This design comes from an exercise in tuning for small area, a short achievable clock period and few clock cycles per item on the open sky130 flow, not from production work.
Function was checked by simulation only, so behaviour that the tests miss may differ from the original.
Not every run is shown, and edits may drop behaviour that the tests do not exercise.

File: flow/fir_coeffs.mem
04
01
01
01
01
01
02
05
File: flow/run.sh
#!/bin/bash
# synth_recipe.tcl (not shown) runs the flow's synth.tcl, then flattens the netlist and writes it again
# the make line also repeats each setting of config.mk as NAME=value (left out here)
make -C /OpenROAD-flow-scripts/flow DESIGN_CONFIG=/design/flow/config.mk WORK_HOME=/design/flow/orfs CLKGATE_MAP_FILE= SYNTH_SCRIPT=/design/flow/synth_recipe.tcl finish
File: flow/config.mk
export PLATFORM = sky130hd
export DESIGN_NAME = fir_top
export DESIGN_NICKNAME = fir_top
export VERILOG_FILES = /design/flow/design.v
export SDC_FILE = /design/flow/constraint.sdc
export NUM_CORES = 4
export LEC_CHECK = 0
export CAP_MARGIN = 20
export CORE_MARGIN = 2
export CORE_UTILIZATION = 40
export SLEW_MARGIN = 20
File: flow/constraint.sdc
create_clock -name core_clock -period 6.0 [get_ports {clk}]
set_input_delay 1.2000 -clock core_clock [delete_from_list [all_inputs] [get_ports {clk}]]
set_output_delay 1.2000 -clock core_clock [all_outputs]
set_load 0.01 [all_outputs]
File: flow/design.v
module rom #(
    parameter   NUM_TAPS   = 8,
                COEFF_WIDTH = 8,
                FILE_NAME  = "fir_coeffs.mem"
)(
    input    [$clog2(NUM_TAPS)-1:0] addr,
    output reg  signed [COEFF_WIDTH-1:0] coeff
);
    reg signed [COEFF_WIDTH-1:0] memory [0:NUM_TAPS-1];
    initial begin
        $readmemh("fir_coeffs.mem", memory);
    end
    always @(*) begin
        coeff <= memory[addr];
    end
endmodule
module shift_register #(
    parameter   DATA_WIDTH = 8,
                NUM_TAPS   = 8
)(
    input                                    clk,
    input                                    rst,
    input                                    shift_en,
    input  signed [DATA_WIDTH-1:0]          data_in,
    output signed [NUM_TAPS*DATA_WIDTH-1:0] taps_out
);
    reg signed [DATA_WIDTH-1:0] reg_mem [0:NUM_TAPS-1];
    integer i;
    always @(posedge clk) begin
        if (rst) begin
            for (i = 0; i < NUM_TAPS; i = i + 1)
                reg_mem[i] <= {DATA_WIDTH{1'b0}};
        end else if (shift_en) begin
            for (i = NUM_TAPS-1; i > 0; i = i - 1)
                reg_mem[i] <= reg_mem[i-1];
            reg_mem[0] <= data_in;  
        end
    end
    genvar k;
    generate
        for (k = 0; k < NUM_TAPS; k = k + 1) begin : gen_taps_out
            assign taps_out[(k+1)*DATA_WIDTH-1 : k*DATA_WIDTH] = reg_mem[k];
        end
    endgenerate
endmodule
module mux_taps #(
    parameter   DATA_WIDTH = 8,
                NUM_TAPS   = 8
)(
    input    [NUM_TAPS*DATA_WIDTH-1:0] taps_in,
    input    [$clog2(NUM_TAPS)-1:0]    tap_index,
    output reg  signed [DATA_WIDTH-1:0]   data_out
);
    always @(*) begin
        data_out = taps_in[(tap_index+1)*DATA_WIDTH-1 -: DATA_WIDTH];
    end
endmodule
module mac #(
    parameter DW = 8,
    parameter CW = 8,
    parameter AW = DW + CW + 4
)(
    input  wire clk,
    input  wire rst,
    input  wire signed [DW-1:0] data_in,
    input  wire signed [CW-1:0] coeff_in,
    input  wire ps,
    input  wire l_acc,
    input  wire signed [AW-1:0] load_value,
    output reg  signed [AW-1:0] acc_out,
    output wire signed [AW-1:0] sum_out
);
    wire signed [DW+CW-1:0] product;
    assign product = data_in * coeff_in;
    wire signed [AW-1:0] product_ext;
    assign product_ext = {{(AW-(DW+CW)){product[DW+CW-1]}}, product};
    wire signed [AW-1:0] sum;
    assign sum = acc_out + product_ext;
    assign sum_out = sum;
    always @(posedge clk or posedge rst) begin
        if (rst)
            acc_out <= 0;
        else if (l_acc)
            acc_out <= 0;
        else if (ps)
            acc_out <= sum;
    end
endmodule
module fir_control #(
    parameter K = 8
  )(
    input  wire clk,
    input  wire rst,
    input  wire start,
    output reg  shift_en,
    output reg  acc_clear,
    output reg  mac_en,
    output reg  data_valid,
    output reg  [$clog2(K)-1:0] tap_index
  );
  localparam IDLE    = 3'd0;
  localparam CAPTURE = 3'd1;
  localparam SHIFT   = 3'd2;
  localparam PROCESS = 3'd3;
  localparam DONE    = 3'd4;
  reg [2:0] state, next_state;
  always @(posedge clk or posedge rst)
  begin
    if (rst)
      state <= IDLE;
    else
      state <= next_state;
  end
  always @(*)
  begin
    next_state = state;
    case (state)
      IDLE:
        if (start)
          next_state = CAPTURE;
      CAPTURE:
        next_state = SHIFT;
      SHIFT:
        next_state = PROCESS;
      PROCESS:
        if (tap_index == K-1)
          next_state = DONE;
      DONE:
        next_state = IDLE;
    endcase
  end
  always @(posedge clk or posedge rst)
  begin
    if (rst)
      tap_index <= 0;
    else
    begin
      case (state)
        CAPTURE: tap_index <= 0;
        PROCESS:
          if (tap_index < K-1)
            tap_index <= tap_index + 1;
        default: ;
      endcase
    end
  end
  always @(state)
  begin
    shift_en   = 1'b0;
    mac_en     = 1'b0;
    acc_clear  = 1'b0;
    data_valid = 1'b0;
    case (state)
      CAPTURE: acc_clear  = 1'b1;
      SHIFT:   shift_en   = 1'b1;
      PROCESS: mac_en     = 1'b1;
      DONE:    data_valid = 1'b1;
      default: ;
    endcase
  end
endmodule
module fir_datapath #(
    parameter K  = 8,
    parameter DW = 8,
    parameter CW = 8
)(
    input  wire clk,
    input  wire rst,
    input  wire shift_en,
    input  wire mac_en,
    input  wire acc_clear,
    input  wire [$clog2(K)-1:0] tap_index,
    input  wire signed [DW-1:0] x_in,
    output reg  signed [DW+CW+$clog2(K):0] y_out
);
    localparam PW = DW + CW;
    localparam AW = PW + $clog2(K) + 1;
    wire signed [K*DW-1:0] taps_bus;
    shift_register #(
        .DATA_WIDTH(DW),
        .NUM_TAPS  (K)
    ) u_shift_register (
        .clk      (clk),
        .rst      (rst),
        .shift_en (shift_en),
        .data_in  (x_in),
        .taps_out (taps_bus)
    );
    wire signed [DW-1:0] sample;
    mux_taps #(
        .DATA_WIDTH(DW),
        .NUM_TAPS  (K)
    ) u_mux_taps (
        .taps_in  (taps_bus),
        .tap_index(tap_index),
        .data_out (sample)
    );
    wire signed [CW-1:0] coeff_rom;
    rom #(
        .NUM_TAPS   (K),
        .COEFF_WIDTH(CW),
        .FILE_NAME  ("fir_coeffs.mem")
    ) u_rom (
        .addr (tap_index),
        .coeff(coeff_rom)
    );
    wire signed [AW-1:0] mac_out;
    wire signed [AW-1:0] mac_sum;
    mac #(
        .DW(DW),
        .CW(CW),
        .AW(AW)
    ) u_mac (
        .clk        (clk),
        .rst        (rst),
        .data_in    (sample),
        .coeff_in   (coeff_rom),
        .ps         (mac_en),      
        .l_acc      (acc_clear),   
        .load_value ({AW{1'b0}}),  
        .acc_out    (mac_out),
        .sum_out    (mac_sum)
    );
    always @(posedge clk or posedge rst) begin
        if (rst)
            y_out <= 0;
        else if (mac_en && (tap_index == K-1))
            y_out <= mac_sum;
    end
endmodule
module fir_top #(
    parameter K  = 8,
    parameter DW = 8,
    parameter CW = 8
)(
    input  wire clk,
    input  wire rst,
    input  wire start,
    input  wire signed [DW-1:0] x_in,
    output wire signed [DW+CW+$clog2(K):0] y_out,
    output wire data_valid
);
    wire shift_en;
    wire mac_en;
    wire acc_clear;
    wire [$clog2(K)-1:0] tap_index;
    fir_control #(
        .K(K)
    ) u_fir_control (
        .clk        (clk),
        .rst        (rst),
        .start      (start),
        .shift_en   (shift_en),
        .acc_clear  (acc_clear),
        .mac_en     (mac_en),
        .tap_index  (tap_index),
        .data_valid (data_valid)
    );
    fir_datapath #(
        .K (K),
        .DW(DW),
        .CW(CW)
    ) u_fir_datapath (
        .clk       (clk),
        .rst       (rst),
        .shift_en  (shift_en),
        .mac_en    (mac_en),
        .acc_clear (acc_clear),
        .x_in      (x_in),
        .tap_index (tap_index),
        .y_out     (y_out)
    );
endmodule
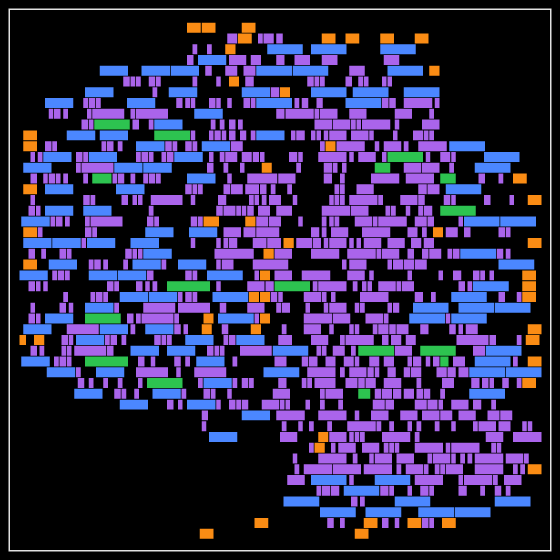
Fig. 1. Placed cells, one color a class (run 1).
legend:
  green:
    class: clock drivers and dummy loads
    cells: 16
    share_of_their_area: 4.4%
  blue:
    class: registers
    cells: 110
    share_of_their_area: 32%
  orange:
    class: remaining buffers and delay cells
    cells: 52
    share_of_their_area: 6.0%
  purple:
    class: remaining logic cells
    cells: 657
    share_of_their_area: 58%

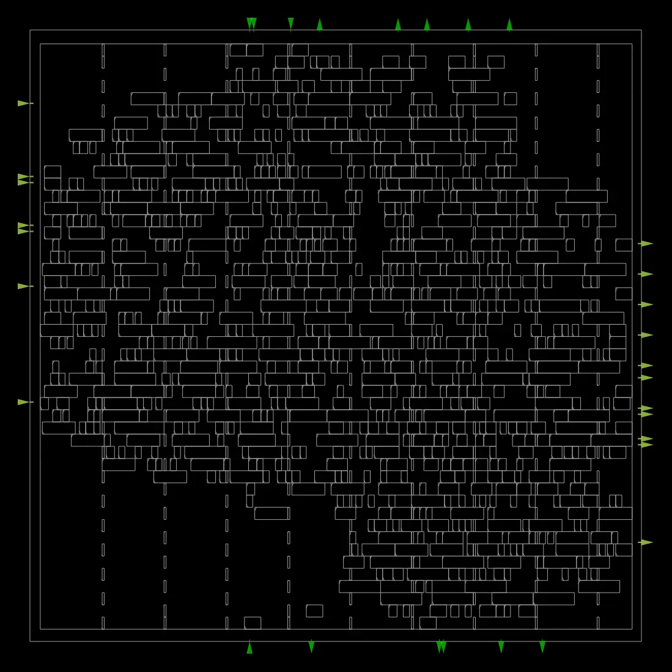
Fig. 2. Placement view (run 1).
core area: 17240 µm²
Site Rows: 48

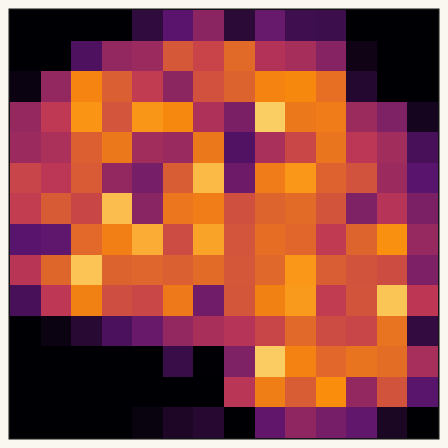
Fig. 3. Cell area per tile (run 1).
14 x 14 tiles, from black (low) to pale yellow (high), 0 to 100% covered.
fullest tile: 89%
nearly empty tiles: 17%
emptiest ninth of the die: lower left
tiles over 75% full: 7.7%
Initial Utilization: 40.67%
Util after Layout: 46.41%

==> impl_results.md, run 1 <==
* Synth async-reset ratio at between 40% and 50%
* Die Y at about 140 µm
* Net count, final at ~940
* Fin crit period at 5640 ps
* Post-CTS Setup Bufs at 0
* HPWL Detailed at a little over 10000 µm
* R2r startpoint: u_fir_control.tap_index[0]$_DFFE_PP0P_
* EDFF count, synth at 0
* Post-Syn Nets at between 900 and 1000
* Avg WL per Cell at between 10 and 15 µm
* Synth Instances at 805
* Clock transition at path regs at ~80 ps
* Slowest Stage Delay on Critical Path at around 550 ps
* Most frequent CP cell: ha_1
* RSZ-0062 raised after global routing: no
* Crit Path Class: reg -> reg
* Iter 0 DRT Violations at 222
* Post-synthesis sequential area ratio at 34.70%
* Worst path required time at roughly 6300 ps
* Least-Margin Pin Slew at 899.4 ps
* Worst-case reg-to-reg path depth at 22
* Crit path launch: u_fir_control.tap_index[0]$_DFFE_PP0P_
* Top cells by area, synth: dfxtp_1 (18%), dfrtp_1 (16%), ha_1 (11%), fa_1 (10%), nand2_1 (9.6%)
* Syn. warnings at 7
* Worst skew pair latency at between 300 and 400 ps
* Ports at 32
* Commonest non-fill, non-tap cells in the layout: nand2_1 (179), inv_1 (111), a21oi_1 (77), dfxtp_1 (64), ha_1 (58)
* Placed Instances at 1043
* Mux contribution to synthesized area at just over 5%
* Max Transition Viols Final at 0
* Largest family of logic cells by synthesized area: adder cells
* Top-count cell post-synth: nand2_1
* Max Clock Skew at about 15 ps
* PortBufs at 31
* Initial DRT Pass Iterations at 4
* DR DRC count at 0
* Root Driver: clkbuf_16
* MaxCap Viol Count at 0
* Largest net degree at the start of global routing at 66
* CP endpoint: u_fir_datapath.y_out[19]$_DFFE_PP0P_
* Crit path launch type: flip-flop
* Arrival time worst endpoint at roughly 6000 ps
* Post-Synth Simple-Gate Area at 14.81%
* Share of the synthesized area in the top cell type at 18.28%
* WP depth at 22
* DRT met1 WL at 7072 µm
* Synthesis-to-finish area growth at 14.10%
* Register bit total from synthesis at between 100 and 150
* Final hold viol count at 0
* Most common cell after layout, fill and taps aside: nand2_1
* Crit path cell chain: inv_1 -> ha_1 -> buf_4 -> buf_6 -> mux4_2 -> a22o_1 -> nand2_1 -> nor2_1 -> fa_1 -> ha_1 -> ha_1 -> inv_1 -> fa_1 -> inv_1 -> ha_1 -> o211ai_1 -> a21oi_2 -> o31ai_2 -> a31oi_1 -> a211oi_1 -> xnor3_1 -> o21ai_1
* Via Count at 5123
* Hold EP: u_fir_datapath.u_shift_register.reg_mem[7][2]$_SDFFE_PP0P_
* Hold Crit Start: u_fir_datapath.u_shift_register.reg_mem[7][2]$_SDFFE_PP0P_
* Crit share post-route at approximately 94%
* CP max-delay cell: mux4_2
* GP Congestion at 0.8664
* Top delay family on crit path: adder cells
* Crit Path Max Fanout at 10
* Crit end category: flip-flop
* Clock buffer depth at 2
* CTS resizes at 0
* Via density at just under 5
* Adder-cell share of the synthesized area at about a fifth
* First-pass GRT wire length at between 20000 and 25000 µm
* Post-Syn Area at 7010 µm²
* Worst hold path class: reg -> reg
* DR WL met3 at between 300 and 400 µm
* Highest metal used: met4
* Setup TNS at 0 ps
* Headroom to the max-slew limit at around 40%
* Syn Area/Cell at 8.709 µm²
* Reg2reg setup slack at between 300 and 400 ps
* Hold Path Depth at 2
* Compound-Gate Fraction of Synth Area at a little over an eighth
* WP buf/inv at 5
* Met2 wire length at 6651 µm
* H-tree levels at 3
* Die area at approximately 19000 µm²
* R2r endpoint: u_fir_datapath.y_out[19]$_DFFE_PP0P_
* Synth area leader: dfxtp_1
* Final setup vio count at 0
* Max Clk Rate at ~180 MHz
* Die Wd at ~140 µm
* Run status: finished clean
* Layout Cells excl Fill at roughly 1100
* Fraction of layout cells with a size suffix above 1 at about a tenth
* Initial antenna violation count at 0
* XOR/XNOR Fraction of Synth Area at just under 3%
* CTS sink cnt at between 100 and 150
* GRT Util Overall at between 10% and 20%
* Routed Antenna Nets at 0
* Grt ovf at 0
* CTS tree: built
* CTS buffer count at 9
* N_diodes at 0
* Hold-fix buffers at CTS at 0
* Synth top cells by count: nand2_1 (179), inv_1 (114), a21oi_1 (78)
* Top FF cell, synth: dfxtp_1
* Post-synthesis cell type count at 54
* Vias in the first global route at roughly 4900
* Final wirelength at between 10000 and 15000 µm
Testbench counts for the RTL of run 1, summed over its fixed seeds: cycles 96,000, items 8,000.
[run 1: layer usage]
layer,vias to the layer above,GRT usage [%]
met5,-,0
met4,0,5.208
met3,15,3.095
met2,41,26.27
met1,2405,22.81
li1,2662,-
[run 1: stage by stage]
| step | setup slack [ps] | hold slack, ps | instance area [µm²] | utilization [%] |
|---|---|---|---|---|
| CTS | 33.62 | 457.6 | 7930 | 46.01 |
| floorplan | 105.6 | 433.1 | 7010 | - |
| finish | 360.4 | 454.9 | 7999 | 46.41 |
| detailed placement | 51.58 | 446.3 | 7594 | 44.05 |
| global placement | 172.7 | 440.3 | 7594 | 44.05 |
| global route | 6.635 | 485.8 | 7999 | 46.41 |
[run 1: state kept, by name, summed over array words and instances, names as in the netlist]
signal,cells
u_fir_datapath.y_out,20
u_fir_datapath.u_mac.acc_out,20
u_fir_control.state,3
u_fir_control.tap_index,3
u_fir_datapath.u_shift_register.reg_mem,64
[run 1: area by class of cell]
class,count,area (µm²)
Fill cell,1684,9238
Multi-Input combinational cell,543,4053
Sequential cell,110,2432
Timing Repair Buffer,52,466.7
Inverter,114,429.2
Tap cell,225,281.5
Clock buffer,10,239.0
Clock inverter,6,97.59
Fig. 4: run 1, a small window of the routed layout
Scale bar: 5 µm. Region (92, 92) to (112, 112) µm. Cells in gray, sequential cells in the stronger gray; small squares are vias.
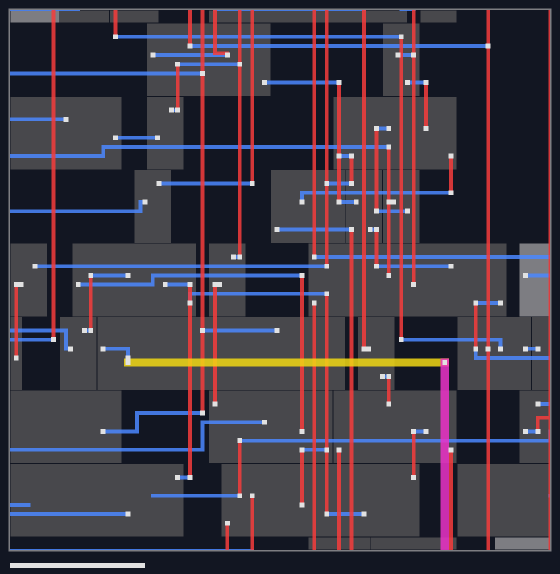

==> inputs of run 2 (changes only) <==
==> flow/design.v (replaced) <==
module fir_top #(
    parameter K  = 8,
    parameter DW = 8,
    parameter CW = 8
)(
    input  wire clk,
    input  wire rst,
    input  wire start,
    input  wire signed [DW-1:0] x_in,
    output wire signed [DW+CW+$clog2(K):0] y_out,
    output wire data_valid
);
    reg [7:0] u1, u2, u3, u4, u5, u6, u7;
    reg [11:0] p;
    reg [11:0] y;
    reg dv;
    wire [7:0]  u_in = {~x_in[7], x_in[6:0]};
    wire [11:0] psum = u1 + u2 + u3 + u4 + u5 + {u6, 1'b0} + {u7, 2'b00} + u7;
    wire [11:0] s    = {u_in, 2'b00} + p;
    wire ld = start & ~rst;
    wire hd = ~start & ~rst;
    always @(posedge clk) begin
        u1 <= ({8{ld}} & u_in) | ({8{hd}} & u1) | {rst, 7'b0};
        u2 <= ({8{ld}} & u1)   | ({8{hd}} & u2) | {rst, 7'b0};
        u3 <= ({8{ld}} & u2)   | ({8{hd}} & u3) | {rst, 7'b0};
        u4 <= ({8{ld}} & u3)   | ({8{hd}} & u4) | {rst, 7'b0};
        u5 <= ({8{ld}} & u4)   | ({8{hd}} & u5) | {rst, 7'b0};
        u6 <= ({8{ld}} & u5)   | ({8{hd}} & u6) | {rst, 7'b0};
        u7 <= ({8{ld}} & u6)   | ({8{hd}} & u7) | {rst, 7'b0};
    end
    always @(posedge clk) begin
        if (rst) p <= 12'd1536;
        else     p <= psum;
    end
    always @(posedge clk)
        y <= {~s[11], s[10:0]};
    always @(posedge clk or posedge rst) begin
        if (rst) dv <= 1'b0;
        else     dv <= start;
    end
    assign y_out = {{8{y[11]}}, y};
    assign data_valid = dv;
endmodule
removed: flow/fir_coeffs.mem
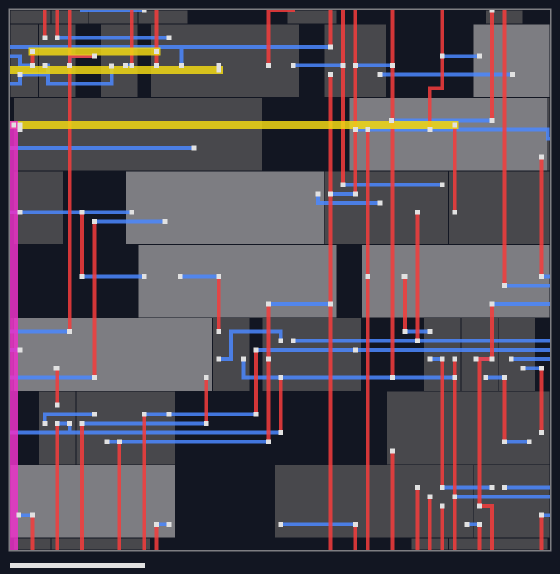
Fig. 5. A small window of the routed layout (run 2).
Scale bar: 5 µm. Region (73, 73) to (93, 93) µm. Cells in gray, sequential cells in the stronger gray; small squares are vias.
legend:
  blue:
    layer: M1
  red:
    layer: M2
  magenta:
    layer: M4
  yellow:
    layer: M3
sequential cells in the window: 6
netlist names of flops here include: `u2` (2), `u3` (2)
most frequent: dfxtp_1 (6), nor2_1 (4)
cells with their middle in the window: 24

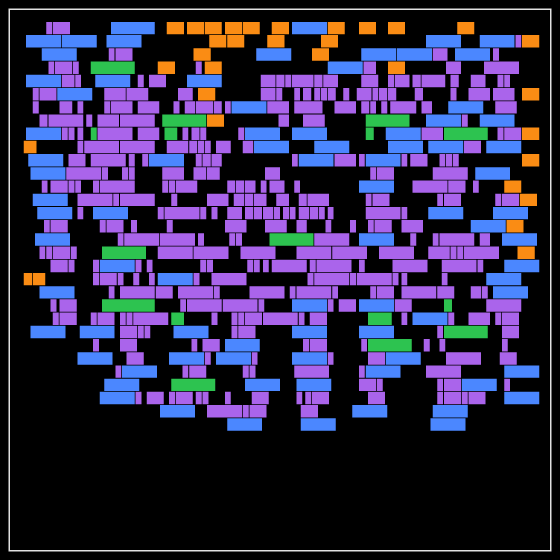
Fig. 6. Placed cells, one color a class (run 2).
legend:
  blue:
    class: registers
    cells: 81
    share_of_their_area: 32%
  orange:
    class: remaining buffers and delay cells
    cells: 32
    share_of_their_area: 6.1%
  purple:
    class: remaining logic cells
    cells: 354
    share_of_their_area: 56%
  green:
    class: clock drivers and dummy loads
    cells: 16
    share_of_their_area: 5.9%

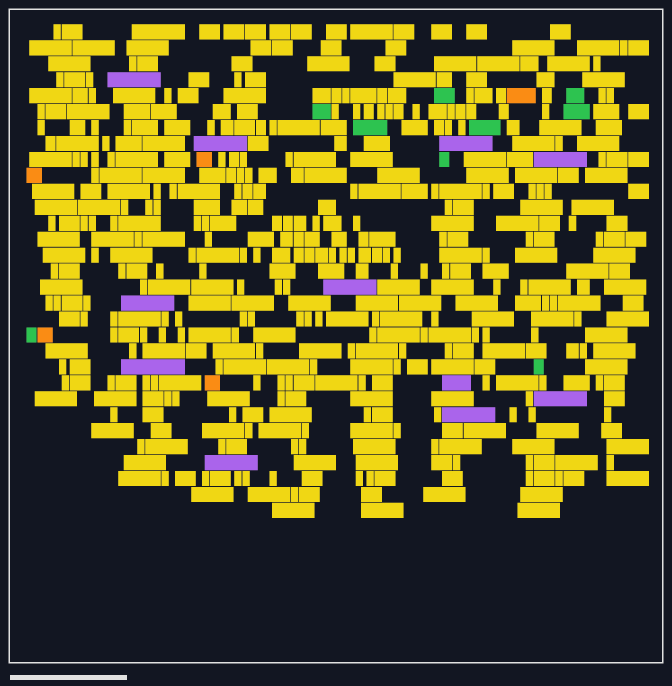
Fig. 7. Cells by drive strength (run 2).
Scale bar: 20 µm.
legend:
  orange:
    size: x3 and x4
    cells: 5
    share: 1.0%
  purple:
    size: x6 and larger
    cells: 11
    share: 2.3%
  green:
    size: x2
    cells: 9
    share: 1.9%
  yellow:
    size: x1 and smaller
    cells: 458
    share: 95%

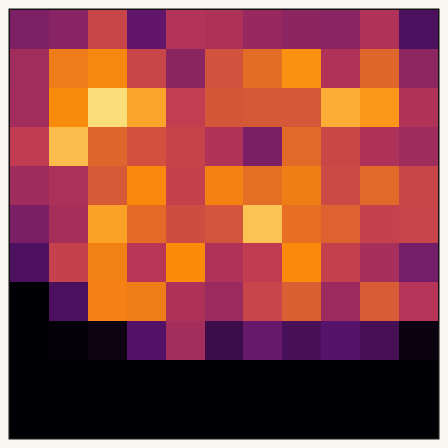
Fig. 8. Cell area per tile (run 2).
11 x 11 tiles, from black (low) to pale yellow (high), 0 to 100% covered.
fullest tile: 93%
nearly empty tiles: 21%
emptiest ninth of the die: lower left

==> run 2 against run 1 <==
Against the previous run:
- global-route usage down 3.1 points
- count of clock-buffer cells in the layout up 1
- worst setup slack better by 1700 ps
- critical path depth down 8
- still clean on timing, DRC and antenna
==> impl_results.md, run 2 <==
* Top delay family on crit path: adder cells (unchanged)
* First-pass GRT wire length at 13280 µm (was 24140 µm)
* Post-Synth Simple-Gate Area at 9.178% (was 14.81%)
* CTS buffer count at 9 (unchanged)
* Post-Syn Nets at 539 (was 911)
* Crit Path Class: reg -> reg (unchanged)
* RSZ-0062 raised after global routing: no (unchanged)
* CTS resizes at 0 (unchanged)
* Most frequent CP cell: fa_1 (was ha_1)
* Max Clk Rate at 254.0 MHz (was 177.3 MHz)
* Met1 Resource Use GR at 16.10% (was 22.81%)
* EDFF count, synth at 0 (unchanged)
* Net count, final at 560 (was 936)
* GP Congestion at 0.7806 (was 0.8664)
* CTS tree: built (unchanged)
* Met3 usage at 3.499% (was 3.095%)
* Syn Area/Cell at 10.05 µm² (was 8.709 µm²)
* Grt ovf at 0 (unchanged)
* Adder-cell share of the synthesized area at 27.02% (was 20.70%)
* Iter 0 DRT Violations at 110 (was 222)
* Crit share post-route at 65.62% (was 93.99%)
* Worst-case reg-to-reg path depth at 14 (was 22)
* WP buf/inv at 3 (was 5)
* Die Y at 111.2 µm (was 136.4 µm)
* H-tree levels at 3 (unchanged)
* Largest family of logic cells by synthesized area: adder cells (unchanged)
* DRT met1 WL at 3215 µm (was 7072 µm)
* Final setup vio count at 0 (unchanged)
* Largest net degree at the start of global routing at 62 (was 66)
* Via Count at 2852 (was 5123)
* Top-count cell post-synth: inv_1 (was nand2_1)
* XOR/XNOR Fraction of Synth Area at 1.906% (was 2.927%)
* Grt peak-use layer: met2 (unchanged)
* R2r endpoint: p[11]$_SDFF_PP0_ (was u_fir_datapath.y_out[19]$_DFFE_PP0P_)
* Max Transition Viols Final at 0 (unchanged)
* HPWL Detailed at 5514 µm (was 10210 µm)
* Synth async-reset ratio at 1.235% (was 41.82%)
* Site Rows at 39 (was 48)
* Run status: finished clean (unchanged)
* N_diodes at 0 (unchanged)
* Hold Path Depth at 0 (was 2)
* Via density at 4.556 (was 4.833)
* Max Clock Skew at 7.146 ps (was 14.85 ps)
* Headroom to the max-slew limit at 37.93% (was 39.89%)
* Avg WL per Cell at 11.99 µm (was 13.48 µm)
* Least-Margin Pin Slew at 931.1 ps (was 899.4 ps)
* Final wirelength at 7503 µm (was 14280 µm)
* Most common cell after layout, fill and taps aside: inv_1 (was nand2_1)
* Hold-fix buffers at CTS at 0 (unchanged)
* Synthesis-to-finish area growth at 14.32% (was 14.10%)
* Synth Instances at 457 (was 805)
* Post-synthesis sequential area ratio at 35.40% (was 34.70%)
* Root Driver: clkbuf_16 (unchanged)
* Synth top cells by count: inv_1 (93), dfxtp_1 (80), nor2_1 (62) (was nand2_1 (179), inv_1 (114), a21oi_1 (78))
* Crit path cell chain: fa_1 -> inv_1 -> fa_1 -> fa_1 -> fa_1 -> inv_1 -> ha_1 -> inv_1 -> fa_1 -> nor2b_1 -> o2111ai_1 -> nand4_1 -> a21o_1 -> a21oi_1 (was inv_1 -> ha_1 -> buf_4 -> buf_6 -> mux4_2 -> a22o_1 -> nand2_1 -> nor2_1 -> fa_1 -> ha_1 -> ha_1 -> inv_1 -> fa_1 -> inv_1 -> ha_1 -> o211ai_1 -> a21oi_2 -> o31ai_2 -> a31oi_1 -> a211oi_1 -> xnor3_1 -> o21ai_1)
* Die area at 12360 µm² (was 18600 µm²)
* Post-Syn Area at 4594 µm² (was 7010 µm²)
* Ports at 32 (unchanged)
* Synth area leader: dfxtp_1 (unchanged)
* Commonest non-fill, non-tap cells in the layout: inv_1 (93), dfxtp_1 (80), nor2_1 (62), mux2i_1 (54), fa_1 (47) (was nand2_1 (179), inv_1 (111), a21oi_1 (77), dfxtp_1 (64), ha_1 (58))
Testbench counts for the RTL of run 2, summed over its fixed seeds: cycles 16,000, items 8,000.
[run 2: changes by cell type after synthesis, moves of 16 or more]
| cell | previous run | this run |
|---|---|---|
| a21oi_1 | 78 | 8 |
| clkbuf_1 | 25 | 5 |
| dfrtp_1 | 46 | 1 |
| dfxtp_1 | 64 | 80 |
| ha_1 | 60 | 24 |
| inv_1 | 114 | 93 |
| mux2i_1 | 1 | 54 |
| nand2_1 | 179 | 14 |
| nor2_1 | 33 | 62 |
| o21ai_0 | 24 | 8 |
[run 2: per-stage QoR]
step | area, µm² | utilization [%] | hold slack (ps) | instances | worst slack (ps)
2_1_floorplan | 4594 | - | 309.6 | 457 | 2210
3_3_place_gp | 4955 | 43.77 | 315.1 | 610 | 2072
3_5_place_dp | 4955 | 43.77 | 315.4 | 610 | 2059
4_1_cts | 5253 | 46.40 | 329.7 | 626 | 2036
5_1_grt | 5253 | 46.40 | 344.2 | 626 | 1762
6_report | 5253 | 46.40 | 326.1 | 626 | 2063
[run 2: cell type report]
cell class	count	area, µm²
fill	1053	6068
multi-input combinational	260	2486
sequential	81	1627
inverter	94	352.8
timing repair buffer	32	310.3
clock buffer	11	242.7
tap	143	178.9
clock inverter	5	55.05
Fig. 9: run 2, routing congestion map
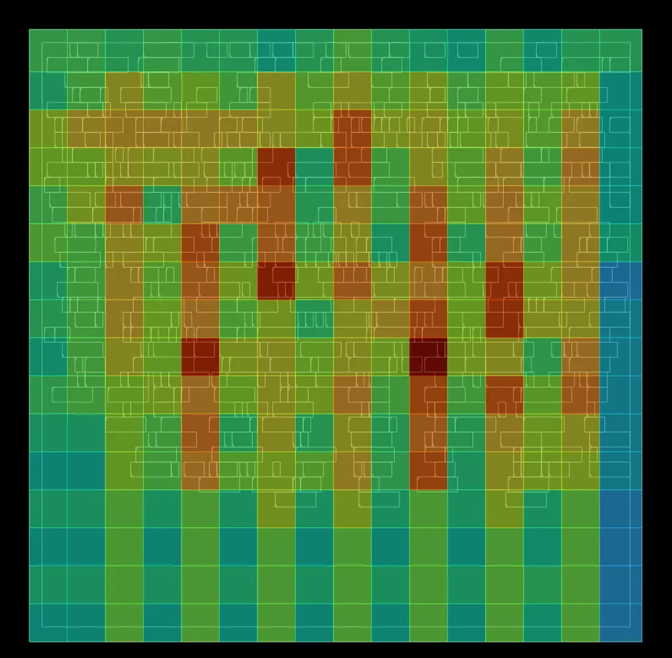

## Run 3: files that changed since run 2, shown whole
removed: flow/run.sh
==> flow/design.v <==
module fa_cell (input wire a, input wire b, input wire c, output wire s, output wire co);
    assign s  = a ^ b ^ c;
    assign co = (a & b) | (a & c) | (b & c);
endmodule
module ha_cell (input wire a, input wire b, output wire s, output wire co);
    assign s  = a ^ b;
    assign co = a & b;
endmodule
module hold_cell (input wire ld, input wire hd, input wire d, input wire q, output wire o);
    assign o = (ld & d) | (hd & q);
endmodule
module hold1_cell (input wire ld, input wire hd, input wire r, input wire d, input wire q, output wire o);
    assign o = (ld & d) | (hd & q) | r;
endmodule
module fir_top #(
    parameter K  = 8,
    parameter DW = 8,
    parameter CW = 8
)(
    input  wire clk,
    input  wire rst,
    input  wire start,
    input  wire signed [DW-1:0] x_in,
    output wire signed [DW+CW+$clog2(K):0] y_out,
    output wire data_valid
);
    reg [7:0] u1, u2, u3, u4, u5, u6;
    reg [10:0] w;
    reg [11:0] ra, rb;
    reg [11:0] y;
    reg dv;
    wire [7:0] u_in = {~x_in[7], x_in[6:0]};
    wire [10:0] w_nx = {2'b00, u5, 1'b0} + {1'b0, u6, 2'b00} + {3'b000, u6};
    wire ld = start & ~rst;
    wire hd = ~start & ~rst;
    wire [58:0] hist = {w, u6, u5, u4, u3, u2, u1};
    wire [58:0] hin  = {w_nx, u5, u4, u3, u2, u1, u_in};
    localparam [58:0] RST1 = {11'd896, {6{8'h80}}};
    wire [58:0] hnx;
    genvar gi;
    generate
        for (gi = 0; gi < 59; gi = gi + 1) begin : g_hist
            if (RST1[gi]) begin : g_one
                hold1_cell u_h (.ld(ld), .hd(hd), .r(rst), .d(hin[gi]), .q(hist[gi]), .o(hnx[gi]));
            end else begin : g_zero
                hold_cell u_h (.ld(ld), .hd(hd), .d(hin[gi]), .q(hist[gi]), .o(hnx[gi]));
            end
        end
    endgenerate
    always @(posedge clk)
        {w, u6, u5, u4, u3, u2, u1} <= hnx;
    wire s1, c1;
    fa_cell u_fa1 (.a(u1[0]), .b(u2[0]), .c(u3[0]), .s(s1), .co(c1));
    wire s2, c2;
    fa_cell u_fa2 (.a(u1[1]), .b(u2[1]), .c(u3[1]), .s(s2), .co(c2));
    wire s3, c3;
    ha_cell u_ha3 (.a(u4[1]), .b(u5[1]), .s(s3), .co(c3));
    wire s4, c4;
    fa_cell u_fa4 (.a(u1[2]), .b(u2[2]), .c(u3[2]), .s(s4), .co(c4));
    wire s5, c5;
    fa_cell u_fa5 (.a(u4[2]), .b(u5[2]), .c(w[2]), .s(s5), .co(c5));
    wire s6, c6;
    fa_cell u_fa6 (.a(u1[3]), .b(u2[3]), .c(u3[3]), .s(s6), .co(c6));
    wire s7, c7;
    fa_cell u_fa7 (.a(u4[3]), .b(u5[3]), .c(w[3]), .s(s7), .co(c7));
    wire s8, c8;
    fa_cell u_fa8 (.a(u1[4]), .b(u2[4]), .c(u3[4]), .s(s8), .co(c8));
    wire s9, c9;
    fa_cell u_fa9 (.a(u4[4]), .b(u5[4]), .c(w[4]), .s(s9), .co(c9));
    wire s10, c10;
    fa_cell u_fa10 (.a(u1[5]), .b(u2[5]), .c(u3[5]), .s(s10), .co(c10));
    wire s11, c11;
    fa_cell u_fa11 (.a(u4[5]), .b(u5[5]), .c(w[5]), .s(s11), .co(c11));
    wire s12, c12;
    fa_cell u_fa12 (.a(u1[6]), .b(u2[6]), .c(u3[6]), .s(s12), .co(c12));
    wire s13, c13;
    fa_cell u_fa13 (.a(u4[6]), .b(u5[6]), .c(w[6]), .s(s13), .co(c13));
    wire s14, c14;
    fa_cell u_fa14 (.a(u1[7]), .b(u2[7]), .c(u3[7]), .s(s14), .co(c14));
    wire s15, c15;
    fa_cell u_fa15 (.a(u4[7]), .b(u5[7]), .c(w[7]), .s(s15), .co(c15));
    wire s16, c16;
    ha_cell u_ha16 (.a(u4[0]), .b(u5[0]), .s(s16), .co(c16));
    wire s17, c17;
    fa_cell u_fa17 (.a(w[1]), .b(s2), .c(s3), .s(s17), .co(c17));
    wire s18, c18;
    fa_cell u_fa18 (.a(s4), .b(s5), .c(c2), .s(s18), .co(c18));
    wire s19, c19;
    fa_cell u_fa19 (.a(s6), .b(s7), .c(c4), .s(s19), .co(c19));
    wire s20, c20;
    fa_cell u_fa20 (.a(s8), .b(s9), .c(c6), .s(s20), .co(c20));
    wire s21, c21;
    fa_cell u_fa21 (.a(s10), .b(s11), .c(c8), .s(s21), .co(c21));
    wire s22, c22;
    fa_cell u_fa22 (.a(s12), .b(s13), .c(c10), .s(s22), .co(c22));
    wire s23, c23;
    fa_cell u_fa23 (.a(s14), .b(s15), .c(c12), .s(s23), .co(c23));
    wire s24, c24;
    ha_cell u_ha24 (.a(w[8]), .b(c14), .s(s24), .co(c24));
    wire s25, c25;
    ha_cell u_ha25 (.a(w[0]), .b(s1), .s(s25), .co(c25));
    wire s26, c26;
    fa_cell u_fa26 (.a(c1), .b(s17), .c(c16), .s(s26), .co(c26));
    wire s27, c27;
    fa_cell u_fa27 (.a(c3), .b(s18), .c(c17), .s(s27), .co(c27));
    wire s28, c28;
    fa_cell u_fa28 (.a(c5), .b(s19), .c(c18), .s(s28), .co(c28));
    wire s29, c29;
    fa_cell u_fa29 (.a(c7), .b(s20), .c(c19), .s(s29), .co(c29));
    wire s30, c30;
    fa_cell u_fa30 (.a(c9), .b(s21), .c(c20), .s(s30), .co(c30));
    wire s31, c31;
    fa_cell u_fa31 (.a(c11), .b(s22), .c(c21), .s(s31), .co(c31));
    wire s32, c32;
    fa_cell u_fa32 (.a(c13), .b(s23), .c(c22), .s(s32), .co(c32));
    wire s33, c33;
    fa_cell u_fa33 (.a(c15), .b(s24), .c(c23), .s(s33), .co(c33));
    wire s34, c34;
    ha_cell u_ha34 (.a(w[9]), .b(c24), .s(s34), .co(c34));
    wire [11:0] pr0 = {1'b0, w[10], s34, s33, s32, s31, s30, s29, s28, s27, s26, s16};
    wire [11:0] pr1 = {1'b0, c34, c33, c32, c31, c30, c29, c28, c27, c26, c25, s25};
    localparam [11:0] RA0 = 12'd0;
    localparam [11:0] RB0 = 12'd1536;
    always @(posedge clk) begin
        if (rst) begin
            ra <= RA0;
            rb <= RB0;
        end else begin
            ra <= pr0;
            rb <= pr1;
        end
    end
    wire [11:0] s = ra + rb + {2'b00, u_in, 2'b00};
    always @(posedge clk)
        y <= {~s[11], s[10:0]};
    always @(posedge clk or posedge rst) begin
        if (rst) dv <= 1'b0;
        else     dv <= start;
    end
    assign y_out = {{8{y[11]}}, y};
    assign data_valid = dv;
endmodule
==> flow/flow/run.sh <==
#!/bin/bash
# The standard layout (standard.sh) with two changes:
#  - port buffers are buf_1 cells instead of the flow's default pick
#    (clkdlybuf4s50_1, a slow delay cell);
#  - synthesis is the standard flow's script, except that Yosys's full/half adder
#    extraction runs only inside the fa_cell and ha_cell modules, so that the
#    final adder is left to abc as plain gates (the extracted fa_1/ha_1 cells
#    are slow on its carry path). Registers are untouched.
set -euo pipefail
W=$(pwd)
export BUFFER_PORTS_ARGS="-buffer_cell sky130_fd_sc_hd__buf_1"
sed 's|extract_fa {\*}\[dont_use_extract_fa_args\]|extract_fa {*}[dont_use_extract_fa_args] fa_cell ha_cell|' \
    "$FLOW_HOME/scripts/synth.tcl" > "$W/flow_synth_core.tcl"
grep -q 'dont_use_extract_fa_args\] fa_cell ha_cell' "$W/flow_synth_core.tcl"
sed "s|source \$::env(SCRIPTS_DIR)/synth.tcl|source $W/flow_synth_core.tcl|" synth_recipe.tcl > "$W/flow_synth.tcl"
grep -q "flow_synth_core.tcl" "$W/flow_synth.tcl"
sed "s|SYNTH_SCRIPT=[^ ]*|SYNTH_SCRIPT=$W/flow_synth.tcl|" standard.sh > "$W/flow_standard.sh"
grep -q "SYNTH_SCRIPT=$W/flow_synth.tcl" "$W/flow_standard.sh"
bash "$W/flow_standard.sh" > "$W/standard.log" 2>&1
==> flow/standard.sh <==
#!/bin/bash
# synth_recipe.tcl (not shown) runs the flow's synth.tcl, then flattens the netlist and writes it again
# the make line also repeats each setting of config.mk as NAME=value (left out here)
make -C /OpenROAD-flow-scripts/flow DESIGN_CONFIG=/design/flow/config.mk WORK_HOME=/design/flow/orfs CLKGATE_MAP_FILE= SYNTH_SCRIPT=/design/flow/synth_recipe.tcl "${@:-finish}"
==> flow/config.mk <==
export PLATFORM = sky130hd
export DESIGN_NAME = fir_top
export DESIGN_NICKNAME = fir_top
export VERILOG_FILES = /design/flow/design.v
export SDC_FILE = /design/flow/constraint.sdc
export NUM_CORES = 4
export LEC_CHECK = 0
export ABC_AREA = 1
export CAP_MARGIN = 20
export CORE_MARGIN = 2
export CORE_UTILIZATION = 40
export SETUP_SLACK_MARGIN = 3.5
export SLEW_MARGIN = 20
export SYNTH_HIERARCHICAL = 1
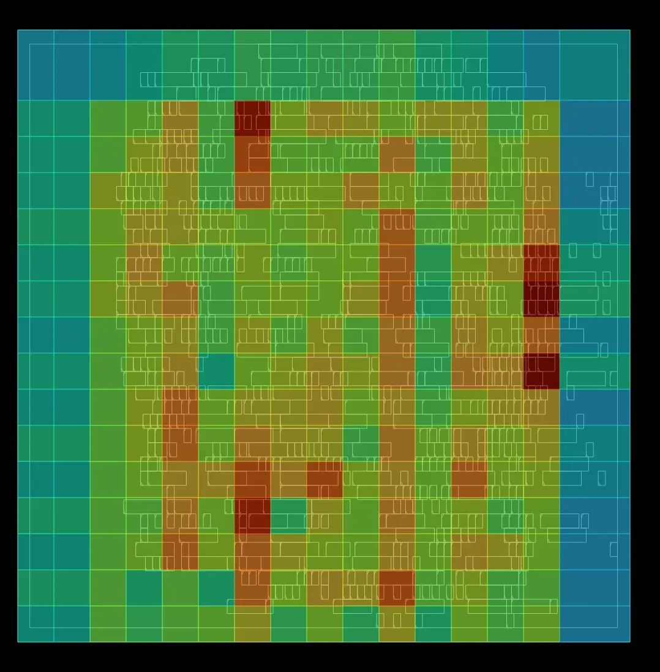
Fig. 10. Routing congestion map (run 3).
GRT Util Overall: 14.91%
Avg WL per Cell: 10.03 µm
met1 Resource Use GR: 20.11%
met2 Use GR: 23.20%
Util after Layout: 46.27%

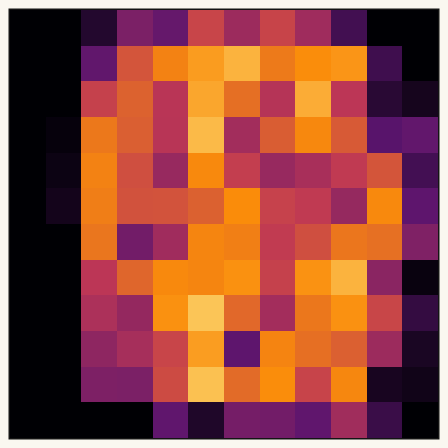
Fig. 11. Cell area per tile (run 3).
12 x 12 tiles, from black (low) to pale yellow (high), 0 to 100% covered.
tiles over 75% full: 11%
nearly empty tiles: 19%
mean over tiles: 41%
emptiest ninth of the die: lower left
fullest tile: 87%
core area: 12520 µm²
Initial Utilization: 40.75%

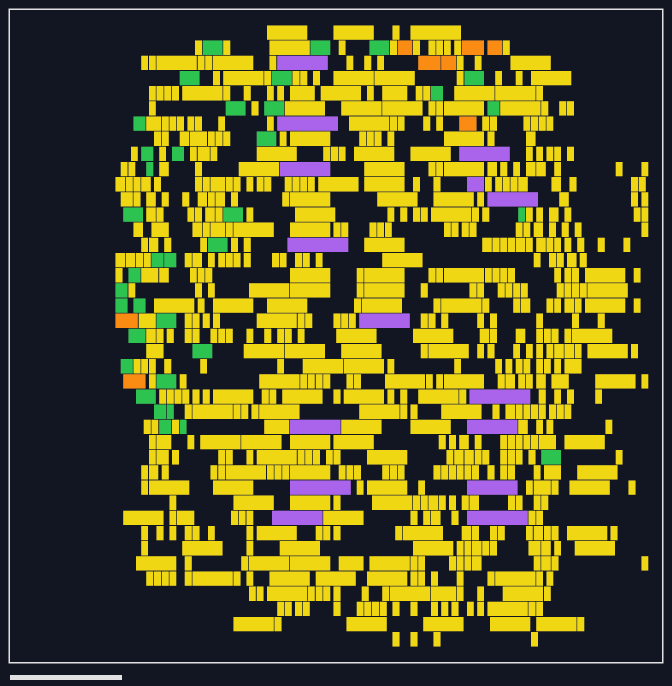
Fig. 12. Cells by drive strength (run 3).
Scale bar: 20 µm.
legend:
  green:
    size: x2
    cells: 36
    share: 4.7%
  orange:
    size: x3 and x4
    cells: 8
    share: 1.0%
  yellow:
    size: x1 and smaller
    cells: 703
    share: 92%
  purple:
    size: x6 and larger
    cells: 15
    share: 2.0%

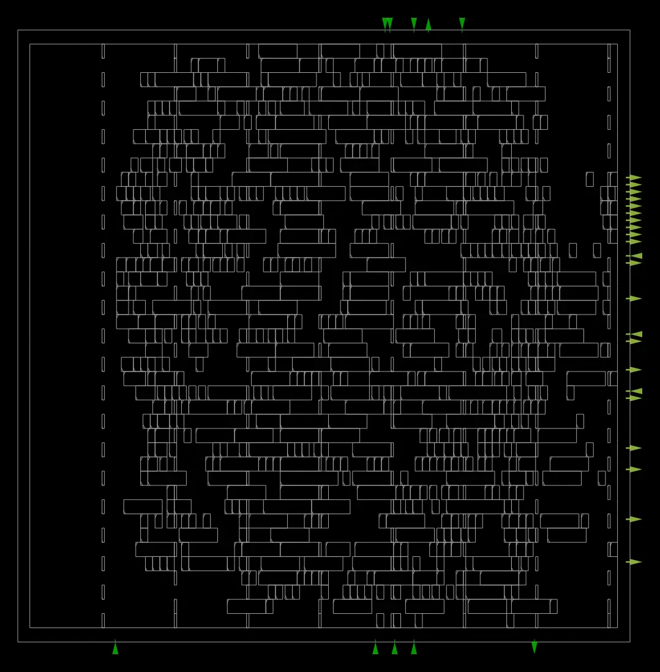
Fig. 13. Placement view (run 3).
Site Rows: 41
Layout Cells excl Fill: 934

==> run 3 against run 2 <==
Against the previous run:
- first-iteration DRC count increased by 110%
- fmax increased by 79%
- critical path depth unchanged
- synthesized area increased by 11%
- non-clock buffer count increased by 2
- cell count increased by 49%
- die area increased by 11%
==> impl_results.md, run 3 <==
* Run status: finished clean (unchanged)
* Post-Syn Nets at 768 (was 539)
* CTS sink cnt at 94 (was 81)
* Worst-case reg-to-reg path depth at 4 (was 14)
* Post-DP Area at 5399 µm² (was 4955 µm²)
* Grt ovf at 0 (unchanged)
* Max Clock Skew at 8.597 ps (was 7.146 ps)
* WP depth at 14 (unchanged)
* Crit path launch type: input pin (was flip-flop)
* Hold EP: w[10]$_DFF_P_ (was y[0]$_DFF_P_)
* Register bit total from synthesis at 94 (was 81)
* Vias in the first global route at 3727 (was 2932)
* Share of the synthesized area in the top cell type at 36.50% (was 34.86%)
* Headroom to the max-slew limit at 57.86% (was 37.93%)
* Crit path cell chain: buf_1 -> inv_1 -> nand2_1 -> nand2_1 -> nand2_1 -> nand3_1 -> nand2_1 -> nor2_1 -> nand2_1 -> nand2_1 -> nand2_1 -> nand2_1 -> nand2_1 -> nand2_1 (was fa_1 -> inv_1 -> fa_1 -> fa_1 -> fa_1 -> inv_1 -> ha_1 -> inv_1 -> fa_1 -> nor2b_1 -> o2111ai_1 -> nand4_1 -> a21o_1 -> a21oi_1)
* Final wirelength at 9372 µm (was 7503 µm)
* Top delay family on crit path: simple AND/OR/NAND/NOR gates (was adder cells)
* Post-synthesis sequential area ratio at 36.99% (was 35.40%)
* Via density at 4.378 (was 4.556)
* Setup WS pre-CTS at 3459 ps (was 2059 ps)
* R2r startpoint: u5[7]$_DFF_P_ (was u1[3]$_DFF_P_)
* First-pass GRT wire length at 16260 µm (was 13280 µm)
* CTS resizes at 0 (unchanged)
* CTS tree: built (unchanged)
* Hold-fix buffers at CTS at 0 (unchanged)
* CP endpoint: y[9]$_DFF_P_ (was p[11]$_SDFF_PP0_)
* Clock buffer depth at 2 (unchanged)
* EDFF count, synth at 0 (unchanged)
* Crit share post-route at 36.60% (was 65.62%)
* Die area at 13670 µm² (was 12360 µm²)
* Max Transition Viols Final at 0 (unchanged)
* Net count, final at 802 (was 560)
* CP max-delay cell: buf_1 (was fa_1)
* Post-CTS Setup Bufs at 0 (unchanged)
* Top-count cell post-synth: nand2_1 (was inv_1)
* Die Wd at 116.9 µm (was 111.2 µm)
* Reg2reg setup slack at 3840 ps (was 2060 ps)
* Crit end category: flip-flop (unchanged)
* Worst skew pair latency at 340 ps (about the same)
* Commonest non-fill, non-tap cells in the layout: nand2_1 (325), inv_1 (95), dfxtp_1 (93), nor2_1 (52), nand3_1 (34) (was inv_1 (93), dfxtp_1 (80), nor2_1 (62), mux2i_1 (54), fa_1 (47))
* Crit Path Max Fanout at 4 (was 3)
* Hold Path Depth at 2 (was 0)
* Final hold viol count at 0 (unchanged)
* Crit path launch: x_in[2] (was u1[3]$_DFF_P_)
* Post-route cell area at 5792 µm² (was 5253 µm²)
* WP buf/inv at 2 (was 3)
* Crit Path Class: in -> reg (was reg -> reg)
* RSZ-0062 raised after global routing: no (unchanged)
* Largest net degree at the start of global routing at 60 (was 62)
* Max Clk Rate at 455.4 MHz (was 254.0 MHz)
* Synth top cells by count: nand2_1 (325), inv_1 (95), dfxtp_1 (93) (was inv_1 (93), dfxtp_1 (80), nor2_1 (62))
* Post-Syn Area at 5101 µm² (was 4594 µm²)
* Biggest register: y
* Final setup vio count at 0 (unchanged)
* Mux contribution to synthesized area at 0% (was 11.76%)
* N_diodes at 0 (unchanged)
* R2r endpoint: rb[9]$_SDFF_PP1_ (was p[11]$_SDFF_PP0_)
* Largest family of logic cells by synthesized area: simple AND/OR/NAND/NOR gates (was adder cells)
* Syn. warnings at 7 (was 1)
* Fin crit period at 2196 ps (was 3937 ps)
* Syn Area/Cell at 7.056 µm² (was 10.05 µm²)
* Worst path required time at 6230 ps (was 6200 ps)
* Most common cell after layout, fill and taps aside: nand2_1 (was inv_1)
* DR DRC count at 0 (unchanged)
* Hold Crit Start: w[10]$_DFF_P_ (was p[0]$_SDFF_PP0_)
* Most frequent CP cell: nand2_1 (was fa_1)
* Routed Antenna Nets at 0 (unchanged)
* Arrival time worst endpoint at 2420 ps (was 4140 ps)
* XOR/XNOR Fraction of Synth Area at 1.889% (was 1.906%)
* Initial DRT Pass Iterations at 6 (was 4)
* Min Hold Slack at 442.1 ps (was 326.1 ps)
* MaxCap Viol Count at 0 (unchanged)
* PortBufs at 31 (unchanged)
* Compound-Gate Fraction of Synth Area at 2.379% (was 4.248%)
* Ports at 32 (unchanged)
* Adder-cell share of the synthesized area at 12.61% (was 27.02%)
* H-tree levels at 3 (unchanged)
* Synth async-reset ratio at 1.064% (was 1.235%)
* CTS buffer count at 9 (unchanged)
* GP Congestion at 0.9084 (was 0.7806)
* Iter 0 DRT Violations at 232 (was 110)
* Max reg flops at 12
* Top FF cell, synth: dfxtp_1 (unchanged)
* Slowest Stage Delay on Critical Path at 180 ps (was 530 ps)
* Synth area leader: dfxtp_1 (unchanged)
* Post-synthesis cell type count at 29 (was 35)
* Least-Margin Pin Slew at 632.1 ps (was 931.1 ps)
* Initial antenna violation count at 0 (unchanged)
* Worst hold path class: reg -> reg (unchanged)
* HPWL Detailed at 6810 µm (was 5514 µm)
* Top cells by area, synth: dfxtp_1 (36%), nand2_1 (24%), fa_1 (11%), inv_1 (7.0%), nor2_1 (4.0%) (was dfxtp_1 (35%), fa_1 (20%), mux2i_1 (12%), inv_1 (7.6%), ha_1 (6.5%))
* Synth Instances at 723 (was 457)
* Setup TNS at 0 ps (unchanged)
* Fraction of layout cells with a size suffix above 1 at 7.743% (was 5.176%)
* Clock transition at path regs at 70 ps (was 60 ps)
* Via Count at 4089 (was 2852)
* Root Driver: clkbuf_16 (unchanged)
* Synthesis-to-finish area growth at 13.54% (was 14.32%)
* Final worst slack at 3804 ps (was 2063 ps)
* Post-Synth Simple-Gate Area at 37.45% (was 9.178%)
* Placed Instances at 918 (was 610)
* Die Y at 116.9 µm (was 111.2 µm)
Testbench counts for the RTL of run 3, summed over its fixed seeds: cycles 16,000, items 8,000.
==> run 3: changes by cell type in the layout (fill, tap and decap cells not counted), sizes merged, moves of 18 or more <==
cell,delta
nand2,+321
mux2i,-54
nand3,+46
buf,+31
clkdlybuf4s50,-29
ha,-19
fa,-18
==> run 3: metal layers <==
layer	wire, µm	up-vias	part of all wire, %	GRT usage (%)
met5	0	-	0	0
met4	227	0	2.4	6.902
met3	255	18	2.7	2.935
met2	4112	48	44	23.20
met1	4776	1785	51	20.11
li1	-	2238	-	-
==> run 3: area by class of cell <==
cell class	instances	area, µm²
Multi-Input combinational cell	519	2786
Fill cell	1252	6725
Sequential cell	94	1887
Tap cell	172	215.2
Clock inverter	7	167.7
Clock buffer	9	225.2
Inverter	99	371.6
Timing Repair Buffer	34	138.9
Fig. 14: run 3, placed cells, one color a class
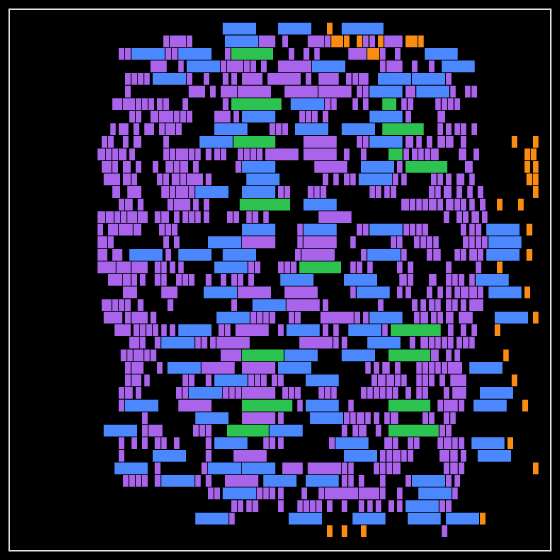

==> inputs of run 4 (changes only) <==
--- a/flow/config.mk
+++ b/flow/config.mk
@@ -7,3 +7,2 @@
 export LEC_CHECK = 0
-export ABC_AREA = 1
 export CAP_MARGIN = 20
@@ -11,3 +10,3 @@
 export CORE_UTILIZATION = 40
-export SETUP_SLACK_MARGIN = 3.5
+export SETUP_SLACK_MARGIN = 3.6
 export SLEW_MARGIN = 20
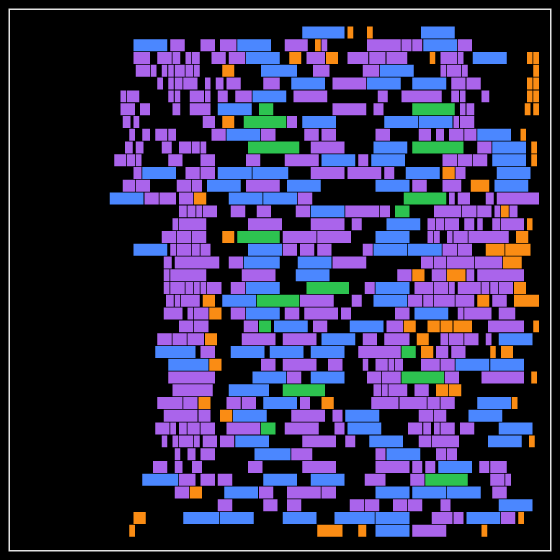
Fig. 15. Placed cells, one color a class (run 4).
legend:
  orange:
    class: remaining buffers and delay cells
    cells: 63
    share_of_their_area: 7.1%
  blue:
    class: registers
    cells: 94
    share_of_their_area: 33%
  green:
    class: clock drivers and dummy loads
    cells: 16
    share_of_their_area: 5.6%
  purple:
    class: remaining logic cells
    cells: 344
    share_of_their_area: 54%

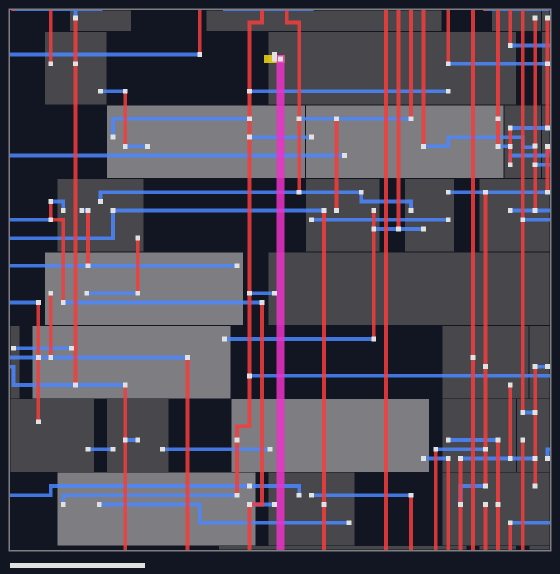
Fig. 16. A small window of the routed layout (run 4).
Scale bar: 5 µm. Region (76, 76) to (96, 96) µm. Cells in gray, sequential cells in the stronger gray; small squares are vias.

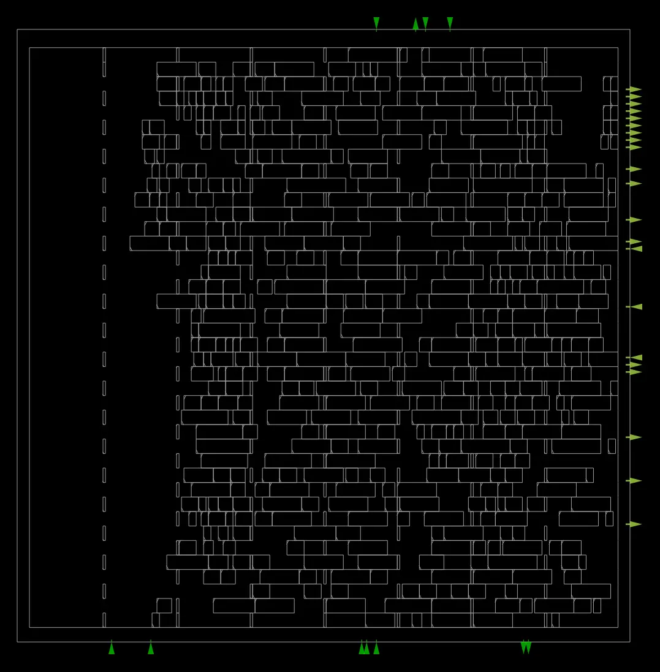
Fig. 17. Placement view (run 4).
fill count: 1062
fraction of area in registers: 31.80%
Site Rows: 40
FF+latch count: 94
Util after Layout: 49.99%

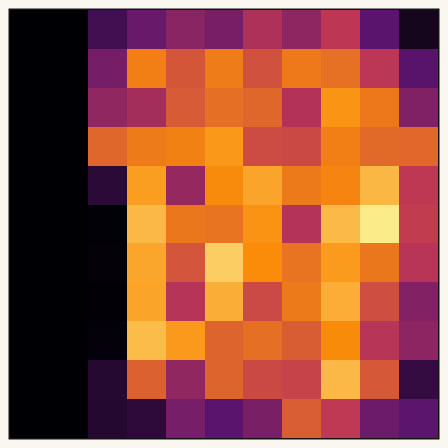
Fig. 18. Cell area per tile (run 4).
11 x 11 tiles, from black (low) to pale yellow (high), 0 to 100% covered.
emptiest ninth of the die: lower left
tiles over 75% full: 15%
mean over tiles: 44%
fullest tile: 96%
nearly empty tiles: 22%
core area: 12010 µm²
Initial Utilization: 40.99%

==> run 4 against run 3 <==
Against the previous run:
- worst setup slack worse by 420 ps
- still clean
- critical endpoint is now y[10]$_DFF_P_
- via count down 13%
- sequential share of layout area down 0.78 points
- flip-flop and latch count unchanged
- synthesized cell count down 37%
- design area up 3.7%
==> impl_results.md, run 4 <==
* Adder-cell share of the synthesized area at 15.58% (was 12.61%)
* Final setup vio count at 0 (unchanged)
* Vias in the first global route at 3381 (was 3727)
* Most common cell after layout, fill and taps aside: dfxtp_1 (was nand2_1)
* Most frequent CP cell: a21oi_2 (was nand2_1)
* Crit share post-route at 43.59% (was 36.60%)
* N_diodes at 0 (unchanged)
* Setup WS pre-CTS at 2812 ps (was 3459 ps)
* Synth async-reset ratio at 1.064% (unchanged)
* Via density at 5.370 (was 4.378)
* Ports at 32 (unchanged)
* Hold Path Depth at 1 (was 2)
* Biggest register: y (unchanged)
* CTS tree: built (unchanged)
* Max Clk Rate at 382.4 MHz (was 455.4 MHz)
* Fin crit period at 2615 ps (was 2196 ps)
* Post-CTS Setup Bufs at 15 (was 0)
* Via Count at 3566 (was 4089)
* Post-route cell area at 6005 µm² (was 5792 µm²)
* Clock buffer depth at 2 (unchanged)
* PortBufs at 31 (unchanged)
* Register bit total from synthesis at 94 (unchanged)
* Worst path required time at 6230 ps (about the same)
* Placed Instances at 619 (was 918)
* Top cells by area, synth: dfxtp_1 (38%), fa_1 (12%), a22o_1 (9.1%), xnor2_1 (6.4%), xor2_1 (3.0%) (was dfxtp_1 (36%), nand2_1 (24%), fa_1 (11%), inv_1 (7.0%), nor2_1 (4.0%))
* Initial DRT Pass Iterations at 4 (was 6)
* Routed Antenna Nets at 0 (unchanged)
* Post-synthesis cell type count at 57 (was 29)
* FF/Latch Area at 1909 µm² (was 1887 µm²)
* Crit end category: flip-flop (unchanged)
* Largest family of logic cells by synthesized area: compound AO/OA/AOI/OAI gates (was simple AND/OR/NAND/NOR gates)
* Crit Path Max Fanout at 9 (was 4)
* MaxCap Viol Count at 0 (unchanged)
* GP Congestion at 0.8088 (was 0.9084)
* GRT Util Overall at 15.70% (was 14.91%)
* Hold EP: w[10]$_DFF_P_ (unchanged)
* CTS sink cnt at 94 (unchanged)
* Synthesis-to-finish area growth at 21.96% (was 13.54%)
* HPWL Detailed at 6346 µm (was 6810 µm)
* Syn Area/Cell at 10.73 µm² (was 7.056 µm²)
* Initial antenna violation count at 0 (unchanged)
* Reg2reg setup slack at 3670 ps (was 3840 ps)
* EDFF count, synth at 0 (unchanged)
* Layout Cells excl Fill at 664 (was 934)
* R2r endpoint: w[9]$_DFF_P_ (was rb[9]$_SDFF_PP1_)
* Hold Crit Start: w[10]$_DFF_P_ (unchanged)
* Net count, final at 557 (was 802)
* Crit path cell chain: buf_8 -> maj3_4 -> xor2_1 -> nor2_4 -> o211ai_1 -> a21oi_2 -> a21oi_2 -> maj3_2 -> xnor2_1 (was buf_1 -> inv_1 -> nand2_1 -> nand2_1 -> nand2_1 -> nand3_1 -> nand2_1 -> nor2_1 -> nand2_1 -> nand2_1 -> nand2_1 -> nand2_1 -> nand2_1 -> nand2_1)
* Post-synthesis sequential area ratio at 38.32% (was 36.99%)
* Die Wd at 114.9 µm (was 116.9 µm)
* Mux contribution to synthesized area at 0.2033% (was 0%)
* Max Clock Skew at 6.990 ps (was 8.597 ps)
* Final hold viol count at 0 (unchanged)
* Least-Margin Pin Slew at 639.5 ps (was 632.1 ps)
* R2r startpoint: u5[2]$_DFF_P_ (was u5[7]$_DFF_P_)
* Grt ovf at 0 (unchanged)
* CP max-delay cell: maj3_4 (was buf_1)
* Min Hold Slack at 478.9 ps (was 442.1 ps)
* Worst hold path class: reg -> reg (unchanged)
* Synth top cells by count: dfxtp_1 (93), a22o_1 (51), xnor2_1 (36) (was nand2_1 (325), inv_1 (95), dfxtp_1 (93))
* DR DRC count at 0 (unchanged)
* Post-Synth Simple-Gate Area at 9.377% (was 37.45%)
* Crit Path Class: in -> reg (unchanged)
* Largest net degree at the start of global routing at 60 (unchanged)
* Commonest non-fill, non-tap cells in the layout: dfxtp_1 (83), a22o_1 (51), xnor2_1 (32), fa_1 (29), buf_4 (27) (was nand2_1 (325), inv_1 (95), dfxtp_1 (93), nor2_1 (52), nand3_1 (34))
* Fraction of layout cells with a size suffix above 1 at 22.24% (was 7.743%)
* Syn. warnings at 7 (unchanged)
* Max reg flops at 12 (unchanged)
* Arrival time worst endpoint at 2850 ps (was 2420 ps)
* RSZ-0062 raised after global routing: yes (was no)
* XOR/XNOR Fraction of Synth Area at 12.35% (was 1.889%)
* Worst skew pair latency at 340 ps (about the same)
* Worst-case reg-to-reg path depth at 9 (was 4)
* Headroom to the max-slew limit at 57.37% (was 57.86%)
* Avg WL per Cell at 14.77 µm (was 10.03 µm)
* Max Transition Viols Final at 0 (unchanged)
* Area occupied by multi-input gates at 3134 µm² (was 2786 µm²)
* Run status: finished clean (unchanged)
* Setup TNS at 0 ps (unchanged)
* Top-count cell post-synth: dfxtp_1 (was nand2_1)
* Iter 0 DRT Violations at 246 (was 232)
* Hold-fix buffers at CTS at 0 (unchanged)
* Post-DP Area at 5176 µm² (was 5399 µm²)
* Final worst slack at 3385 ps (was 3804 ps)
* Root Driver: clkbuf_16 (unchanged)
* Crit path launch type: input pin (unchanged)
* CTS resizes at 49 (was 0)
* Slowest Stage Delay on Critical Path at 380 ps (was 180 ps)
* H-tree levels at 3 (unchanged)
* CTS buffer count at 9 (unchanged)
* Die area at 13210 µm² (was 13670 µm²)
* Clock transition at path regs at 70 ps (about the same)
* Die Y at 114.9 µm (was 116.9 µm)
* Final wirelength at 9808 µm (was 9372 µm)
* Top FF cell, synth: dfxtp_1 (unchanged)
* Synth Instances at 459 (was 723)
* Post-Syn Nets at 504 (was 768)
* Compound-Gate Fraction of Synth Area at 21.22% (was 2.379%)
* Synth area leader: dfxtp_1 (unchanged)
* Post-Syn Area at 4923 µm² (was 5101 µm²)
* First-pass GRT wire length at 16630 µm (was 16260 µm)
* Share of the synthesized area in the top cell type at 37.81% (was 36.50%)
## run 4: worst max-delay path by stage
stage,from,end,slack [ps],depth (start not counted)
6_report,x_in[4],y[10]$_DFF_P_,3380,9
5_1_grt,x_in[1],y[11]$_DFF_P_,3320,9
4_1_cts,x_in[3],y[10]$_DFF_P_,3340,9
3_5_place_dp,x_in[3],y[10]$_DFF_P_,2810,9
3_3_place_gp,x_in[1],y[11]$_DFF_P_,2910,9
2_1_floorplan,x_in[4],y[10]$_DFF_P_,3230,8
## run 4: worst max-delay path: cells and delay by family
| family | cells | cell delay [ps] |
|---|---|---|
| buf+inv | 1 | 100 |
| compound gates | 3 | 400 |
| xor+xnor | 2 | 320 |
| simple gates | 1 | 140 |
| fa+ha+maj | 2 | 690 |
## run 4: final cells by class
class	count	share of cell area (%)
flip-flops and latches	94	31.80
clock inverters	7	1.709
inverters	9	0.5626
well taps	147	3.063
multi-input cells	335	52.20
clock buffers	9	3.751
repair buffers	63	6.918
## run 4: metal layers
metal,share of wire [%],global-route usage [%],vias to the layer above
met5,0,0,-
met4,2.0,6.506,0
met3,1.8,2.530,13
met2,47,24.35,54
met1,49,21.89,1741
li1,-,-,1758
Fig. 19: run 4, routing congestion map
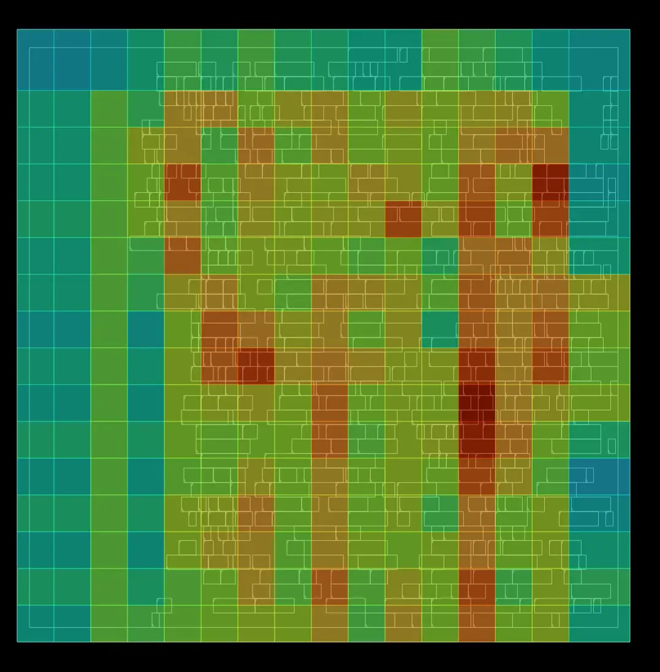

==> inputs of run 5 (changes only) <==
--- a/flow/config.mk
+++ b/flow/config.mk
@@ -10,3 +10,3 @@
 export CORE_UTILIZATION = 40
-export SETUP_SLACK_MARGIN = 3.6
+export SETUP_SLACK_MARGIN = 3.8
 export SLEW_MARGIN = 20
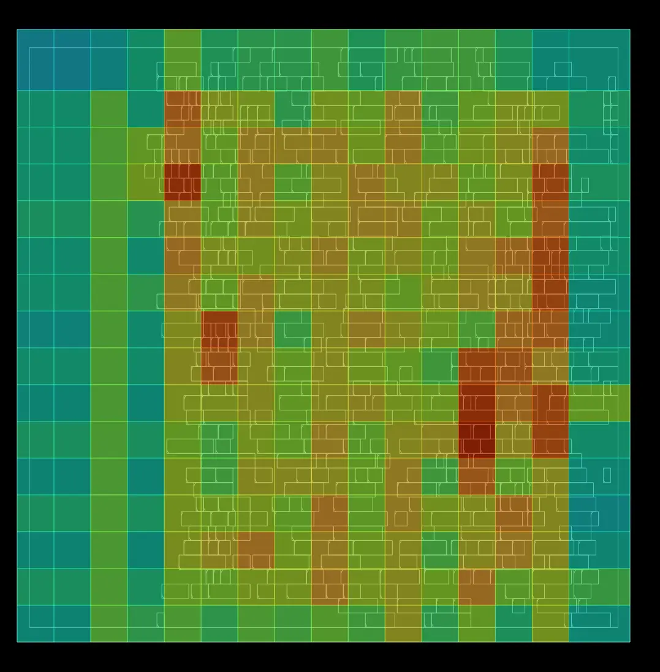
Fig. 20. Routing congestion map (run 5).
Avg WL per Cell: 14.64 µm
met3 usage: 2.688%

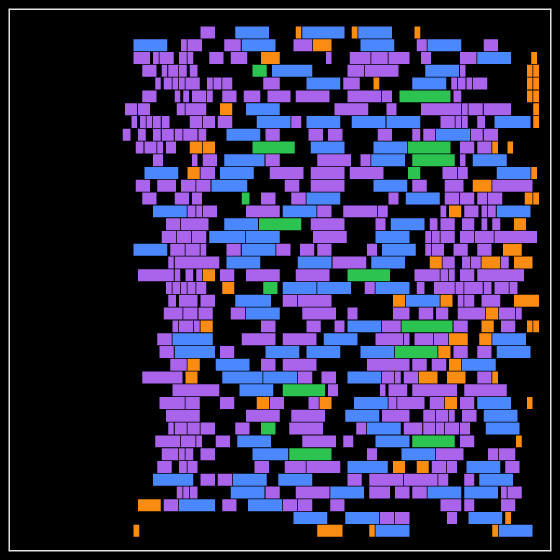
Fig. 21. Placed cells, one color a class (run 5).
legend:
  green:
    class: clock drivers and dummy loads
    cells: 16
    share_of_their_area: 5.6%
  orange:
    class: remaining buffers and delay cells
    cells: 63
    share_of_their_area: 7.3%
  blue:
    class: registers
    cells: 94
    share_of_their_area: 33%
  purple:
    class: remaining logic cells
    cells: 344
    share_of_their_area: 54%
Util after Layout: 50.14%
post-route cell area: 6022 µm²
fraction of area in registers: 31.89%

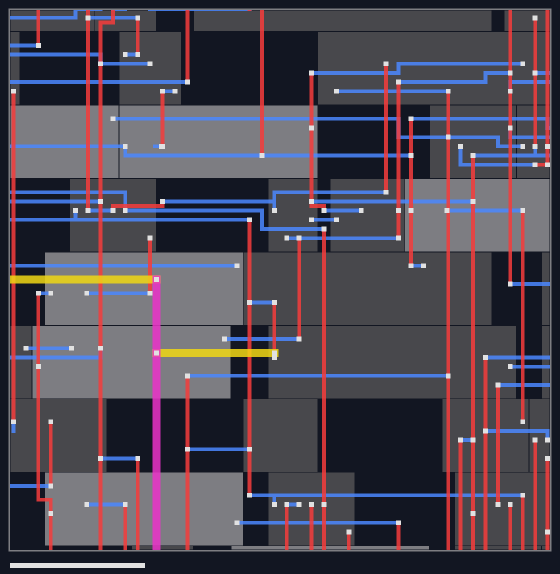
Fig. 22. A small window of the routed layout (run 5).
Scale bar: 5 µm. Region (76, 76) to (96, 96) µm. Cells in gray, sequential cells in the stronger gray; small squares are vias.
legend:
  red:
    layer: M2
  blue:
    layer: M1
  yellow:
    layer: M3
  magenta:
    layer: M4
most frequent: dfxtp_1 (6)
cells with their middle in the window: 19
sequential cells in the window: 6
netlist names of flops here include: `ra` (2), `rb` (2)

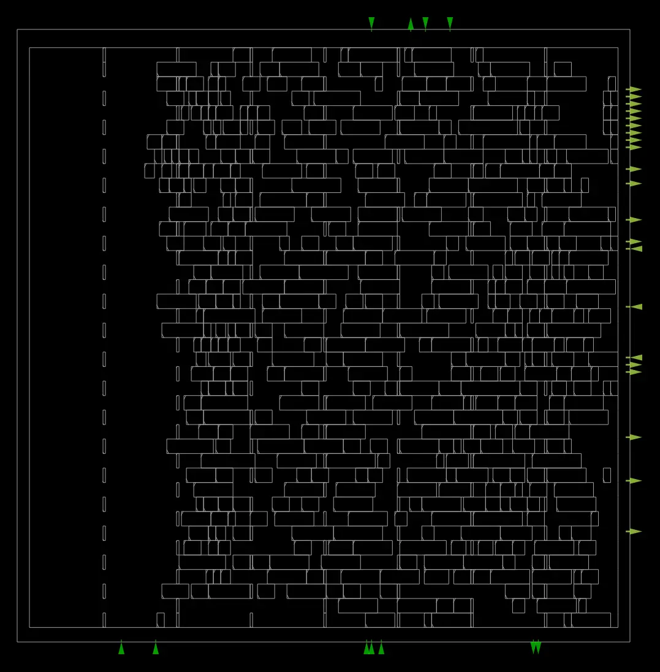
Fig. 23. Placement view (run 5).
well tap count: 147
Layout Cells excl Fill: 664
fill count: 1047

==> run 5 against run 4 <==
Against the previous run:
- design area is 0.29% higher
- flip-flop and latch count stayed put
==> impl_results.md, run 5 <==
* Run status: finished clean (unchanged)
* GRT Util Overall at 15.41% (was 15.70%)
* Crit path cell chain: buf_6 -> xor3_2 -> xnor2_4 -> nor2_4 -> o211ai_1 -> a21oi_1 -> a21oi_2 -> maj3_2 -> xnor2_1 (was buf_8 -> maj3_4 -> xor2_1 -> nor2_4 -> o211ai_1 -> a21oi_2 -> a21oi_2 -> maj3_2 -> xnor2_1)
* Vias in the first global route at 3401 (was 3381)
* Arrival time worst endpoint at 2890 ps (was 2850 ps)
* Post-synthesis cell type count at 57 (unchanged)
* Synth Instances at 459 (unchanged)
* Post-synthesis sequential area ratio at 38.32% (unchanged)
* HPWL Detailed at 6306 µm (was 6346 µm)
* Largest net degree at the start of global routing at 60 (unchanged)
* Post-Synth Simple-Gate Area at 9.377% (unchanged)
* Max Transition Viols Final at 0 (unchanged)
* Final hold viol count at 0 (unchanged)
* Core area at 12010 µm² (unchanged)
* Post-Syn Nets at 504 (unchanged)
* Crit share post-route at 44.73% (was 43.59%)
* Routed Antenna Nets at 0 (unchanged)
* Iter 0 DRT Violations at 244 (was 246)
* Max reg flops at 12 (unchanged)
* Synthesis-to-finish area growth at 22.31% (was 21.96%)
* Compound-Gate Fraction of Synth Area at 21.22% (unchanged)
* DR DRC count at 0 (unchanged)
* Biggest register: y (unchanged)
* Share of the synthesized area in the top cell type at 37.81% (unchanged)
* Net count, final at 557 (unchanged)
* Worst skew pair latency at 330 ps (was 340 ps)
* Top FF cell, synth: dfxtp_1 (unchanged)
* Met1 Resource Use GR at 21.14% (was 21.89%)
* GP Congestion at 0.7871 (was 0.8088)
* Mux contribution to synthesized area at 0.2033% (unchanged)
* Syn Area/Cell at 10.73 µm² (unchanged)
* Initial antenna violation count at 0 (unchanged)
* EDFF count, synth at 0 (unchanged)
* R2r startpoint: u5[2]$_DFF_P_ (unchanged)
* Ports at 32 (unchanged)
* H-tree levels at 3 (unchanged)
* Crit end category: flip-flop (unchanged)
* CP endpoint: y[10]$_DFF_P_ (unchanged)
* First-pass GRT wire length at 16330 µm (was 16630 µm)
* Register bit total from synthesis at 94 (unchanged)
* Met2 Use GR at 24.51% (was 24.35%)
* RSZ-0062 raised after global routing: yes (unchanged)
* Site Rows at 40 (unchanged)
* CTS sink cnt at 94 (unchanged)
* Crit Path Max Fanout at 5 (was 9)
* Hold Path Depth at 1 (unchanged)
* N_diodes at 0 (unchanged)
* DR WL met3 at 245 µm (was 177 µm)
* Worst hold path class: reg -> reg (unchanged)
* Clock transition at path regs at 60 ps (was 70 ps)
* DRT met1 WL at 4868 µm (was 4845 µm)
* PortBufs at 31 (unchanged)
* MaxCap Viol Count at 0 (unchanged)
* CTS tree: built (unchanged)
* Largest family of logic cells by synthesized area: compound AO/OA/AOI/OAI gates (unchanged)
* Synth area leader: dfxtp_1 (unchanged)
* Post-Syn Area at 4923 µm² (unchanged)
* Die area at 13210 µm² (unchanged)
* Final setup vio count at 0 (unchanged)
* Initial Utilization at 40.99% (unchanged)
* Post-DP Area at 5176 µm² (unchanged)
* Headroom to the max-slew limit at 65.25% (was 57.37%)
* Crit path launch: x_in[4] (unchanged)
* Least-Margin Pin Slew at 520.5 ps (was 639.5 ps)
* Worst path required time at 6210 ps (was 6230 ps)
* Slowest Stage Delay on Critical Path at 470 ps (was 380 ps)
* Commonest non-fill, non-tap cells in the layout: dfxtp_1 (80), a22o_1 (51), xnor2_1 (32), fa_1 (29), buf_1 (26) (was dfxtp_1 (83), a22o_1 (51), xnor2_1 (32), fa_1 (29), buf_4 (27))
## run 5: cell counts after synthesis
No cell type changed its count.
## run 5: critical path, delay by kind of cell
kind / cells / cell delay [ps]
xor+xnor: 3 / 780
compound gates: 3 / 390
fa+ha+maj: 1 / 310
simple gates: 1 / 110
buf+inv: 1 / 100
## run 5: area by class of cell
type                            count  area, µm²
Fill cell                        1047       5989
Multi-Input combinational cell    335       3132
Clock inverter                      7      98.84
Clock buffer                        9      225.2
Tap cell                          147      183.9
Inverter                            9      33.78
Sequential cell                    94       1921
Timing Repair Buffer               63      427.9
## run 5: through the flow
| stage | utilization [%] | setup slack, ps | cells |
|---|---|---|---|
| after floorplan | - | 3234 | 459 |
| after global placement | 43.09 | 2914 | 619 |
| after detailed placement | 43.09 | 2828 | 619 |
| after CTS | 48.30 | 3290 | 651 |
| after global routing | 50.14 | 3263 | 664 |
| final | 50.14 | 3316 | 664 |
## run 5: what timing repair did
item / 4_1_cts / 5_1_grt
pin swaps: 25 / 24
gates cloned: 0 / 0
buffers inserted: 16 / 13
setup endpoints to repair: 27 / 80
gates resized for setup: 48 / 36
Fig. 24: run 5, cells by drive strength
Scale bar: 20 µm.
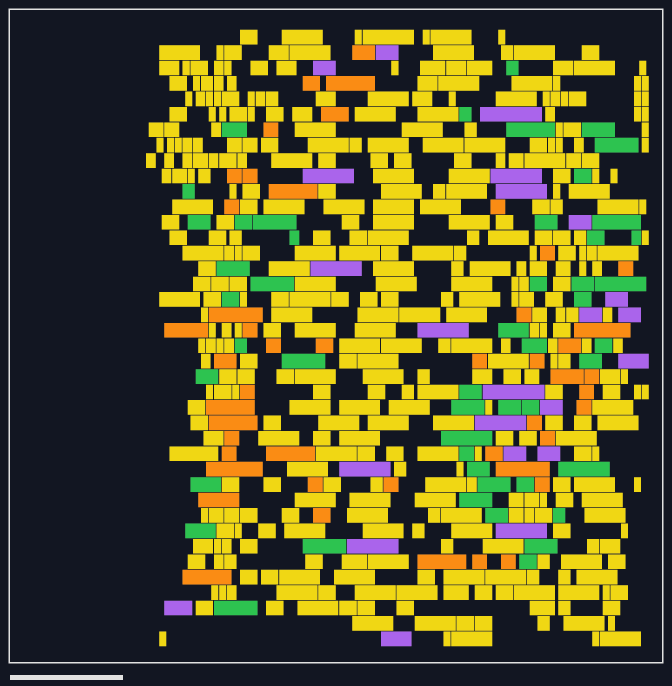

==> inputs of run 6 (changes only) <==
--- a/flow/config.mk
+++ b/flow/config.mk
@@ -7,2 +7,3 @@
 export LEC_CHECK = 0
+export ABC_AREA = 1
 export CAP_MARGIN = 20
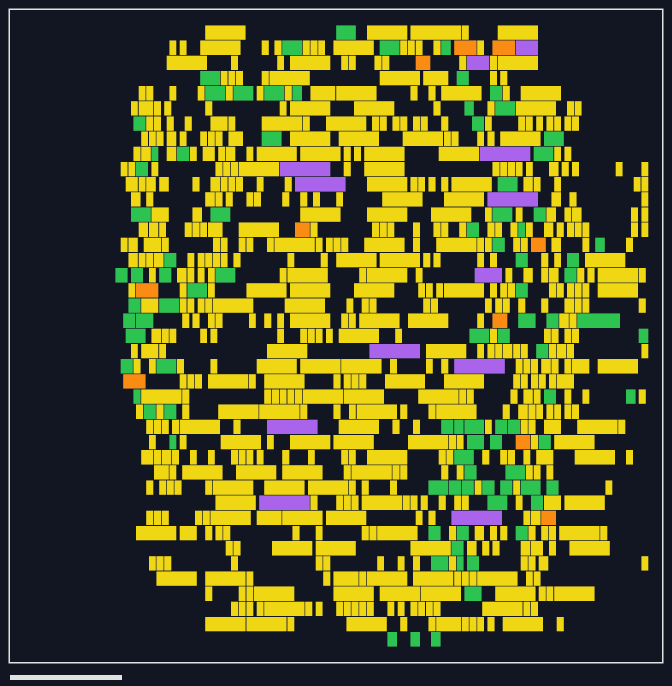
Fig. 25. Cells by drive strength (run 6).
Scale bar: 20 µm.
legend:
  green:
    size: x2
    cells: 91
    share: 12%
  yellow:
    size: x1 and smaller
    cells: 653
    share: 85%
  purple:
    size: x6 and larger
    cells: 12
    share: 1.6%
  orange:
    size: x3 and x4
    cells: 10
    share: 1.3%

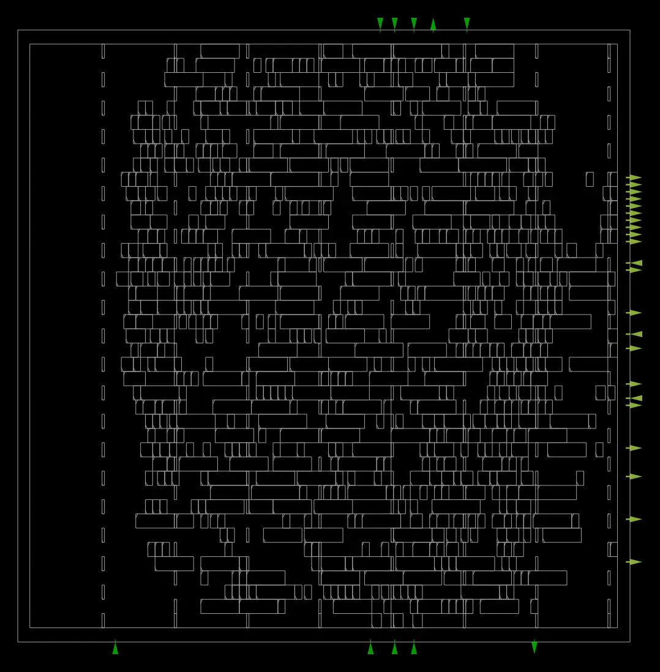
Fig. 26. Placement view (run 6).
fraction of area in registers: 32.26%
fill count: 1259
core area: 12520 µm²

==> run 6 against run 5 <==
Against the previous run:
- first-iteration DRC count fell by 18%
- via count rose by 17%
- wire length fell by 0.29%
- worst setup slack improved by 550 ps
- critical path depth rose by 5
- count of clock-buffer cells in the layout rose by 3
- clock skew fell by 2.0 ps
- non-clock buffer count fell by 25
- critical path type unchanged
- critical endpoint unchanged
- fmax rose by 26%
- still clean
==> impl_results.md, run 6 <==
* Clock transition at path regs at 60 ps (about the same)
* DR DRC count at 0 (unchanged)
* Crit path cell chain: clkbuf_2 -> inv_1 -> nand2_1 -> nand2_1 -> nand2_1 -> nand3_2 -> nand2_2 -> nor2_2 -> nand2_1 -> nand3_2 -> nand2_2 -> nand2_1 -> nand2_1 -> nand2_1 (was buf_6 -> xor3_2 -> xnor2_4 -> nor2_4 -> o211ai_1 -> a21oi_1 -> a21oi_2 -> maj3_2 -> xnor2_1)
* Worst path required time at 6230 ps (was 6210 ps)
* Crit path launch: x_in[3] (was x_in[4])
* Initial antenna violation count at 0 (unchanged)
* RSZ-0062 raised after global routing: yes (unchanged)
* Max Clock Skew at 5.887 ps (was 7.878 ps)
* Slowest Stage Delay on Critical Path at 150 ps (was 470 ps)
* HPWL Detailed at 7000 µm (was 6306 µm)
* Largest net degree at the start of global routing at 60 (unchanged)
* Area occupied by multi-input gates at 2924 µm² (was 3132 µm²)
* First-pass GRT wire length at 16120 µm (was 16330 µm)
* Top delay family on crit path: simple AND/OR/NAND/NOR gates (was XOR/XNOR gates)
* Top FF cell, synth: dfxtp_1 (unchanged)
* Headroom to the max-slew limit at 70.04% (was 65.25%)
* Biggest register: y (unchanged)
* Commonest non-fill, non-tap cells in the layout: nand2_1 (299), inv_1 (94), dfxtp_1 (92), nor2_1 (49), nand2_2 (34) (was dfxtp_1 (80), a22o_1 (51), xnor2_1 (32), fa_1 (29), buf_1 (26))
* CTS sink cnt at 94 (unchanged)
* Hold-fix buffers at CTS at 0 (unchanged)
* Clock buffer depth at 2 (unchanged)
* CTS tree: built (unchanged)
* Ports at 32 (unchanged)
* Syn Area/Cell at 7.056 µm² (was 10.73 µm²)
* Reg2reg setup slack at 3890 ps (was 3710 ps)
* MaxCap Viol Count at 0 (unchanged)
* Syn. warnings at 7 (unchanged)
* FF/Latch Area at 1888 µm² (was 1921 µm²)
* Crit Path Class: in -> reg (unchanged)
* Clk cell area share at 4.596% (was 5.381%)
* Repair and plain buffers at 38 (was 63)
* WP buf/inv at 2 (was 1)
* Share of the synthesized area in the top cell type at 36.50% (was 37.81%)
* Synth async-reset ratio at 1.064% (unchanged)
* Vias in the first global route at 3750 (was 3401)
* Hold EP: w[10]$_DFF_P_ (unchanged)
* Most frequent CP cell: nand2_1
* Synth top cells by count: nand2_1 (325), inv_1 (95), dfxtp_1 (93) (was dfxtp_1 (93), a22o_1 (51), xnor2_1 (36))
* Avg WL per Cell at 10.33 µm (was 14.64 µm)
* Max Clk Rate at 469.0 MHz (was 372.6 MHz)
* Die area at 13670 µm² (was 13210 µm²)
* Synth Instances at 723 (was 459)
* Inverter count at 99 (was 9)
* Routed Antenna Nets at 0 (unchanged)
* Hold Path Depth at 2 (was 1)
* Top cells by area, synth: dfxtp_1 (36%), nand2_1 (24%), fa_1 (11%), inv_1 (7.0%), nor2_1 (4.0%) (was dfxtp_1 (38%), fa_1 (12%), a22o_1 (9.1%), xnor2_1 (6.4%), xor2_1 (3.0%))
* Setup WS pre-CTS at 3444 ps (was 2828 ps)
* Worst-case reg-to-reg path depth at 4 (was 10)
* Area-dominant class: multi-input gates (unchanged)
* Grt ovf at 0 (unchanged)
* Via Count at 4180 (was 3575)
* Fraction of layout cells with a size suffix above 1 at 14.75% (was 23.02%)
* R2r endpoint: rb[9]$_SDFF_PP1_ (was w[9]$_DFF_P_)
* Post-DP Area at 5406 µm² (was 5176 µm²)
* Crit end category: flip-flop (unchanged)
* Die Wd at 116.9 µm (was 114.9 µm)
* Final wirelength at 9690 µm (was 9718 µm)
* Run status: finished clean (unchanged)
* Placed Instances at 918 (was 619)
* Root Driver: clkbuf_16 (unchanged)
* Setup TNS at 0 ps (unchanged)
* Non-clock buffer share at 3.164% (was 7.106%)
* Worst skew pair latency at 330 ps (about the same)
* CTS resizes at 0 (was 48)
* Max Transition Viols Final at 0 (unchanged)
* Initial DRT Pass Iterations at 4 (unchanged)
* Layout Cells excl Fill at 938 (was 664)
* Multi-input logic portion of the cell area at 49.96% (was 52.00%)
* R2r startpoint: u5[7]$_DFF_P_ (was u5[2]$_DFF_P_)
* Synthesis-to-finish area growth at 14.74% (was 22.31%)
* Via density at 4.456 (was 5.384)
* Synth area leader: dfxtp_1 (unchanged)
* Site Rows at 41 (was 40)
* Clock buffers at 12 (was 9)
* Crit share post-route at 35.53% (was 44.73%)
* Post-synthesis cell type count at 29 (was 57)
* WP depth at 14 (was 9)
* Top-count cell post-synth: nand2_1 (was dfxtp_1)
* Register bit total from synthesis at 94 (unchanged)
* Initial Utilization at 40.75% (was 40.99%)
* Post-Syn Area at 5101 µm² (was 4923 µm²)
* EDFF count, synth at 0 (unchanged)
* Post-Syn Nets at 768 (was 504)
* Min Hold Slack at 452.1 ps (was 486.2 ps)
* CTS buffer count at 9 (unchanged)
* Post-synthesis sequential area ratio at 36.99% (was 38.32%)
* Crit Path Max Fanout at 4 (was 5)
* Final worst slack at 3868 ps (was 3316 ps)
* Final setup vio count at 0 (unchanged)
* Well tap count at 172 (was 147)
* Hold Crit Start: w[10]$_DFF_P_ (unchanged)
* CP endpoint: y[10]$_DFF_P_ (unchanged)
* Die Y at 116.9 µm (was 114.9 µm)
* Fin crit period at 2132 ps (was 2684 ps)
* Post-CTS Setup Bufs at 0 (was 16)
* N_diodes at 0 (unchanged)
* Crit path launch type: input pin (unchanged)
* Max reg flops at 12 (unchanged)
* Net count, final at 806 (was 557)
* GP Congestion at 0.8720 (was 0.7871)
* PortBufs at 31 (unchanged)
* CP max-delay cell: nand3_2 (was xor3_2)
* Arrival time worst endpoint at 2360 ps (was 2890 ps)
* Most common cell after layout, fill and taps aside: nand2_1 (was dfxtp_1)
* H-tree levels at 3 (unchanged)
* Iter 0 DRT Violations at 199 (was 244)
* Least-Margin Pin Slew at 449.4 ps (was 520.5 ps)
* Final hold viol count at 0 (unchanged)
* Comb_multi_in at 519 (was 335)
* FF+latch count at 94 (unchanged)
* Post-route cell area at 5853 µm² (was 6022 µm²)
* Worst hold path class: reg -> reg (unchanged)
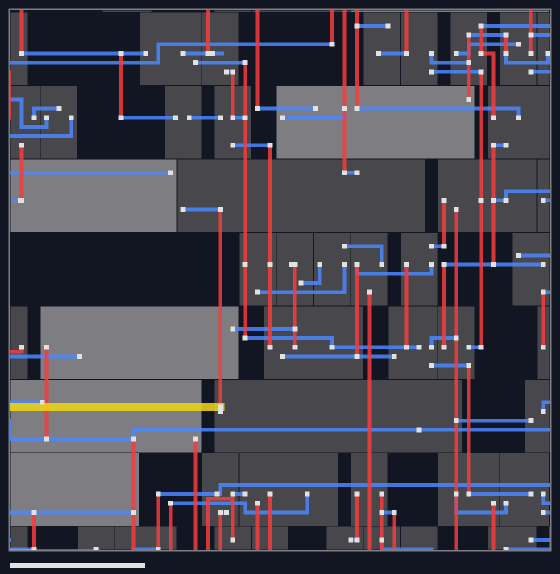
Fig. 27. A small window of the routed layout (run 6).
Scale bar: 5 µm. Region (78, 78) to (98, 98) µm. Cells in gray, sequential cells in the stronger gray; small squares are vias.

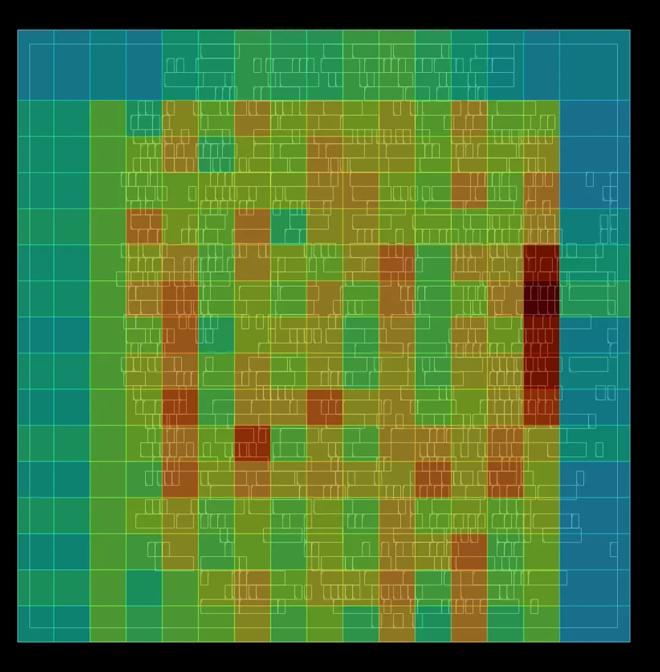
Fig. 28. Routing congestion map (run 6).
GRT Util Overall: 14.67%
Util after Layout: 46.76%

## run 6: cell count changes after synthesis, moves of 11 or more
cell / change
a22o_1: -51
nor2b_1: -22
inv_1: +86
xor2_1: -11
xnor2_1: -31
nand2_1: +299
nor2_1: +34
nand3_2: +17
nand3_1: +28
a21oi_1: -16
## run 6: layer usage
metal,part of all wire [%],up-vias,GRT usage (%),routed length [µm]
met5,0,-,0,0
met4,2.0,0,5.725,189
met3,2.6,16,2.781,248
met2,46,53,23.55,4411
met1,50,1865,19.67,4840
li1,-,2246,-,-
## run 6: worst reg2reg max path: cells and delay by family (launching register included)
family | cells | cell delay (ps)
simple gates | 1 | 280
fa+ha+maj | 3 | 1280
flops | 1 | 440
## run 6: logic make-up (layout without fill, tap and decap cells)
kind of cell,Yosys count,in the layout,synth area share [%]
and+or+nand+nor,452,452,37.45
adders and majority gates,34,34,12.61
buffers and inverters,110,153,8.683
xor gates and xnor gates,11,11,1.889
DFF,94,94,36.99
AOI/OAI and AO/OA,22,22,2.379
==> inputs of run 7 (changes only) <==
--- a/flow/config.mk
+++ b/flow/config.mk
@@ -8,2 +8,3 @@
 export ABC_AREA = 1
+export ABC_CLOCK_PERIOD_IN_PS = 1000
 export CAP_MARGIN = 20
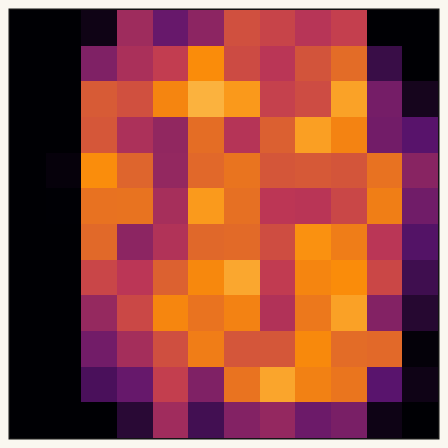
Fig. 29. Cell area per tile (run 7).
12 x 12 tiles, from black (low) to pale yellow (high), 0 to 100% covered.
nearly empty tiles: 21%
emptiest ninth of the die: lower left
fullest tile: 83%
tiles over 75% full: 8.3%
mean over tiles: 41%

==> run 7 against run 6 <==
Against the previous run:
- flip-flop and latch count is the same
- synthesized area unchanged
- cell count stayed put
- core utilization stayed put
- first-iteration DRC count stayed put
- global-route usage is the same
- worst hold slack is the same
- via count did not move
- non-clock buffer count is the same
- fmax unchanged
- design area unchanged
==> impl_results.md, run 7 <==
* Run status: finished clean (unchanged)
* DRT met1 WL at 4840 µm (unchanged)
* Min Hold Slack at 452.1 ps (unchanged)
* Synth async-reset ratio at 1.064% (unchanged)
* Die Wd at 116.9 µm (unchanged)
* Most common cell after layout, fill and taps aside: nand2_1 (unchanged)
* Post-Syn Area at 5101 µm² (unchanged)
* R2r startpoint: u5[7]$_DFF_P_ (unchanged)
* Top cells by area, synth: dfxtp_1 (36%), nand2_1 (24%), fa_1 (11%), inv_1 (7.0%), nor2_1 (4.0%) (unchanged)
* Adder-cell share of the synthesized area at 12.61% (unchanged)
* Core area at 12520 µm² (unchanged)
* Crit Path Class: in -> reg (unchanged)
* Register bit total from synthesis at 94 (unchanged)
* Arrival time worst endpoint at 2360 ps (about the same)
* Hold-fix buffers at CTS at 0 (unchanged)
* Post-synthesis sequential area ratio at 36.99% (unchanged)
* GP Congestion at 0.8720 (unchanged)
* Crit end category: flip-flop (unchanged)
* Max Clk Rate at 469.0 MHz (unchanged)
* Crit path launch type: input pin (unchanged)
* Synth top cells by count: nand2_1 (325), inv_1 (95), dfxtp_1 (93) (unchanged)
* Root Driver: clkbuf_16 (unchanged)
* Hold Crit Start: w[10]$_DFF_P_ (unchanged)
* Initial antenna violation count at 0 (unchanged)
* Clock transition at path regs at 60 ps (about the same)
* Final worst slack at 3868 ps (unchanged)
* Top-count cell post-synth: nand2_1 (unchanged)
* Met1 Resource Use GR at 19.67% (unchanged)
* Synth Instances at 723 (unchanged)
* First-pass GRT wire length at 16120 µm (unchanged)
* Biggest register: y (unchanged)
* Initial Utilization at 40.75% (unchanged)
* Avg WL per Cell at 10.33 µm (unchanged)
* EDFF count, synth at 0 (unchanged)
* Post-Synth Simple-Gate Area at 37.45% (unchanged)
* Final hold viol count at 0 (unchanged)
* CTS buffer count at 9 (unchanged)
* DR DRC count at 0 (unchanged)
* H-tree levels at 3 (unchanged)
* Least-Margin Pin Slew at 449.4 ps (unchanged)
* Synth area leader: dfxtp_1 (unchanged)
* Layout Cells excl Fill at 938 (unchanged)
* Final setup vio count at 0 (unchanged)
* Vias in the first global route at 3750 (unchanged)
* Commonest non-fill, non-tap cells in the layout: nand2_1 (299), inv_1 (94), dfxtp_1 (92), nor2_1 (49), nand2_2 (34) (unchanged)
* Synthesis-to-finish area growth at 14.74% (unchanged)
* Post-Syn Nets at 768 (unchanged)
* Largest net degree at the start of global routing at 60 (unchanged)
* Via density at 4.456 (unchanged)
* Hold Path Depth at 2 (unchanged)
* Max Transition Viols Final at 0 (unchanged)
* Crit path launch: x_in[3] (unchanged)
* Share of the synthesized area in the top cell type at 36.50% (unchanged)
* Crit Path Max Fanout at 4 (unchanged)
* Max Clock Skew at 5.887 ps (unchanged)
* Placed Instances at 918 (unchanged)
* Net count, final at 806 (unchanged)
* Initial DRT Pass Iterations at 4 (unchanged)
* CP endpoint: y[10]$_DFF_P_ (unchanged)
* N_diodes at 0 (unchanged)
* Syn. warnings at 7 (unchanged)
* Crit share post-route at 35.53% (unchanged)
* Fin crit period at 2132 ps (unchanged)
* Via Count at 4180 (unchanged)
* Met2 wire length at 4411 µm (unchanged)
* Ports at 32 (unchanged)
* Syn Area/Cell at 7.056 µm² (unchanged)
* Worst path required time at 6230 ps (about the same)
* Worst-case reg-to-reg path depth at 4 (unchanged)
* Die area at 13670 µm² (unchanged)
* PortBufs at 31 (unchanged)
* Max reg flops at 12 (unchanged)
* Post-synthesis cell type count at 29 (unchanged)
* Routed Antenna Nets at 0 (unchanged)
* Setup WS pre-CTS at 3444 ps (unchanged)
* Die Y at 116.9 µm (unchanged)
* Headroom to the max-slew limit at 70.04% (unchanged)
* Mux contribution to synthesized area at 0% (unchanged)
* CTS tree: built (unchanged)
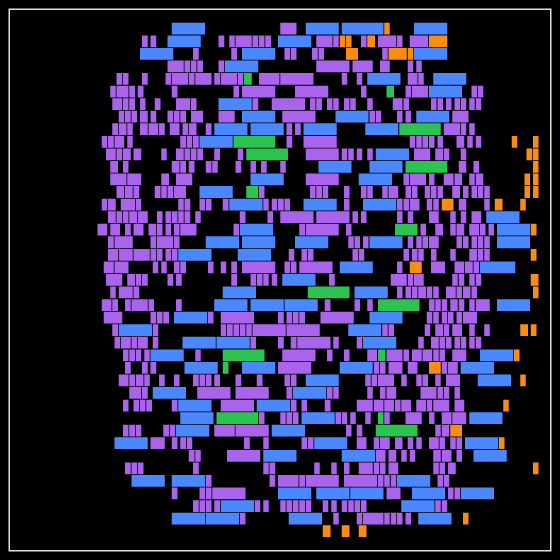
Fig. 30. Placed cells, one color a class (run 7).
legend:
  purple:
    class: remaining logic cells
    cells: 618
    share_of_their_area: 58%
  orange:
    class: remaining buffers and delay cells
    cells: 38
    share_of_their_area: 3.3%
  green:
    class: clock drivers and dummy loads
    cells: 16
    share_of_their_area: 4.8%
  blue:
    class: registers
    cells: 94
    share_of_their_area: 33%
Site Rows: 41
post-route cell area: 5853 µm²

==> run 7: cell counts after synthesis <==
No cell type changed its count.
==> run 7: per-stage QoR <==
stage	cell area [µm²]	util [%]
2_1_floorplan	5155	-
3_5_place_dp	5406	43.19
6_report	5853	46.76
3_3_place_gp	5406	43.19
4_1_cts	5675	45.34
5_1_grt	5853	46.76
==> run 7: worst max-delay path: stages <==
cell,delay [ps]
clkbuf_2,120
inv_1,40
nand2_1,80
nand2_1,50
nand2_1,90
nand3_2,130
nand2_2,120
nor2_2,50
nand2_1,70
nand3_2,150
nand2_2,110
nand2_1,50
nand2_1,50
nand2_1,50
==> run 7: final cells by class <==
| type | count | area [µm²] |
|---|---|---|
| fillers | 1259 | 6664 |
| flip-flops and latches | 94 | 1888 |
| well taps | 172 | 215.2 |
| clock buffers | 12 | 246.5 |
| multi-input cells | 519 | 2924 |
| repair buffers | 38 | 185.2 |
| inverters | 99 | 371.6 |
| clock inverters | 4 | 22.52 |
==> run 7: timing repair <==
action	in CTS	in global routing
endpoints found under the setup margin	0	44
buffers inserted	0	4
gates resized for setup	0	56
==> inputs of run 8 (changes only) <==
--- a/flow/config.mk
+++ b/flow/config.mk
@@ -8,3 +8,3 @@
 export ABC_AREA = 1
-export ABC_CLOCK_PERIOD_IN_PS = 1000
+export ABC_CLOCK_PERIOD_IN_PS = 1600
 export CAP_MARGIN = 20
==> run 8 against run 7 <==
Against the previous run:
- cell count unchanged
- worst hold slack unchanged
- fmax is the same
- clock skew unchanged
- flip-flop and latch count unchanged
- synthesized area unchanged
- synthesized cell count stayed put
- critical path type unchanged
- critical endpoint unchanged
==> impl_results.md, run 8 <==
* Inverter count at 99 (unchanged)
* Post-synthesis sequential area ratio at 36.99% (unchanged)
* Worst path required time at 6230 ps (about the same)
* Worst-case reg-to-reg path depth at 4 (unchanged)
* Most frequent CP cell: nand2_1 (unchanged)
* Synth async-reset ratio at 1.064% (unchanged)
* Avg WL per Cell at 10.33 µm (unchanged)
* Hold EP: w[10]$_DFF_P_ (unchanged)
* N_diodes at 0 (unchanged)
* Die Wd at 116.9 µm (unchanged)
* Hold Crit Start: w[10]$_DFF_P_ (unchanged)
* Register bit total from synthesis at 94 (unchanged)
* Headroom to the max-slew limit at 70.04% (unchanged)
* Fill count at 1259 (unchanged)
* Final wirelength at 9690 µm (unchanged)
* Post-DP Area at 5406 µm² (unchanged)
* Initial DRT Pass Iterations at 4 (unchanged)
* DRT met1 WL at 4840 µm (unchanged)
* Post-route cell area at 5853 µm² (unchanged)
* Clock buffers at 12 (unchanged)
* Die Y at 116.9 µm (unchanged)
* Iter 0 DRT Violations at 199 (unchanged)
* Top FF cell, synth: dfxtp_1 (unchanged)
* CTS sink cnt at 94 (unchanged)
* Syn. warnings at 7 (unchanged)
* Root Driver: clkbuf_16 (unchanged)
* Comb_multi_in at 519 (unchanged)
* Area-dominant class: multi-input gates (unchanged)
* Crit end category: flip-flop (unchanged)
* Via density at 4.456 (unchanged)
* Top delay family on crit path: simple AND/OR/NAND/NOR gates (unchanged)
* R2r endpoint: rb[9]$_SDFF_PP1_ (unchanged)
* Site Rows at 41 (unchanged)
* Post-Syn Nets at 768 (unchanged)
* Grt ovf at 0 (unchanged)
* Core area at 12520 µm² (unchanged)
* DR WL met3 at 248 µm (unchanged)
* CP max-delay cell: nand3_2 (unchanged)
* WP buf/inv at 2 (unchanged)
* R2r startpoint: u5[7]$_DFF_P_ (unchanged)
* DR DRC count at 0 (unchanged)
* Clock buffer depth at 2 (unchanged)
* Synth area leader: dfxtp_1 (unchanged)
* Layout Cells excl Fill at 938 (unchanged)
* HPWL Detailed at 7000 µm (unchanged)
* Max Clk Rate at 469.0 MHz (unchanged)
* Least-Margin Pin Slew at 449.4 ps (unchanged)
* Ports at 32 (unchanged)
* Synth top cells by count: nand2_1 (325), inv_1 (95), dfxtp_1 (93) (unchanged)
* FF/Latch Area at 1888 µm² (unchanged)
* Commonest non-fill, non-tap cells in the layout: nand2_1 (299), inv_1 (94), dfxtp_1 (92), nor2_1 (49), nand2_2 (34) (unchanged)
* Clock transition at path regs at 60 ps (about the same)
* Initial antenna violation count at 0 (unchanged)
* Fin crit period at 2132 ps (unchanged)
* CTS buffer count at 9 (unchanged)
* Post-synthesis cell type count at 29 (unchanged)
* PortBufs at 31 (unchanged)
* Well tap count at 172 (unchanged)
* Biggest register: y (unchanged)
* Top cells by area, synth: dfxtp_1 (36%), nand2_1 (24%), fa_1 (11%), inv_1 (7.0%), nor2_1 (4.0%) (unchanged)
* Worst hold path class: reg -> reg (unchanged)
* Repair and plain buffers at 38 (unchanged)
* Worst skew pair latency at 330 ps (about the same)
* Max reg flops at 12 (unchanged)
* Share of the synthesized area in the top cell type at 36.50% (unchanged)
* Largest net degree at the start of global routing at 60 (unchanged)
* Syn Area/Cell at 7.056 µm² (unchanged)
* Routed Antenna Nets at 0 (unchanged)
* Final hold viol count at 0 (unchanged)
* Top-count cell post-synth: nand2_1 (unchanged)
* Arrival time worst endpoint at 2360 ps (about the same)
* Crit path launch type: input pin (unchanged)
* Initial Utilization at 40.75% (unchanged)
* Clk cell area share at 4.596% (unchanged)
* Util after Layout at 46.76% (unchanged)
* Die area at 13670 µm² (unchanged)
* CTS tree: built (unchanged)
* Multi-input logic portion of the cell area at 49.96% (unchanged)
* Max Transition Viols Final at 0 (unchanged)
* Fraction of area in registers at 32.26% (unchanged)
* Hold Path Depth at 2 (unchanged)
* Synthesis-to-finish area growth at 14.74% (unchanged)
* Reg2reg setup slack at 3890 ps (about the same)
* Met2 wire length at 4411 µm (unchanged)
* Fraction of layout cells with a size suffix above 1 at 14.75% (unchanged)
* Crit share post-route at 35.53% (unchanged)
* Most common cell after layout, fill and taps aside: nand2_1 (unchanged)
* Placed Instances at 918 (unchanged)
* First-pass GRT wire length at 16120 µm (unchanged)
* Non-clock buffer share at 3.164% (unchanged)
* Slowest Stage Delay on Critical Path at 150 ps (about the same)
* Hold-fix buffers at CTS at 0 (unchanged)
* Area occupied by multi-input gates at 2924 µm² (unchanged)
* Setup TNS at 0 ps (unchanged)
* Run status: finished clean (unchanged)
* Crit Path Class: in -> reg (unchanged)
* Final worst slack at 3868 ps (unchanged)
* Crit path cell chain: clkbuf_2 -> inv_1 -> nand2_1 -> nand2_1 -> nand2_1 -> nand3_2 -> nand2_2 -> nor2_2 -> nand2_1 -> nand3_2 -> nand2_2 -> nand2_1 -> nand2_1 -> nand2_1 (unchanged)
* H-tree levels at 3 (unchanged)
* MaxCap Viol Count at 0 (unchanged)
* GP Congestion at 0.8720 (unchanged)
* WP depth at 14 (unchanged)
* Synth Instances at 723 (unchanged)
* GRT Util Overall at 14.67% (unchanged)
* Vias in the first global route at 3750 (unchanged)
* Max Clock Skew at 5.887 ps (unchanged)
* Min Hold Slack at 452.1 ps (unchanged)
* FF+latch count at 94 (unchanged)
* Setup WS pre-CTS at 3444 ps (unchanged)
* Crit Path Max Fanout at 4 (unchanged)
* Net count, final at 806 (unchanged)
* Via Count at 4180 (unchanged)
* Highest metal used: met4 (unchanged)
* Final setup vio count at 0 (unchanged)
* RSZ-0062 raised after global routing: yes (unchanged)
* Post-Syn Area at 5101 µm² (unchanged)
* EDFF count, synth at 0 (unchanged)
==> run 8: how the worst max path moves through the flow <==
stage	end	slack, ps	start
2_1_floorplan	u1[7]$_DFF_P_	3580	rst
3_3_place_gp	y[10]$_DFF_P_	3480	x_in[4]
3_5_place_dp	y[8]$_DFF_P_	3440	x_in[2]
4_1_cts	y[8]$_DFF_P_	3800	x_in[2]
5_1_grt	y[9]$_DFF_P_	3720	x_in[2]
6_report	y[10]$_DFF_P_	3870	x_in[3]
==> run 8: worst reg2reg max path, delay by kind of cell, from the launching register on <==
family / cells / cell delay, ps
adders and majority gates: 3 / 1280
DFF: 1 / 440
and+or+nand+nor: 1 / 280
==> run 8: cells by family after synthesis <==
logic type	Yosys count	synth area share [%]
AOI/OAI and AO/OA	22	2.379
and+or+nand+nor	452	37.45
xor gates and xnor gates	11	1.889
adders and majority gates	34	12.61
DFF	94	36.99
buffers and inverters	110	8.683
==> run 8: repair_timing <==
action	4_1_cts	5_1_grt
buffers inserted	0	4
resized for setup	0	56
setup endpoints to repair	0	44
==> run 8: per-layer routing <==
layer	up-vias	GRT usage [%]
li1	2246	-
met1	1865	19.67
met2	53	23.55
met3	16	2.781
met4	0	5.725
met5	-	0
==> inputs of run 9 (changes only) <==
==> flow/flow/run.sh (replaced) <==
#!/bin/bash
# The standard layout (standard.sh) with these changes:
#  - port buffers are buf_1 cells instead of the flow's default pick
#    (clkdlybuf4s50_1, a slow delay cell);
#  - synthesis is the standard flow's script, except that
#    - Yosys's full/half adder extraction runs only inside the fa_cell and
#      ha_cell modules, so the final adder is left to abc as plain gates (the
#      extracted fa_1/ha_1 cells are slow on its carry path);
#    - abc maps the top module with ORFS's abc_area.script (it builds the
#      final adder from fast NAND gates) and the small cell modules with the
#      default abc_speed.script (which keeps the history muxes as a22o).
#  Registers are untouched.
set -euo pipefail
W=$(pwd)
export BUFFER_PORTS_ARGS="-buffer_cell sky130_fd_sc_hd__buf_1"
sed -e 's|extract_fa {\*}\[dont_use_extract_fa_args\]|extract_fa {*}[dont_use_extract_fa_args] fa_cell ha_cell|' \
    -e 's|^  log_cmd abc {\*}\$abc_args$|  log_cmd abc {*}$abc_args fir_top %n\n  log_cmd abc {*}[lreplace $abc_args 1 1 $::env(SCRIPTS_DIR)/abc_area.script] fir_top|' \
    "$FLOW_HOME/scripts/synth.tcl" > "$W/flow_synth_core.tcl"
grep -q 'dont_use_extract_fa_args\] fa_cell ha_cell' "$W/flow_synth_core.tcl"
grep -q 'abc_area.script\] fir_top' "$W/flow_synth_core.tcl"
sed "s|source \$::env(SCRIPTS_DIR)/synth.tcl|source $W/flow_synth_core.tcl|" synth_recipe.tcl > "$W/flow_synth.tcl"
grep -q "flow_synth_core.tcl" "$W/flow_synth.tcl"
sed "s|SYNTH_SCRIPT=[^ ]*|SYNTH_SCRIPT=$W/flow_synth.tcl|" standard.sh > "$W/flow_standard.sh"
grep -q "SYNTH_SCRIPT=$W/flow_synth.tcl" "$W/flow_standard.sh"
bash "$W/flow_standard.sh" > "$W/standard.log" 2>&1
--- a/flow/config.mk
+++ b/flow/config.mk
@@ -7,4 +7,2 @@
 export LEC_CHECK = 0
-export ABC_AREA = 1
-export ABC_CLOCK_PERIOD_IN_PS = 1600
 export CAP_MARGIN = 20
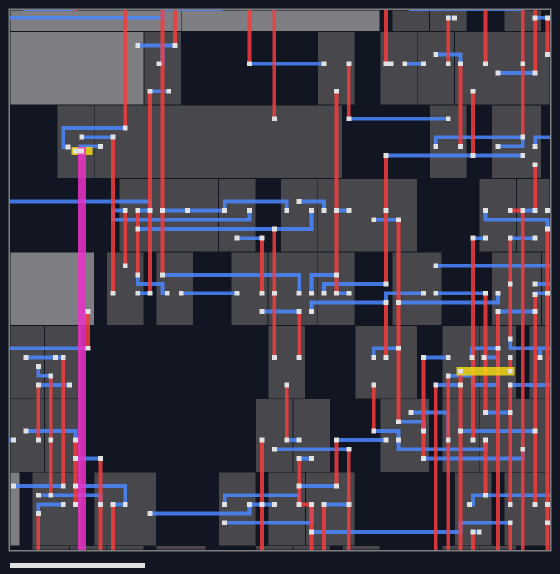
Fig. 31. A small window of the routed layout (run 9).
Scale bar: 5 µm. Region (76, 76) to (96, 96) µm. Cells in gray, sequential cells in the stronger gray; small squares are vias.
legend:
  yellow:
    layer: M3
  magenta:
    layer: M4
  red:
    layer: M2
  blue:
    layer: M1
sequential cells in the window: 1
netlist names of flops here include: `ra` (1)
cells with their middle in the window: 44
most frequent: nand2_1 (16), inv_1 (7), nand3_1 (5)

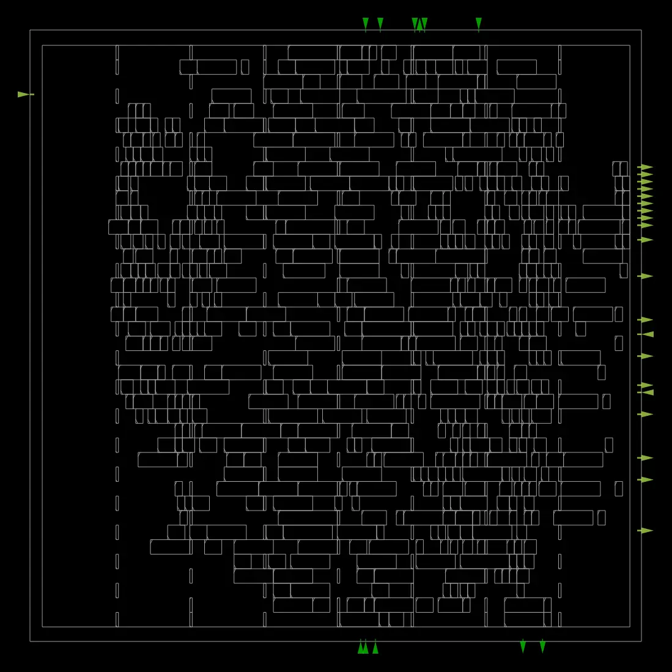
Fig. 32. Placement view (run 9).
fraction of area in registers: 33.74%
fill count: 1165
Site Rows: 40

==> run 9 against run 8 <==
Against the previous run:
- still clean
- cell count is 17% lower
- synthesized area is 4.4% lower
- worst hold slack better by 27 ps
==> impl_results.md, run 9 <==
* Top cells by area, synth: dfxtp_1 (38%), nand2_1 (12%), fa_1 (12%), a22o_1 (9.0%), inv_1 (6.6%) (was dfxtp_1 (36%), nand2_1 (24%), fa_1 (11%), inv_1 (7.0%), nor2_1 (4.0%))
* Slowest Stage Delay on Critical Path at 130 ps (was 150 ps)
* Post-route cell area at 5610 µm² (was 5853 µm²)
* Syn Area/Cell at 8.179 µm² (was 7.056 µm²)
* Final setup vio count at 0 (unchanged)
* Non-clock buffer share at 2.944% (was 3.164%)
* DR DRC count at 0 (unchanged)
* Multi-input logic portion of the cell area at 48.31% (was 49.96%)
* Largest net degree at the start of global routing at 60 (unchanged)
* Synthesis-to-finish area growth at 15.09% (was 14.74%)
* Top delay family on crit path: simple AND/OR/NAND/NOR gates (unchanged)
* CTS buffer count at 9 (unchanged)
* Most frequent CP cell: nand2_1 (unchanged)
* Clock buffer depth at 2 (unchanged)
* Worst path required time at 6230 ps (about the same)
* Crit path launch: x_in[0] (was x_in[3])
* Final wirelength at 9369 µm (was 9690 µm)
* Hold Crit Start: w[10]$_DFF_P_ (unchanged)
* Grt ovf at 0 (unchanged)
* Commonest non-fill, non-tap cells in the layout: nand2_1 (135), dfxtp_1 (88), inv_1 (86), a22o_1 (50), nor2_1 (48) (was nand2_1 (299), inv_1 (94), dfxtp_1 (92), nor2_1 (49), nand2_2 (34))
* Clock buffers at 13 (was 12)
* Crit path cell chain: buf_2 -> inv_1 -> nand2_2 -> nand2_2 -> nand2_1 -> nand2_1 -> nor2_2 -> inv_1 -> nand2_1 -> nand2_2 -> nand2_1 -> nand2_2 -> nand3_1 -> nand2_1 (was clkbuf_2 -> inv_1 -> nand2_1 -> nand2_1 -> nand2_1 -> nand3_2 -> nand2_2 -> nor2_2 -> nand2_1 -> nand3_2 -> nand2_2 -> nand2_1 -> nand2_1 -> nand2_1)
* PortBufs at 31 (unchanged)
* Worst-case reg-to-reg path depth at 4 (unchanged)
* Biggest register: y (unchanged)
* Reg2reg setup slack at 3890 ps (about the same)
* N_diodes at 0 (unchanged)
* Area-dominant class: multi-input gates (unchanged)
* Inverter count at 90 (was 99)
* Layout Cells excl Fill at 783 (was 938)
* Setup TNS at 0 ps (unchanged)
* Min Hold Slack at 479.1 ps (was 452.1 ps)
* Die Wd at 114.4 µm (was 116.9 µm)
* Repair and plain buffers at 35 (was 38)
* Fin crit period at 2152 ps (was 2132 ps)
* Net count, final at 676 (was 806)
* Post-Syn Nets at 641 (was 768)
* CTS sink cnt at 94 (unchanged)
* Core area at 11960 µm² (was 12520 µm²)
* Run status: finished clean (unchanged)
* First-pass GRT wire length at 15970 µm (was 16120 µm)
* Initial Utilization at 40.75% (about the same)
* Clock transition at path regs at 60 ps (about the same)
* Post-Syn Area at 4875 µm² (was 5101 µm²)
* Crit Path Max Fanout at 4 (unchanged)
* R2r startpoint: u1[7]$_DFF_P_ (was u5[7]$_DFF_P_)
* CP max-delay cell: nand2_1 (was nand3_2)
* Hold-fix buffers at CTS at 0 (unchanged)
* Die area at 13090 µm² (was 13670 µm²)
* Crit Path Class: in -> reg (unchanged)
* Area occupied by multi-input gates at 2710 µm² (was 2924 µm²)
* Register bit total from synthesis at 94 (unchanged)
* FF/Latch Area at 1893 µm² (was 1888 µm²)
* Synth Instances at 596 (was 723)
* Clk cell area share at 5.709% (was 4.596%)
* Vias in the first global route at 3558 (was 3750)
* Worst hold path class: reg -> reg (unchanged)
* Iter 0 DRT Violations at 221 (was 199)
* Hold EP: w[10]$_DFF_P_ (unchanged)
* Post-synthesis cell type count at 31 (was 29)
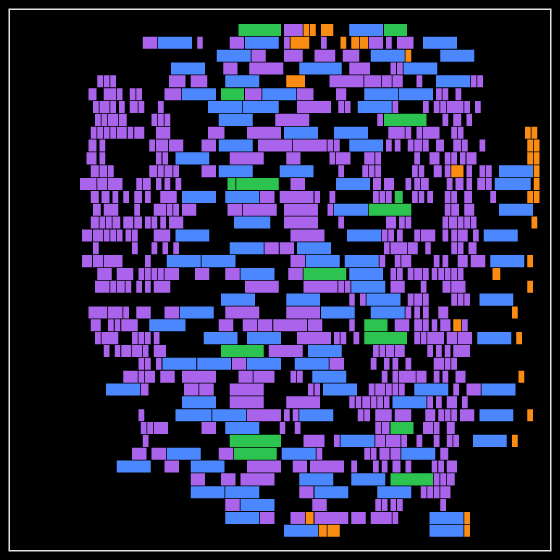
Fig. 33. Placed cells, one color a class (run 9).
legend:
  orange:
    class: remaining buffers and delay cells
    cells: 35
    share_of_their_area: 3.0%
  blue:
    class: registers
    cells: 94
    share_of_their_area: 35%
  green:
    class: clock drivers and dummy loads
    cells: 16
    share_of_their_area: 5.9%
  purple:
    class: remaining logic cells
    cells: 491
    share_of_their_area: 56%

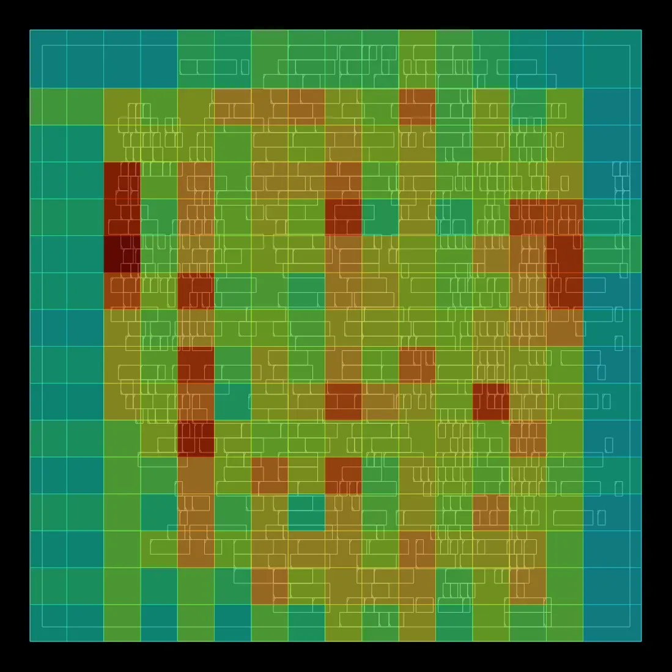
Fig. 34. Routing congestion map (run 9).
grt peak-use layer: met2
met3 usage: 3.812%
GRT Util Overall: 15.25%
met2 Use GR: 23.59%
met1 Resource Use GR: 20.41%

## run 9: per-layer routing
layer  share of wire (%)  wire (µm)
met4                 1.6        151
met3                 2.7        250
met2                  46       4271
met1                  50       4696
met5                   0          0
## run 9: modules after synthesis (local to each module, per instance)
| module | cells | flops+latches | times used | cell area [µm²] |
|---|---|---|---|---|
| hold1_cell | 1 | 0 | 9 | 10.01 |
| ha_cell | 1 | 0 | 5 | 12.51 |
| fa_cell | 1 | 0 | 29 | 20.02 |
| hold_cell | 1 | 0 | 50 | 8.758 |
| fir_top | 503 | 94 | 1 | 3704 |
## run 9: kinds of logic (layout without fill, tap and decap cells)
family	count (synthesis)	count (layout)	share of synthesized area [%]
DFF	94	94	38.71
buffers and inverters	101	141	8.393
AOI/OAI and AO/OA	81	81	13.32
adders and majority gates	34	34	13.19
and+or+nand+nor	275	275	24.41
xor gates and xnor gates	11	11	1.976
Fig. 35: run 9, cell area per tile
11 x 11 tiles, from black (low) to pale yellow (high), 0 to 100% covered.
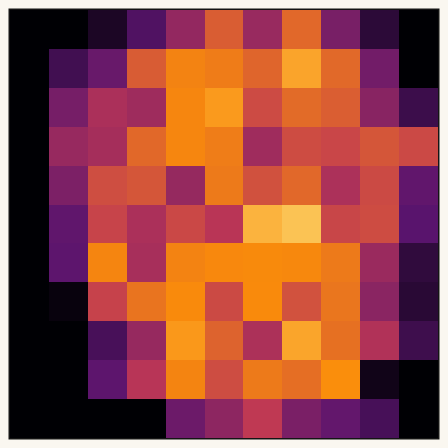

==> inputs of run 10 (changes only) <==
--- a/flow/config.mk
+++ b/flow/config.mk
@@ -10,2 +10,4 @@
 export CORE_UTILIZATION = 40
+export CTS_BUF_LIST = sky130_fd_sc_hd__clkbuf_4 sky130_fd_sc_hd__clkbuf_8
+export CTS_CLUSTER_SIZE = 20
 export SETUP_SLACK_MARGIN = 3.8
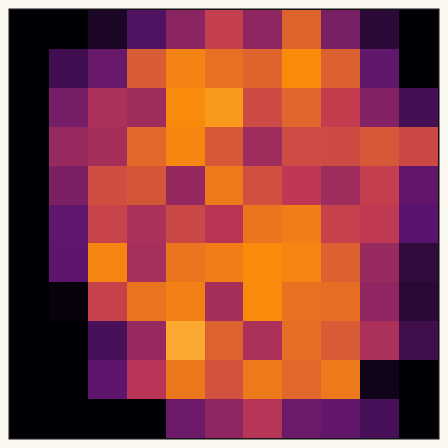
Fig. 36. Cell area per tile (run 10).
11 x 11 tiles, from black (low) to pale yellow (high), 0 to 100% covered.
Util after Layout: 45.42%
core area: 11960 µm²
Initial Utilization: 40.75%

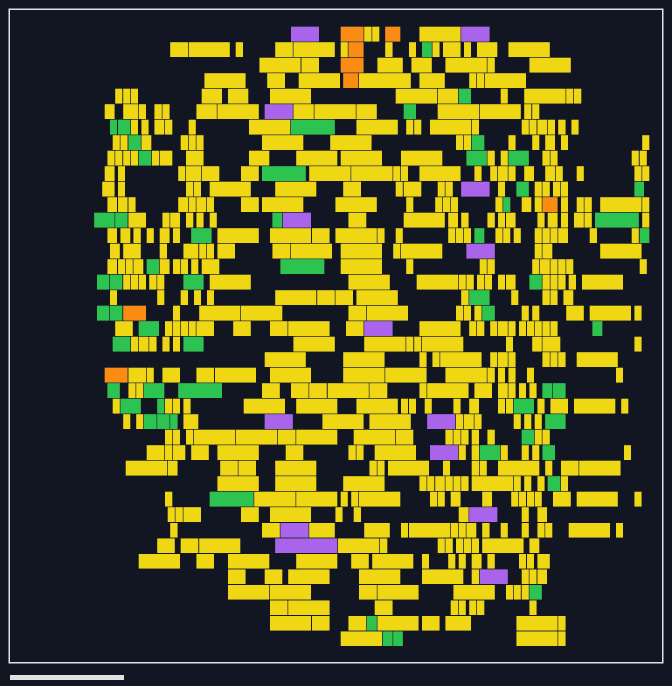
Fig. 37. Cells by drive strength (run 10).
Scale bar: 20 µm.
legend:
  purple:
    size: x6 and larger
    cells: 14
    share: 2.2%
  yellow:
    size: x1 and smaller
    cells: 557
    share: 88%
  green:
    size: x2
    cells: 57
    share: 9.0%
  orange:
    size: x3 and x4
    cells: 8
    share: 1.3%

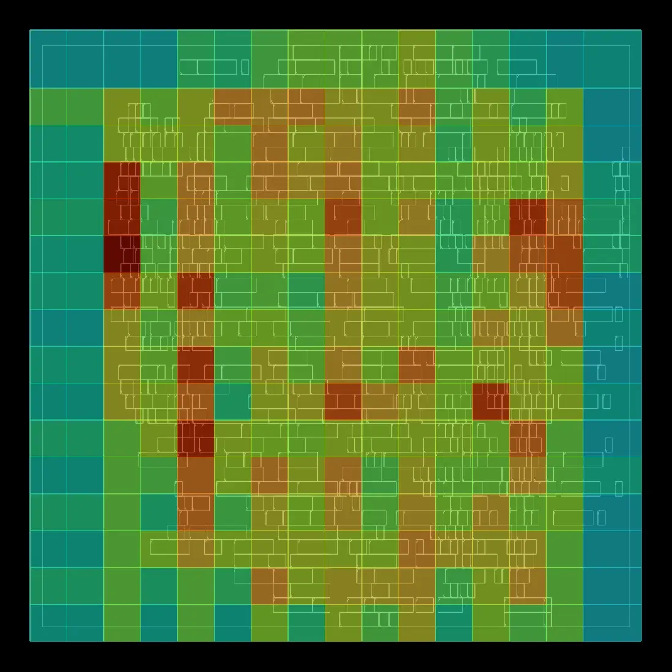
Fig. 38. Routing congestion map (run 10).
met3 usage: 4.447%
GRT Util Overall: 15.06%
met2 Use GR: 22.76%
Avg WL per Cell: 11.68 µm
met1 Resource Use GR: 20.45%

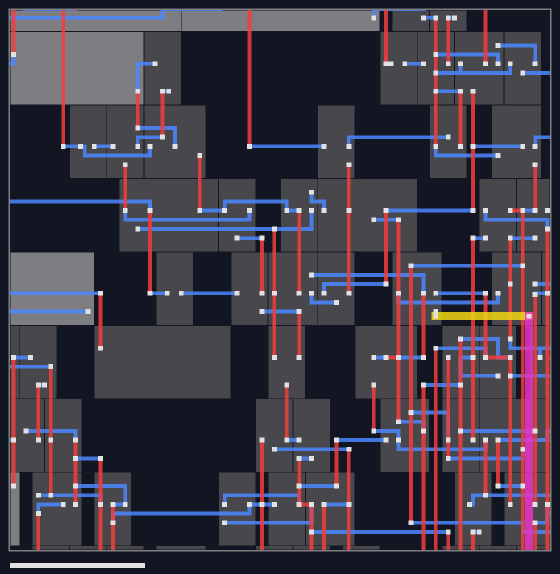
Fig. 39. A small window of the routed layout (run 10).
Scale bar: 5 µm. Region (76, 76) to (96, 96) µm. Cells in gray, sequential cells in the stronger gray; small squares are vias.
legend:
  red:
    layer: M2
  yellow:
    layer: M3
  magenta:
    layer: M4
  blue:
    layer: M1
sequential cells in the window: 1
cells with their middle in the window: 45
most frequent: nand2_1 (18), inv_1 (7), nand3_1 (6)
netlist names of flops here include: `ra` (1)

==> run 10 against run 9 <==
Against the previous run:
- core utilization fell by 1.5 points
- synthesized cell count unchanged
- wire length is 2.4% lower
- synthesized area stayed put
- global-route usage is 0.19 points lower
- critical path depth decreased by 1
- clock skew grew 2.7 ps
- register-to-register slack about the same
- critical path type unchanged
- sequential share of layout area grew 1.1 points
==> impl_results.md, run 10 <==
* Run status: finished clean (unchanged)
* Crit end category: flip-flop (unchanged)
* Placed Instances at 766 (unchanged)
* H-tree levels at 3 (unchanged)
* Well tap count at 147 (unchanged)
* Clk cell area share at 4.030% (was 5.709%)
* Grt ovf at 0 (unchanged)
* Via density at 4.778 (was 4.797)
* CTS buffer count at 9 (unchanged)
* Clock transition at path regs at 90 ps (was 60 ps)
* Hold-fix buffers at CTS at 0 (unchanged)
* Vias in the first global route at 3505 (was 3558)
* Most common cell after layout, fill and taps aside: nand2_1 (unchanged)
* CP max-delay cell: nor2_1 (was nand2_1)
* Top FF cell, synth: dfxtp_1 (unchanged)
* Syn. warnings at 7 (unchanged)
* Max Transition Viols Final at 0 (unchanged)
* Synth Instances at 596 (unchanged)
* FF+latch count at 94 (unchanged)
* Clock buffers at 13 (unchanged)
* Post-synthesis sequential area ratio at 38.71% (unchanged)
* Final hold viol count at 0 (unchanged)
* Headroom to the max-slew limit at 57.94% (was 69.77%)
* Hold Crit Start: w[10]$_DFF_P_ (unchanged)
* Inverter count at 90 (unchanged)
* Post-DP Area at 5149 µm² (unchanged)
* Ports at 32 (unchanged)
* Clock buffer depth at 2 (unchanged)
* Top delay family on crit path: simple AND/OR/NAND/NOR gates (unchanged)
* Final setup vio count at 0 (unchanged)
* Commonest non-fill, non-tap cells in the layout: nand2_1 (149), dfxtp_1 (87), inv_1 (86), nor2_1 (51), a22o_1 (50) (was nand2_1 (135), dfxtp_1 (88), inv_1 (86), a22o_1 (50), nor2_1 (48))
* FF/Latch Area at 1894 µm² (was 1893 µm²)
* Register bit total from synthesis at 94 (unchanged)
* Largest net degree at the start of global routing at 60 (unchanged)
* Synth top cells by count: nand2_1 (157), dfxtp_1 (93), inv_1 (86) (unchanged)
==> run 10: cell counts after synthesis <==
Identical to the previous run, type by type.
==> run 10: what timing repair did <==
action / 4_1_cts / 5_1_grt
gates resized for setup: 1 / 26
pin swaps: 0 / 3
setup buffers: 0 / 1
setup endpoints to repair: 9 / 19
==> run 10: how the worst max path moves through the flow <==
stage / slack (ps) / startpoint / endpoint / depth (start not counted)
after floorplan: 3530 / rst / u1[7]$_DFF_P_ / 4
after global placement: 3460 / x_in[2] / y[10]$_DFF_P_ / 12
after detailed placement: 3420 / x_in[1] / y[9]$_DFF_P_ / 12
after CTS: 3830 / x_in[2] / y[9]$_DFF_P_ / 14
after global routing: 3760 / x_in[0] / y[11]$_DFF_P_ / 14
final: 3870 / x_in[0] / y[10]$_DFF_P_ / 13
==> run 10: cells by family after synthesis <==
logic type,count (synthesis),share of synthesized area (%)
buf+inv,101,8.393
compound gates,81,13.32
simple gates,275,24.41
fa+ha+maj,34,13.19
xor+xnor,11,1.976
flops,94,38.71
==> run 10: layer usage <==
layer  part of all wire (%)  wire (µm)  vias to the layer above
met1                     51       4662                     1691
met4                    2.2        201                        0
li1                       -          -                     1980
met2                     44       3986                       52
met5                      0          0                        -
met3                    3.2        296                       18

[static timing again, ports no longer ideal]
The results above use ideal ports. As a check the final layouts listed here were re-extracted and re-timed, cells and wires unchanged.
Step 1 (the two cells are an assumption about what drives the block):
set clk [get_ports {clk}]
set_driving_cell -lib_cell sky130_fd_sc_hd__clkbuf_16 $clk
set_driving_cell -lib_cell sky130_fd_sc_hd__buf_2 [delete_from_list [all_inputs] $clk]
Step 2 adds t to the input delays and takes it off the output delays; t is the mean of the earliest and latest rising clock arrival at the registers after step 1. Input paths then give back, and output paths get back, about the clock's delay inside the block.
Slacks: ideal ports / drivers / drivers and shift; pairs: ideal ports / drivers.
run | t (ns) | setup WS [ns] | worst register clock-pin slew, ns | pins driven straight from the clock port
run 1 | 0.398 | 0.360 / 0.360 / 0.360 | 0.08 / 0.08 | 1
run 2 | 0.374 | 2.063 / 2.063 / 2.063 | 0.06 / 0.06 | 1
run 3 | 0.371 | 3.804 / 3.791 / 3.447 | 0.07 / 0.07 | 1
run 4 | 0.376 | 3.385 / 3.381 / 3.005 | 0.07 / 0.07 | 1
run 5 | 0.367 | 3.316 / 3.321 / 2.954 | 0.07 / 0.07 | 1
run 6 | 0.363 | 3.868 / 3.876 / 3.515 | 0.06 / 0.06 | 1
run 7 | 0.363 | 3.868 / 3.876 / 3.515 | 0.06 / 0.06 | 1
run 8 | 0.363 | 3.868 / 3.876 / 3.515 | 0.06 / 0.06 | 1
run 9 | 0.376 | 3.848 / 3.867 / 3.491 | 0.06 / 0.06 | 1
run 10 | 0.394 | 3.873 / 3.840 / 3.493 | 0.09 / 0.09 | 1
After both steps setup and hold are still met in every run listed.
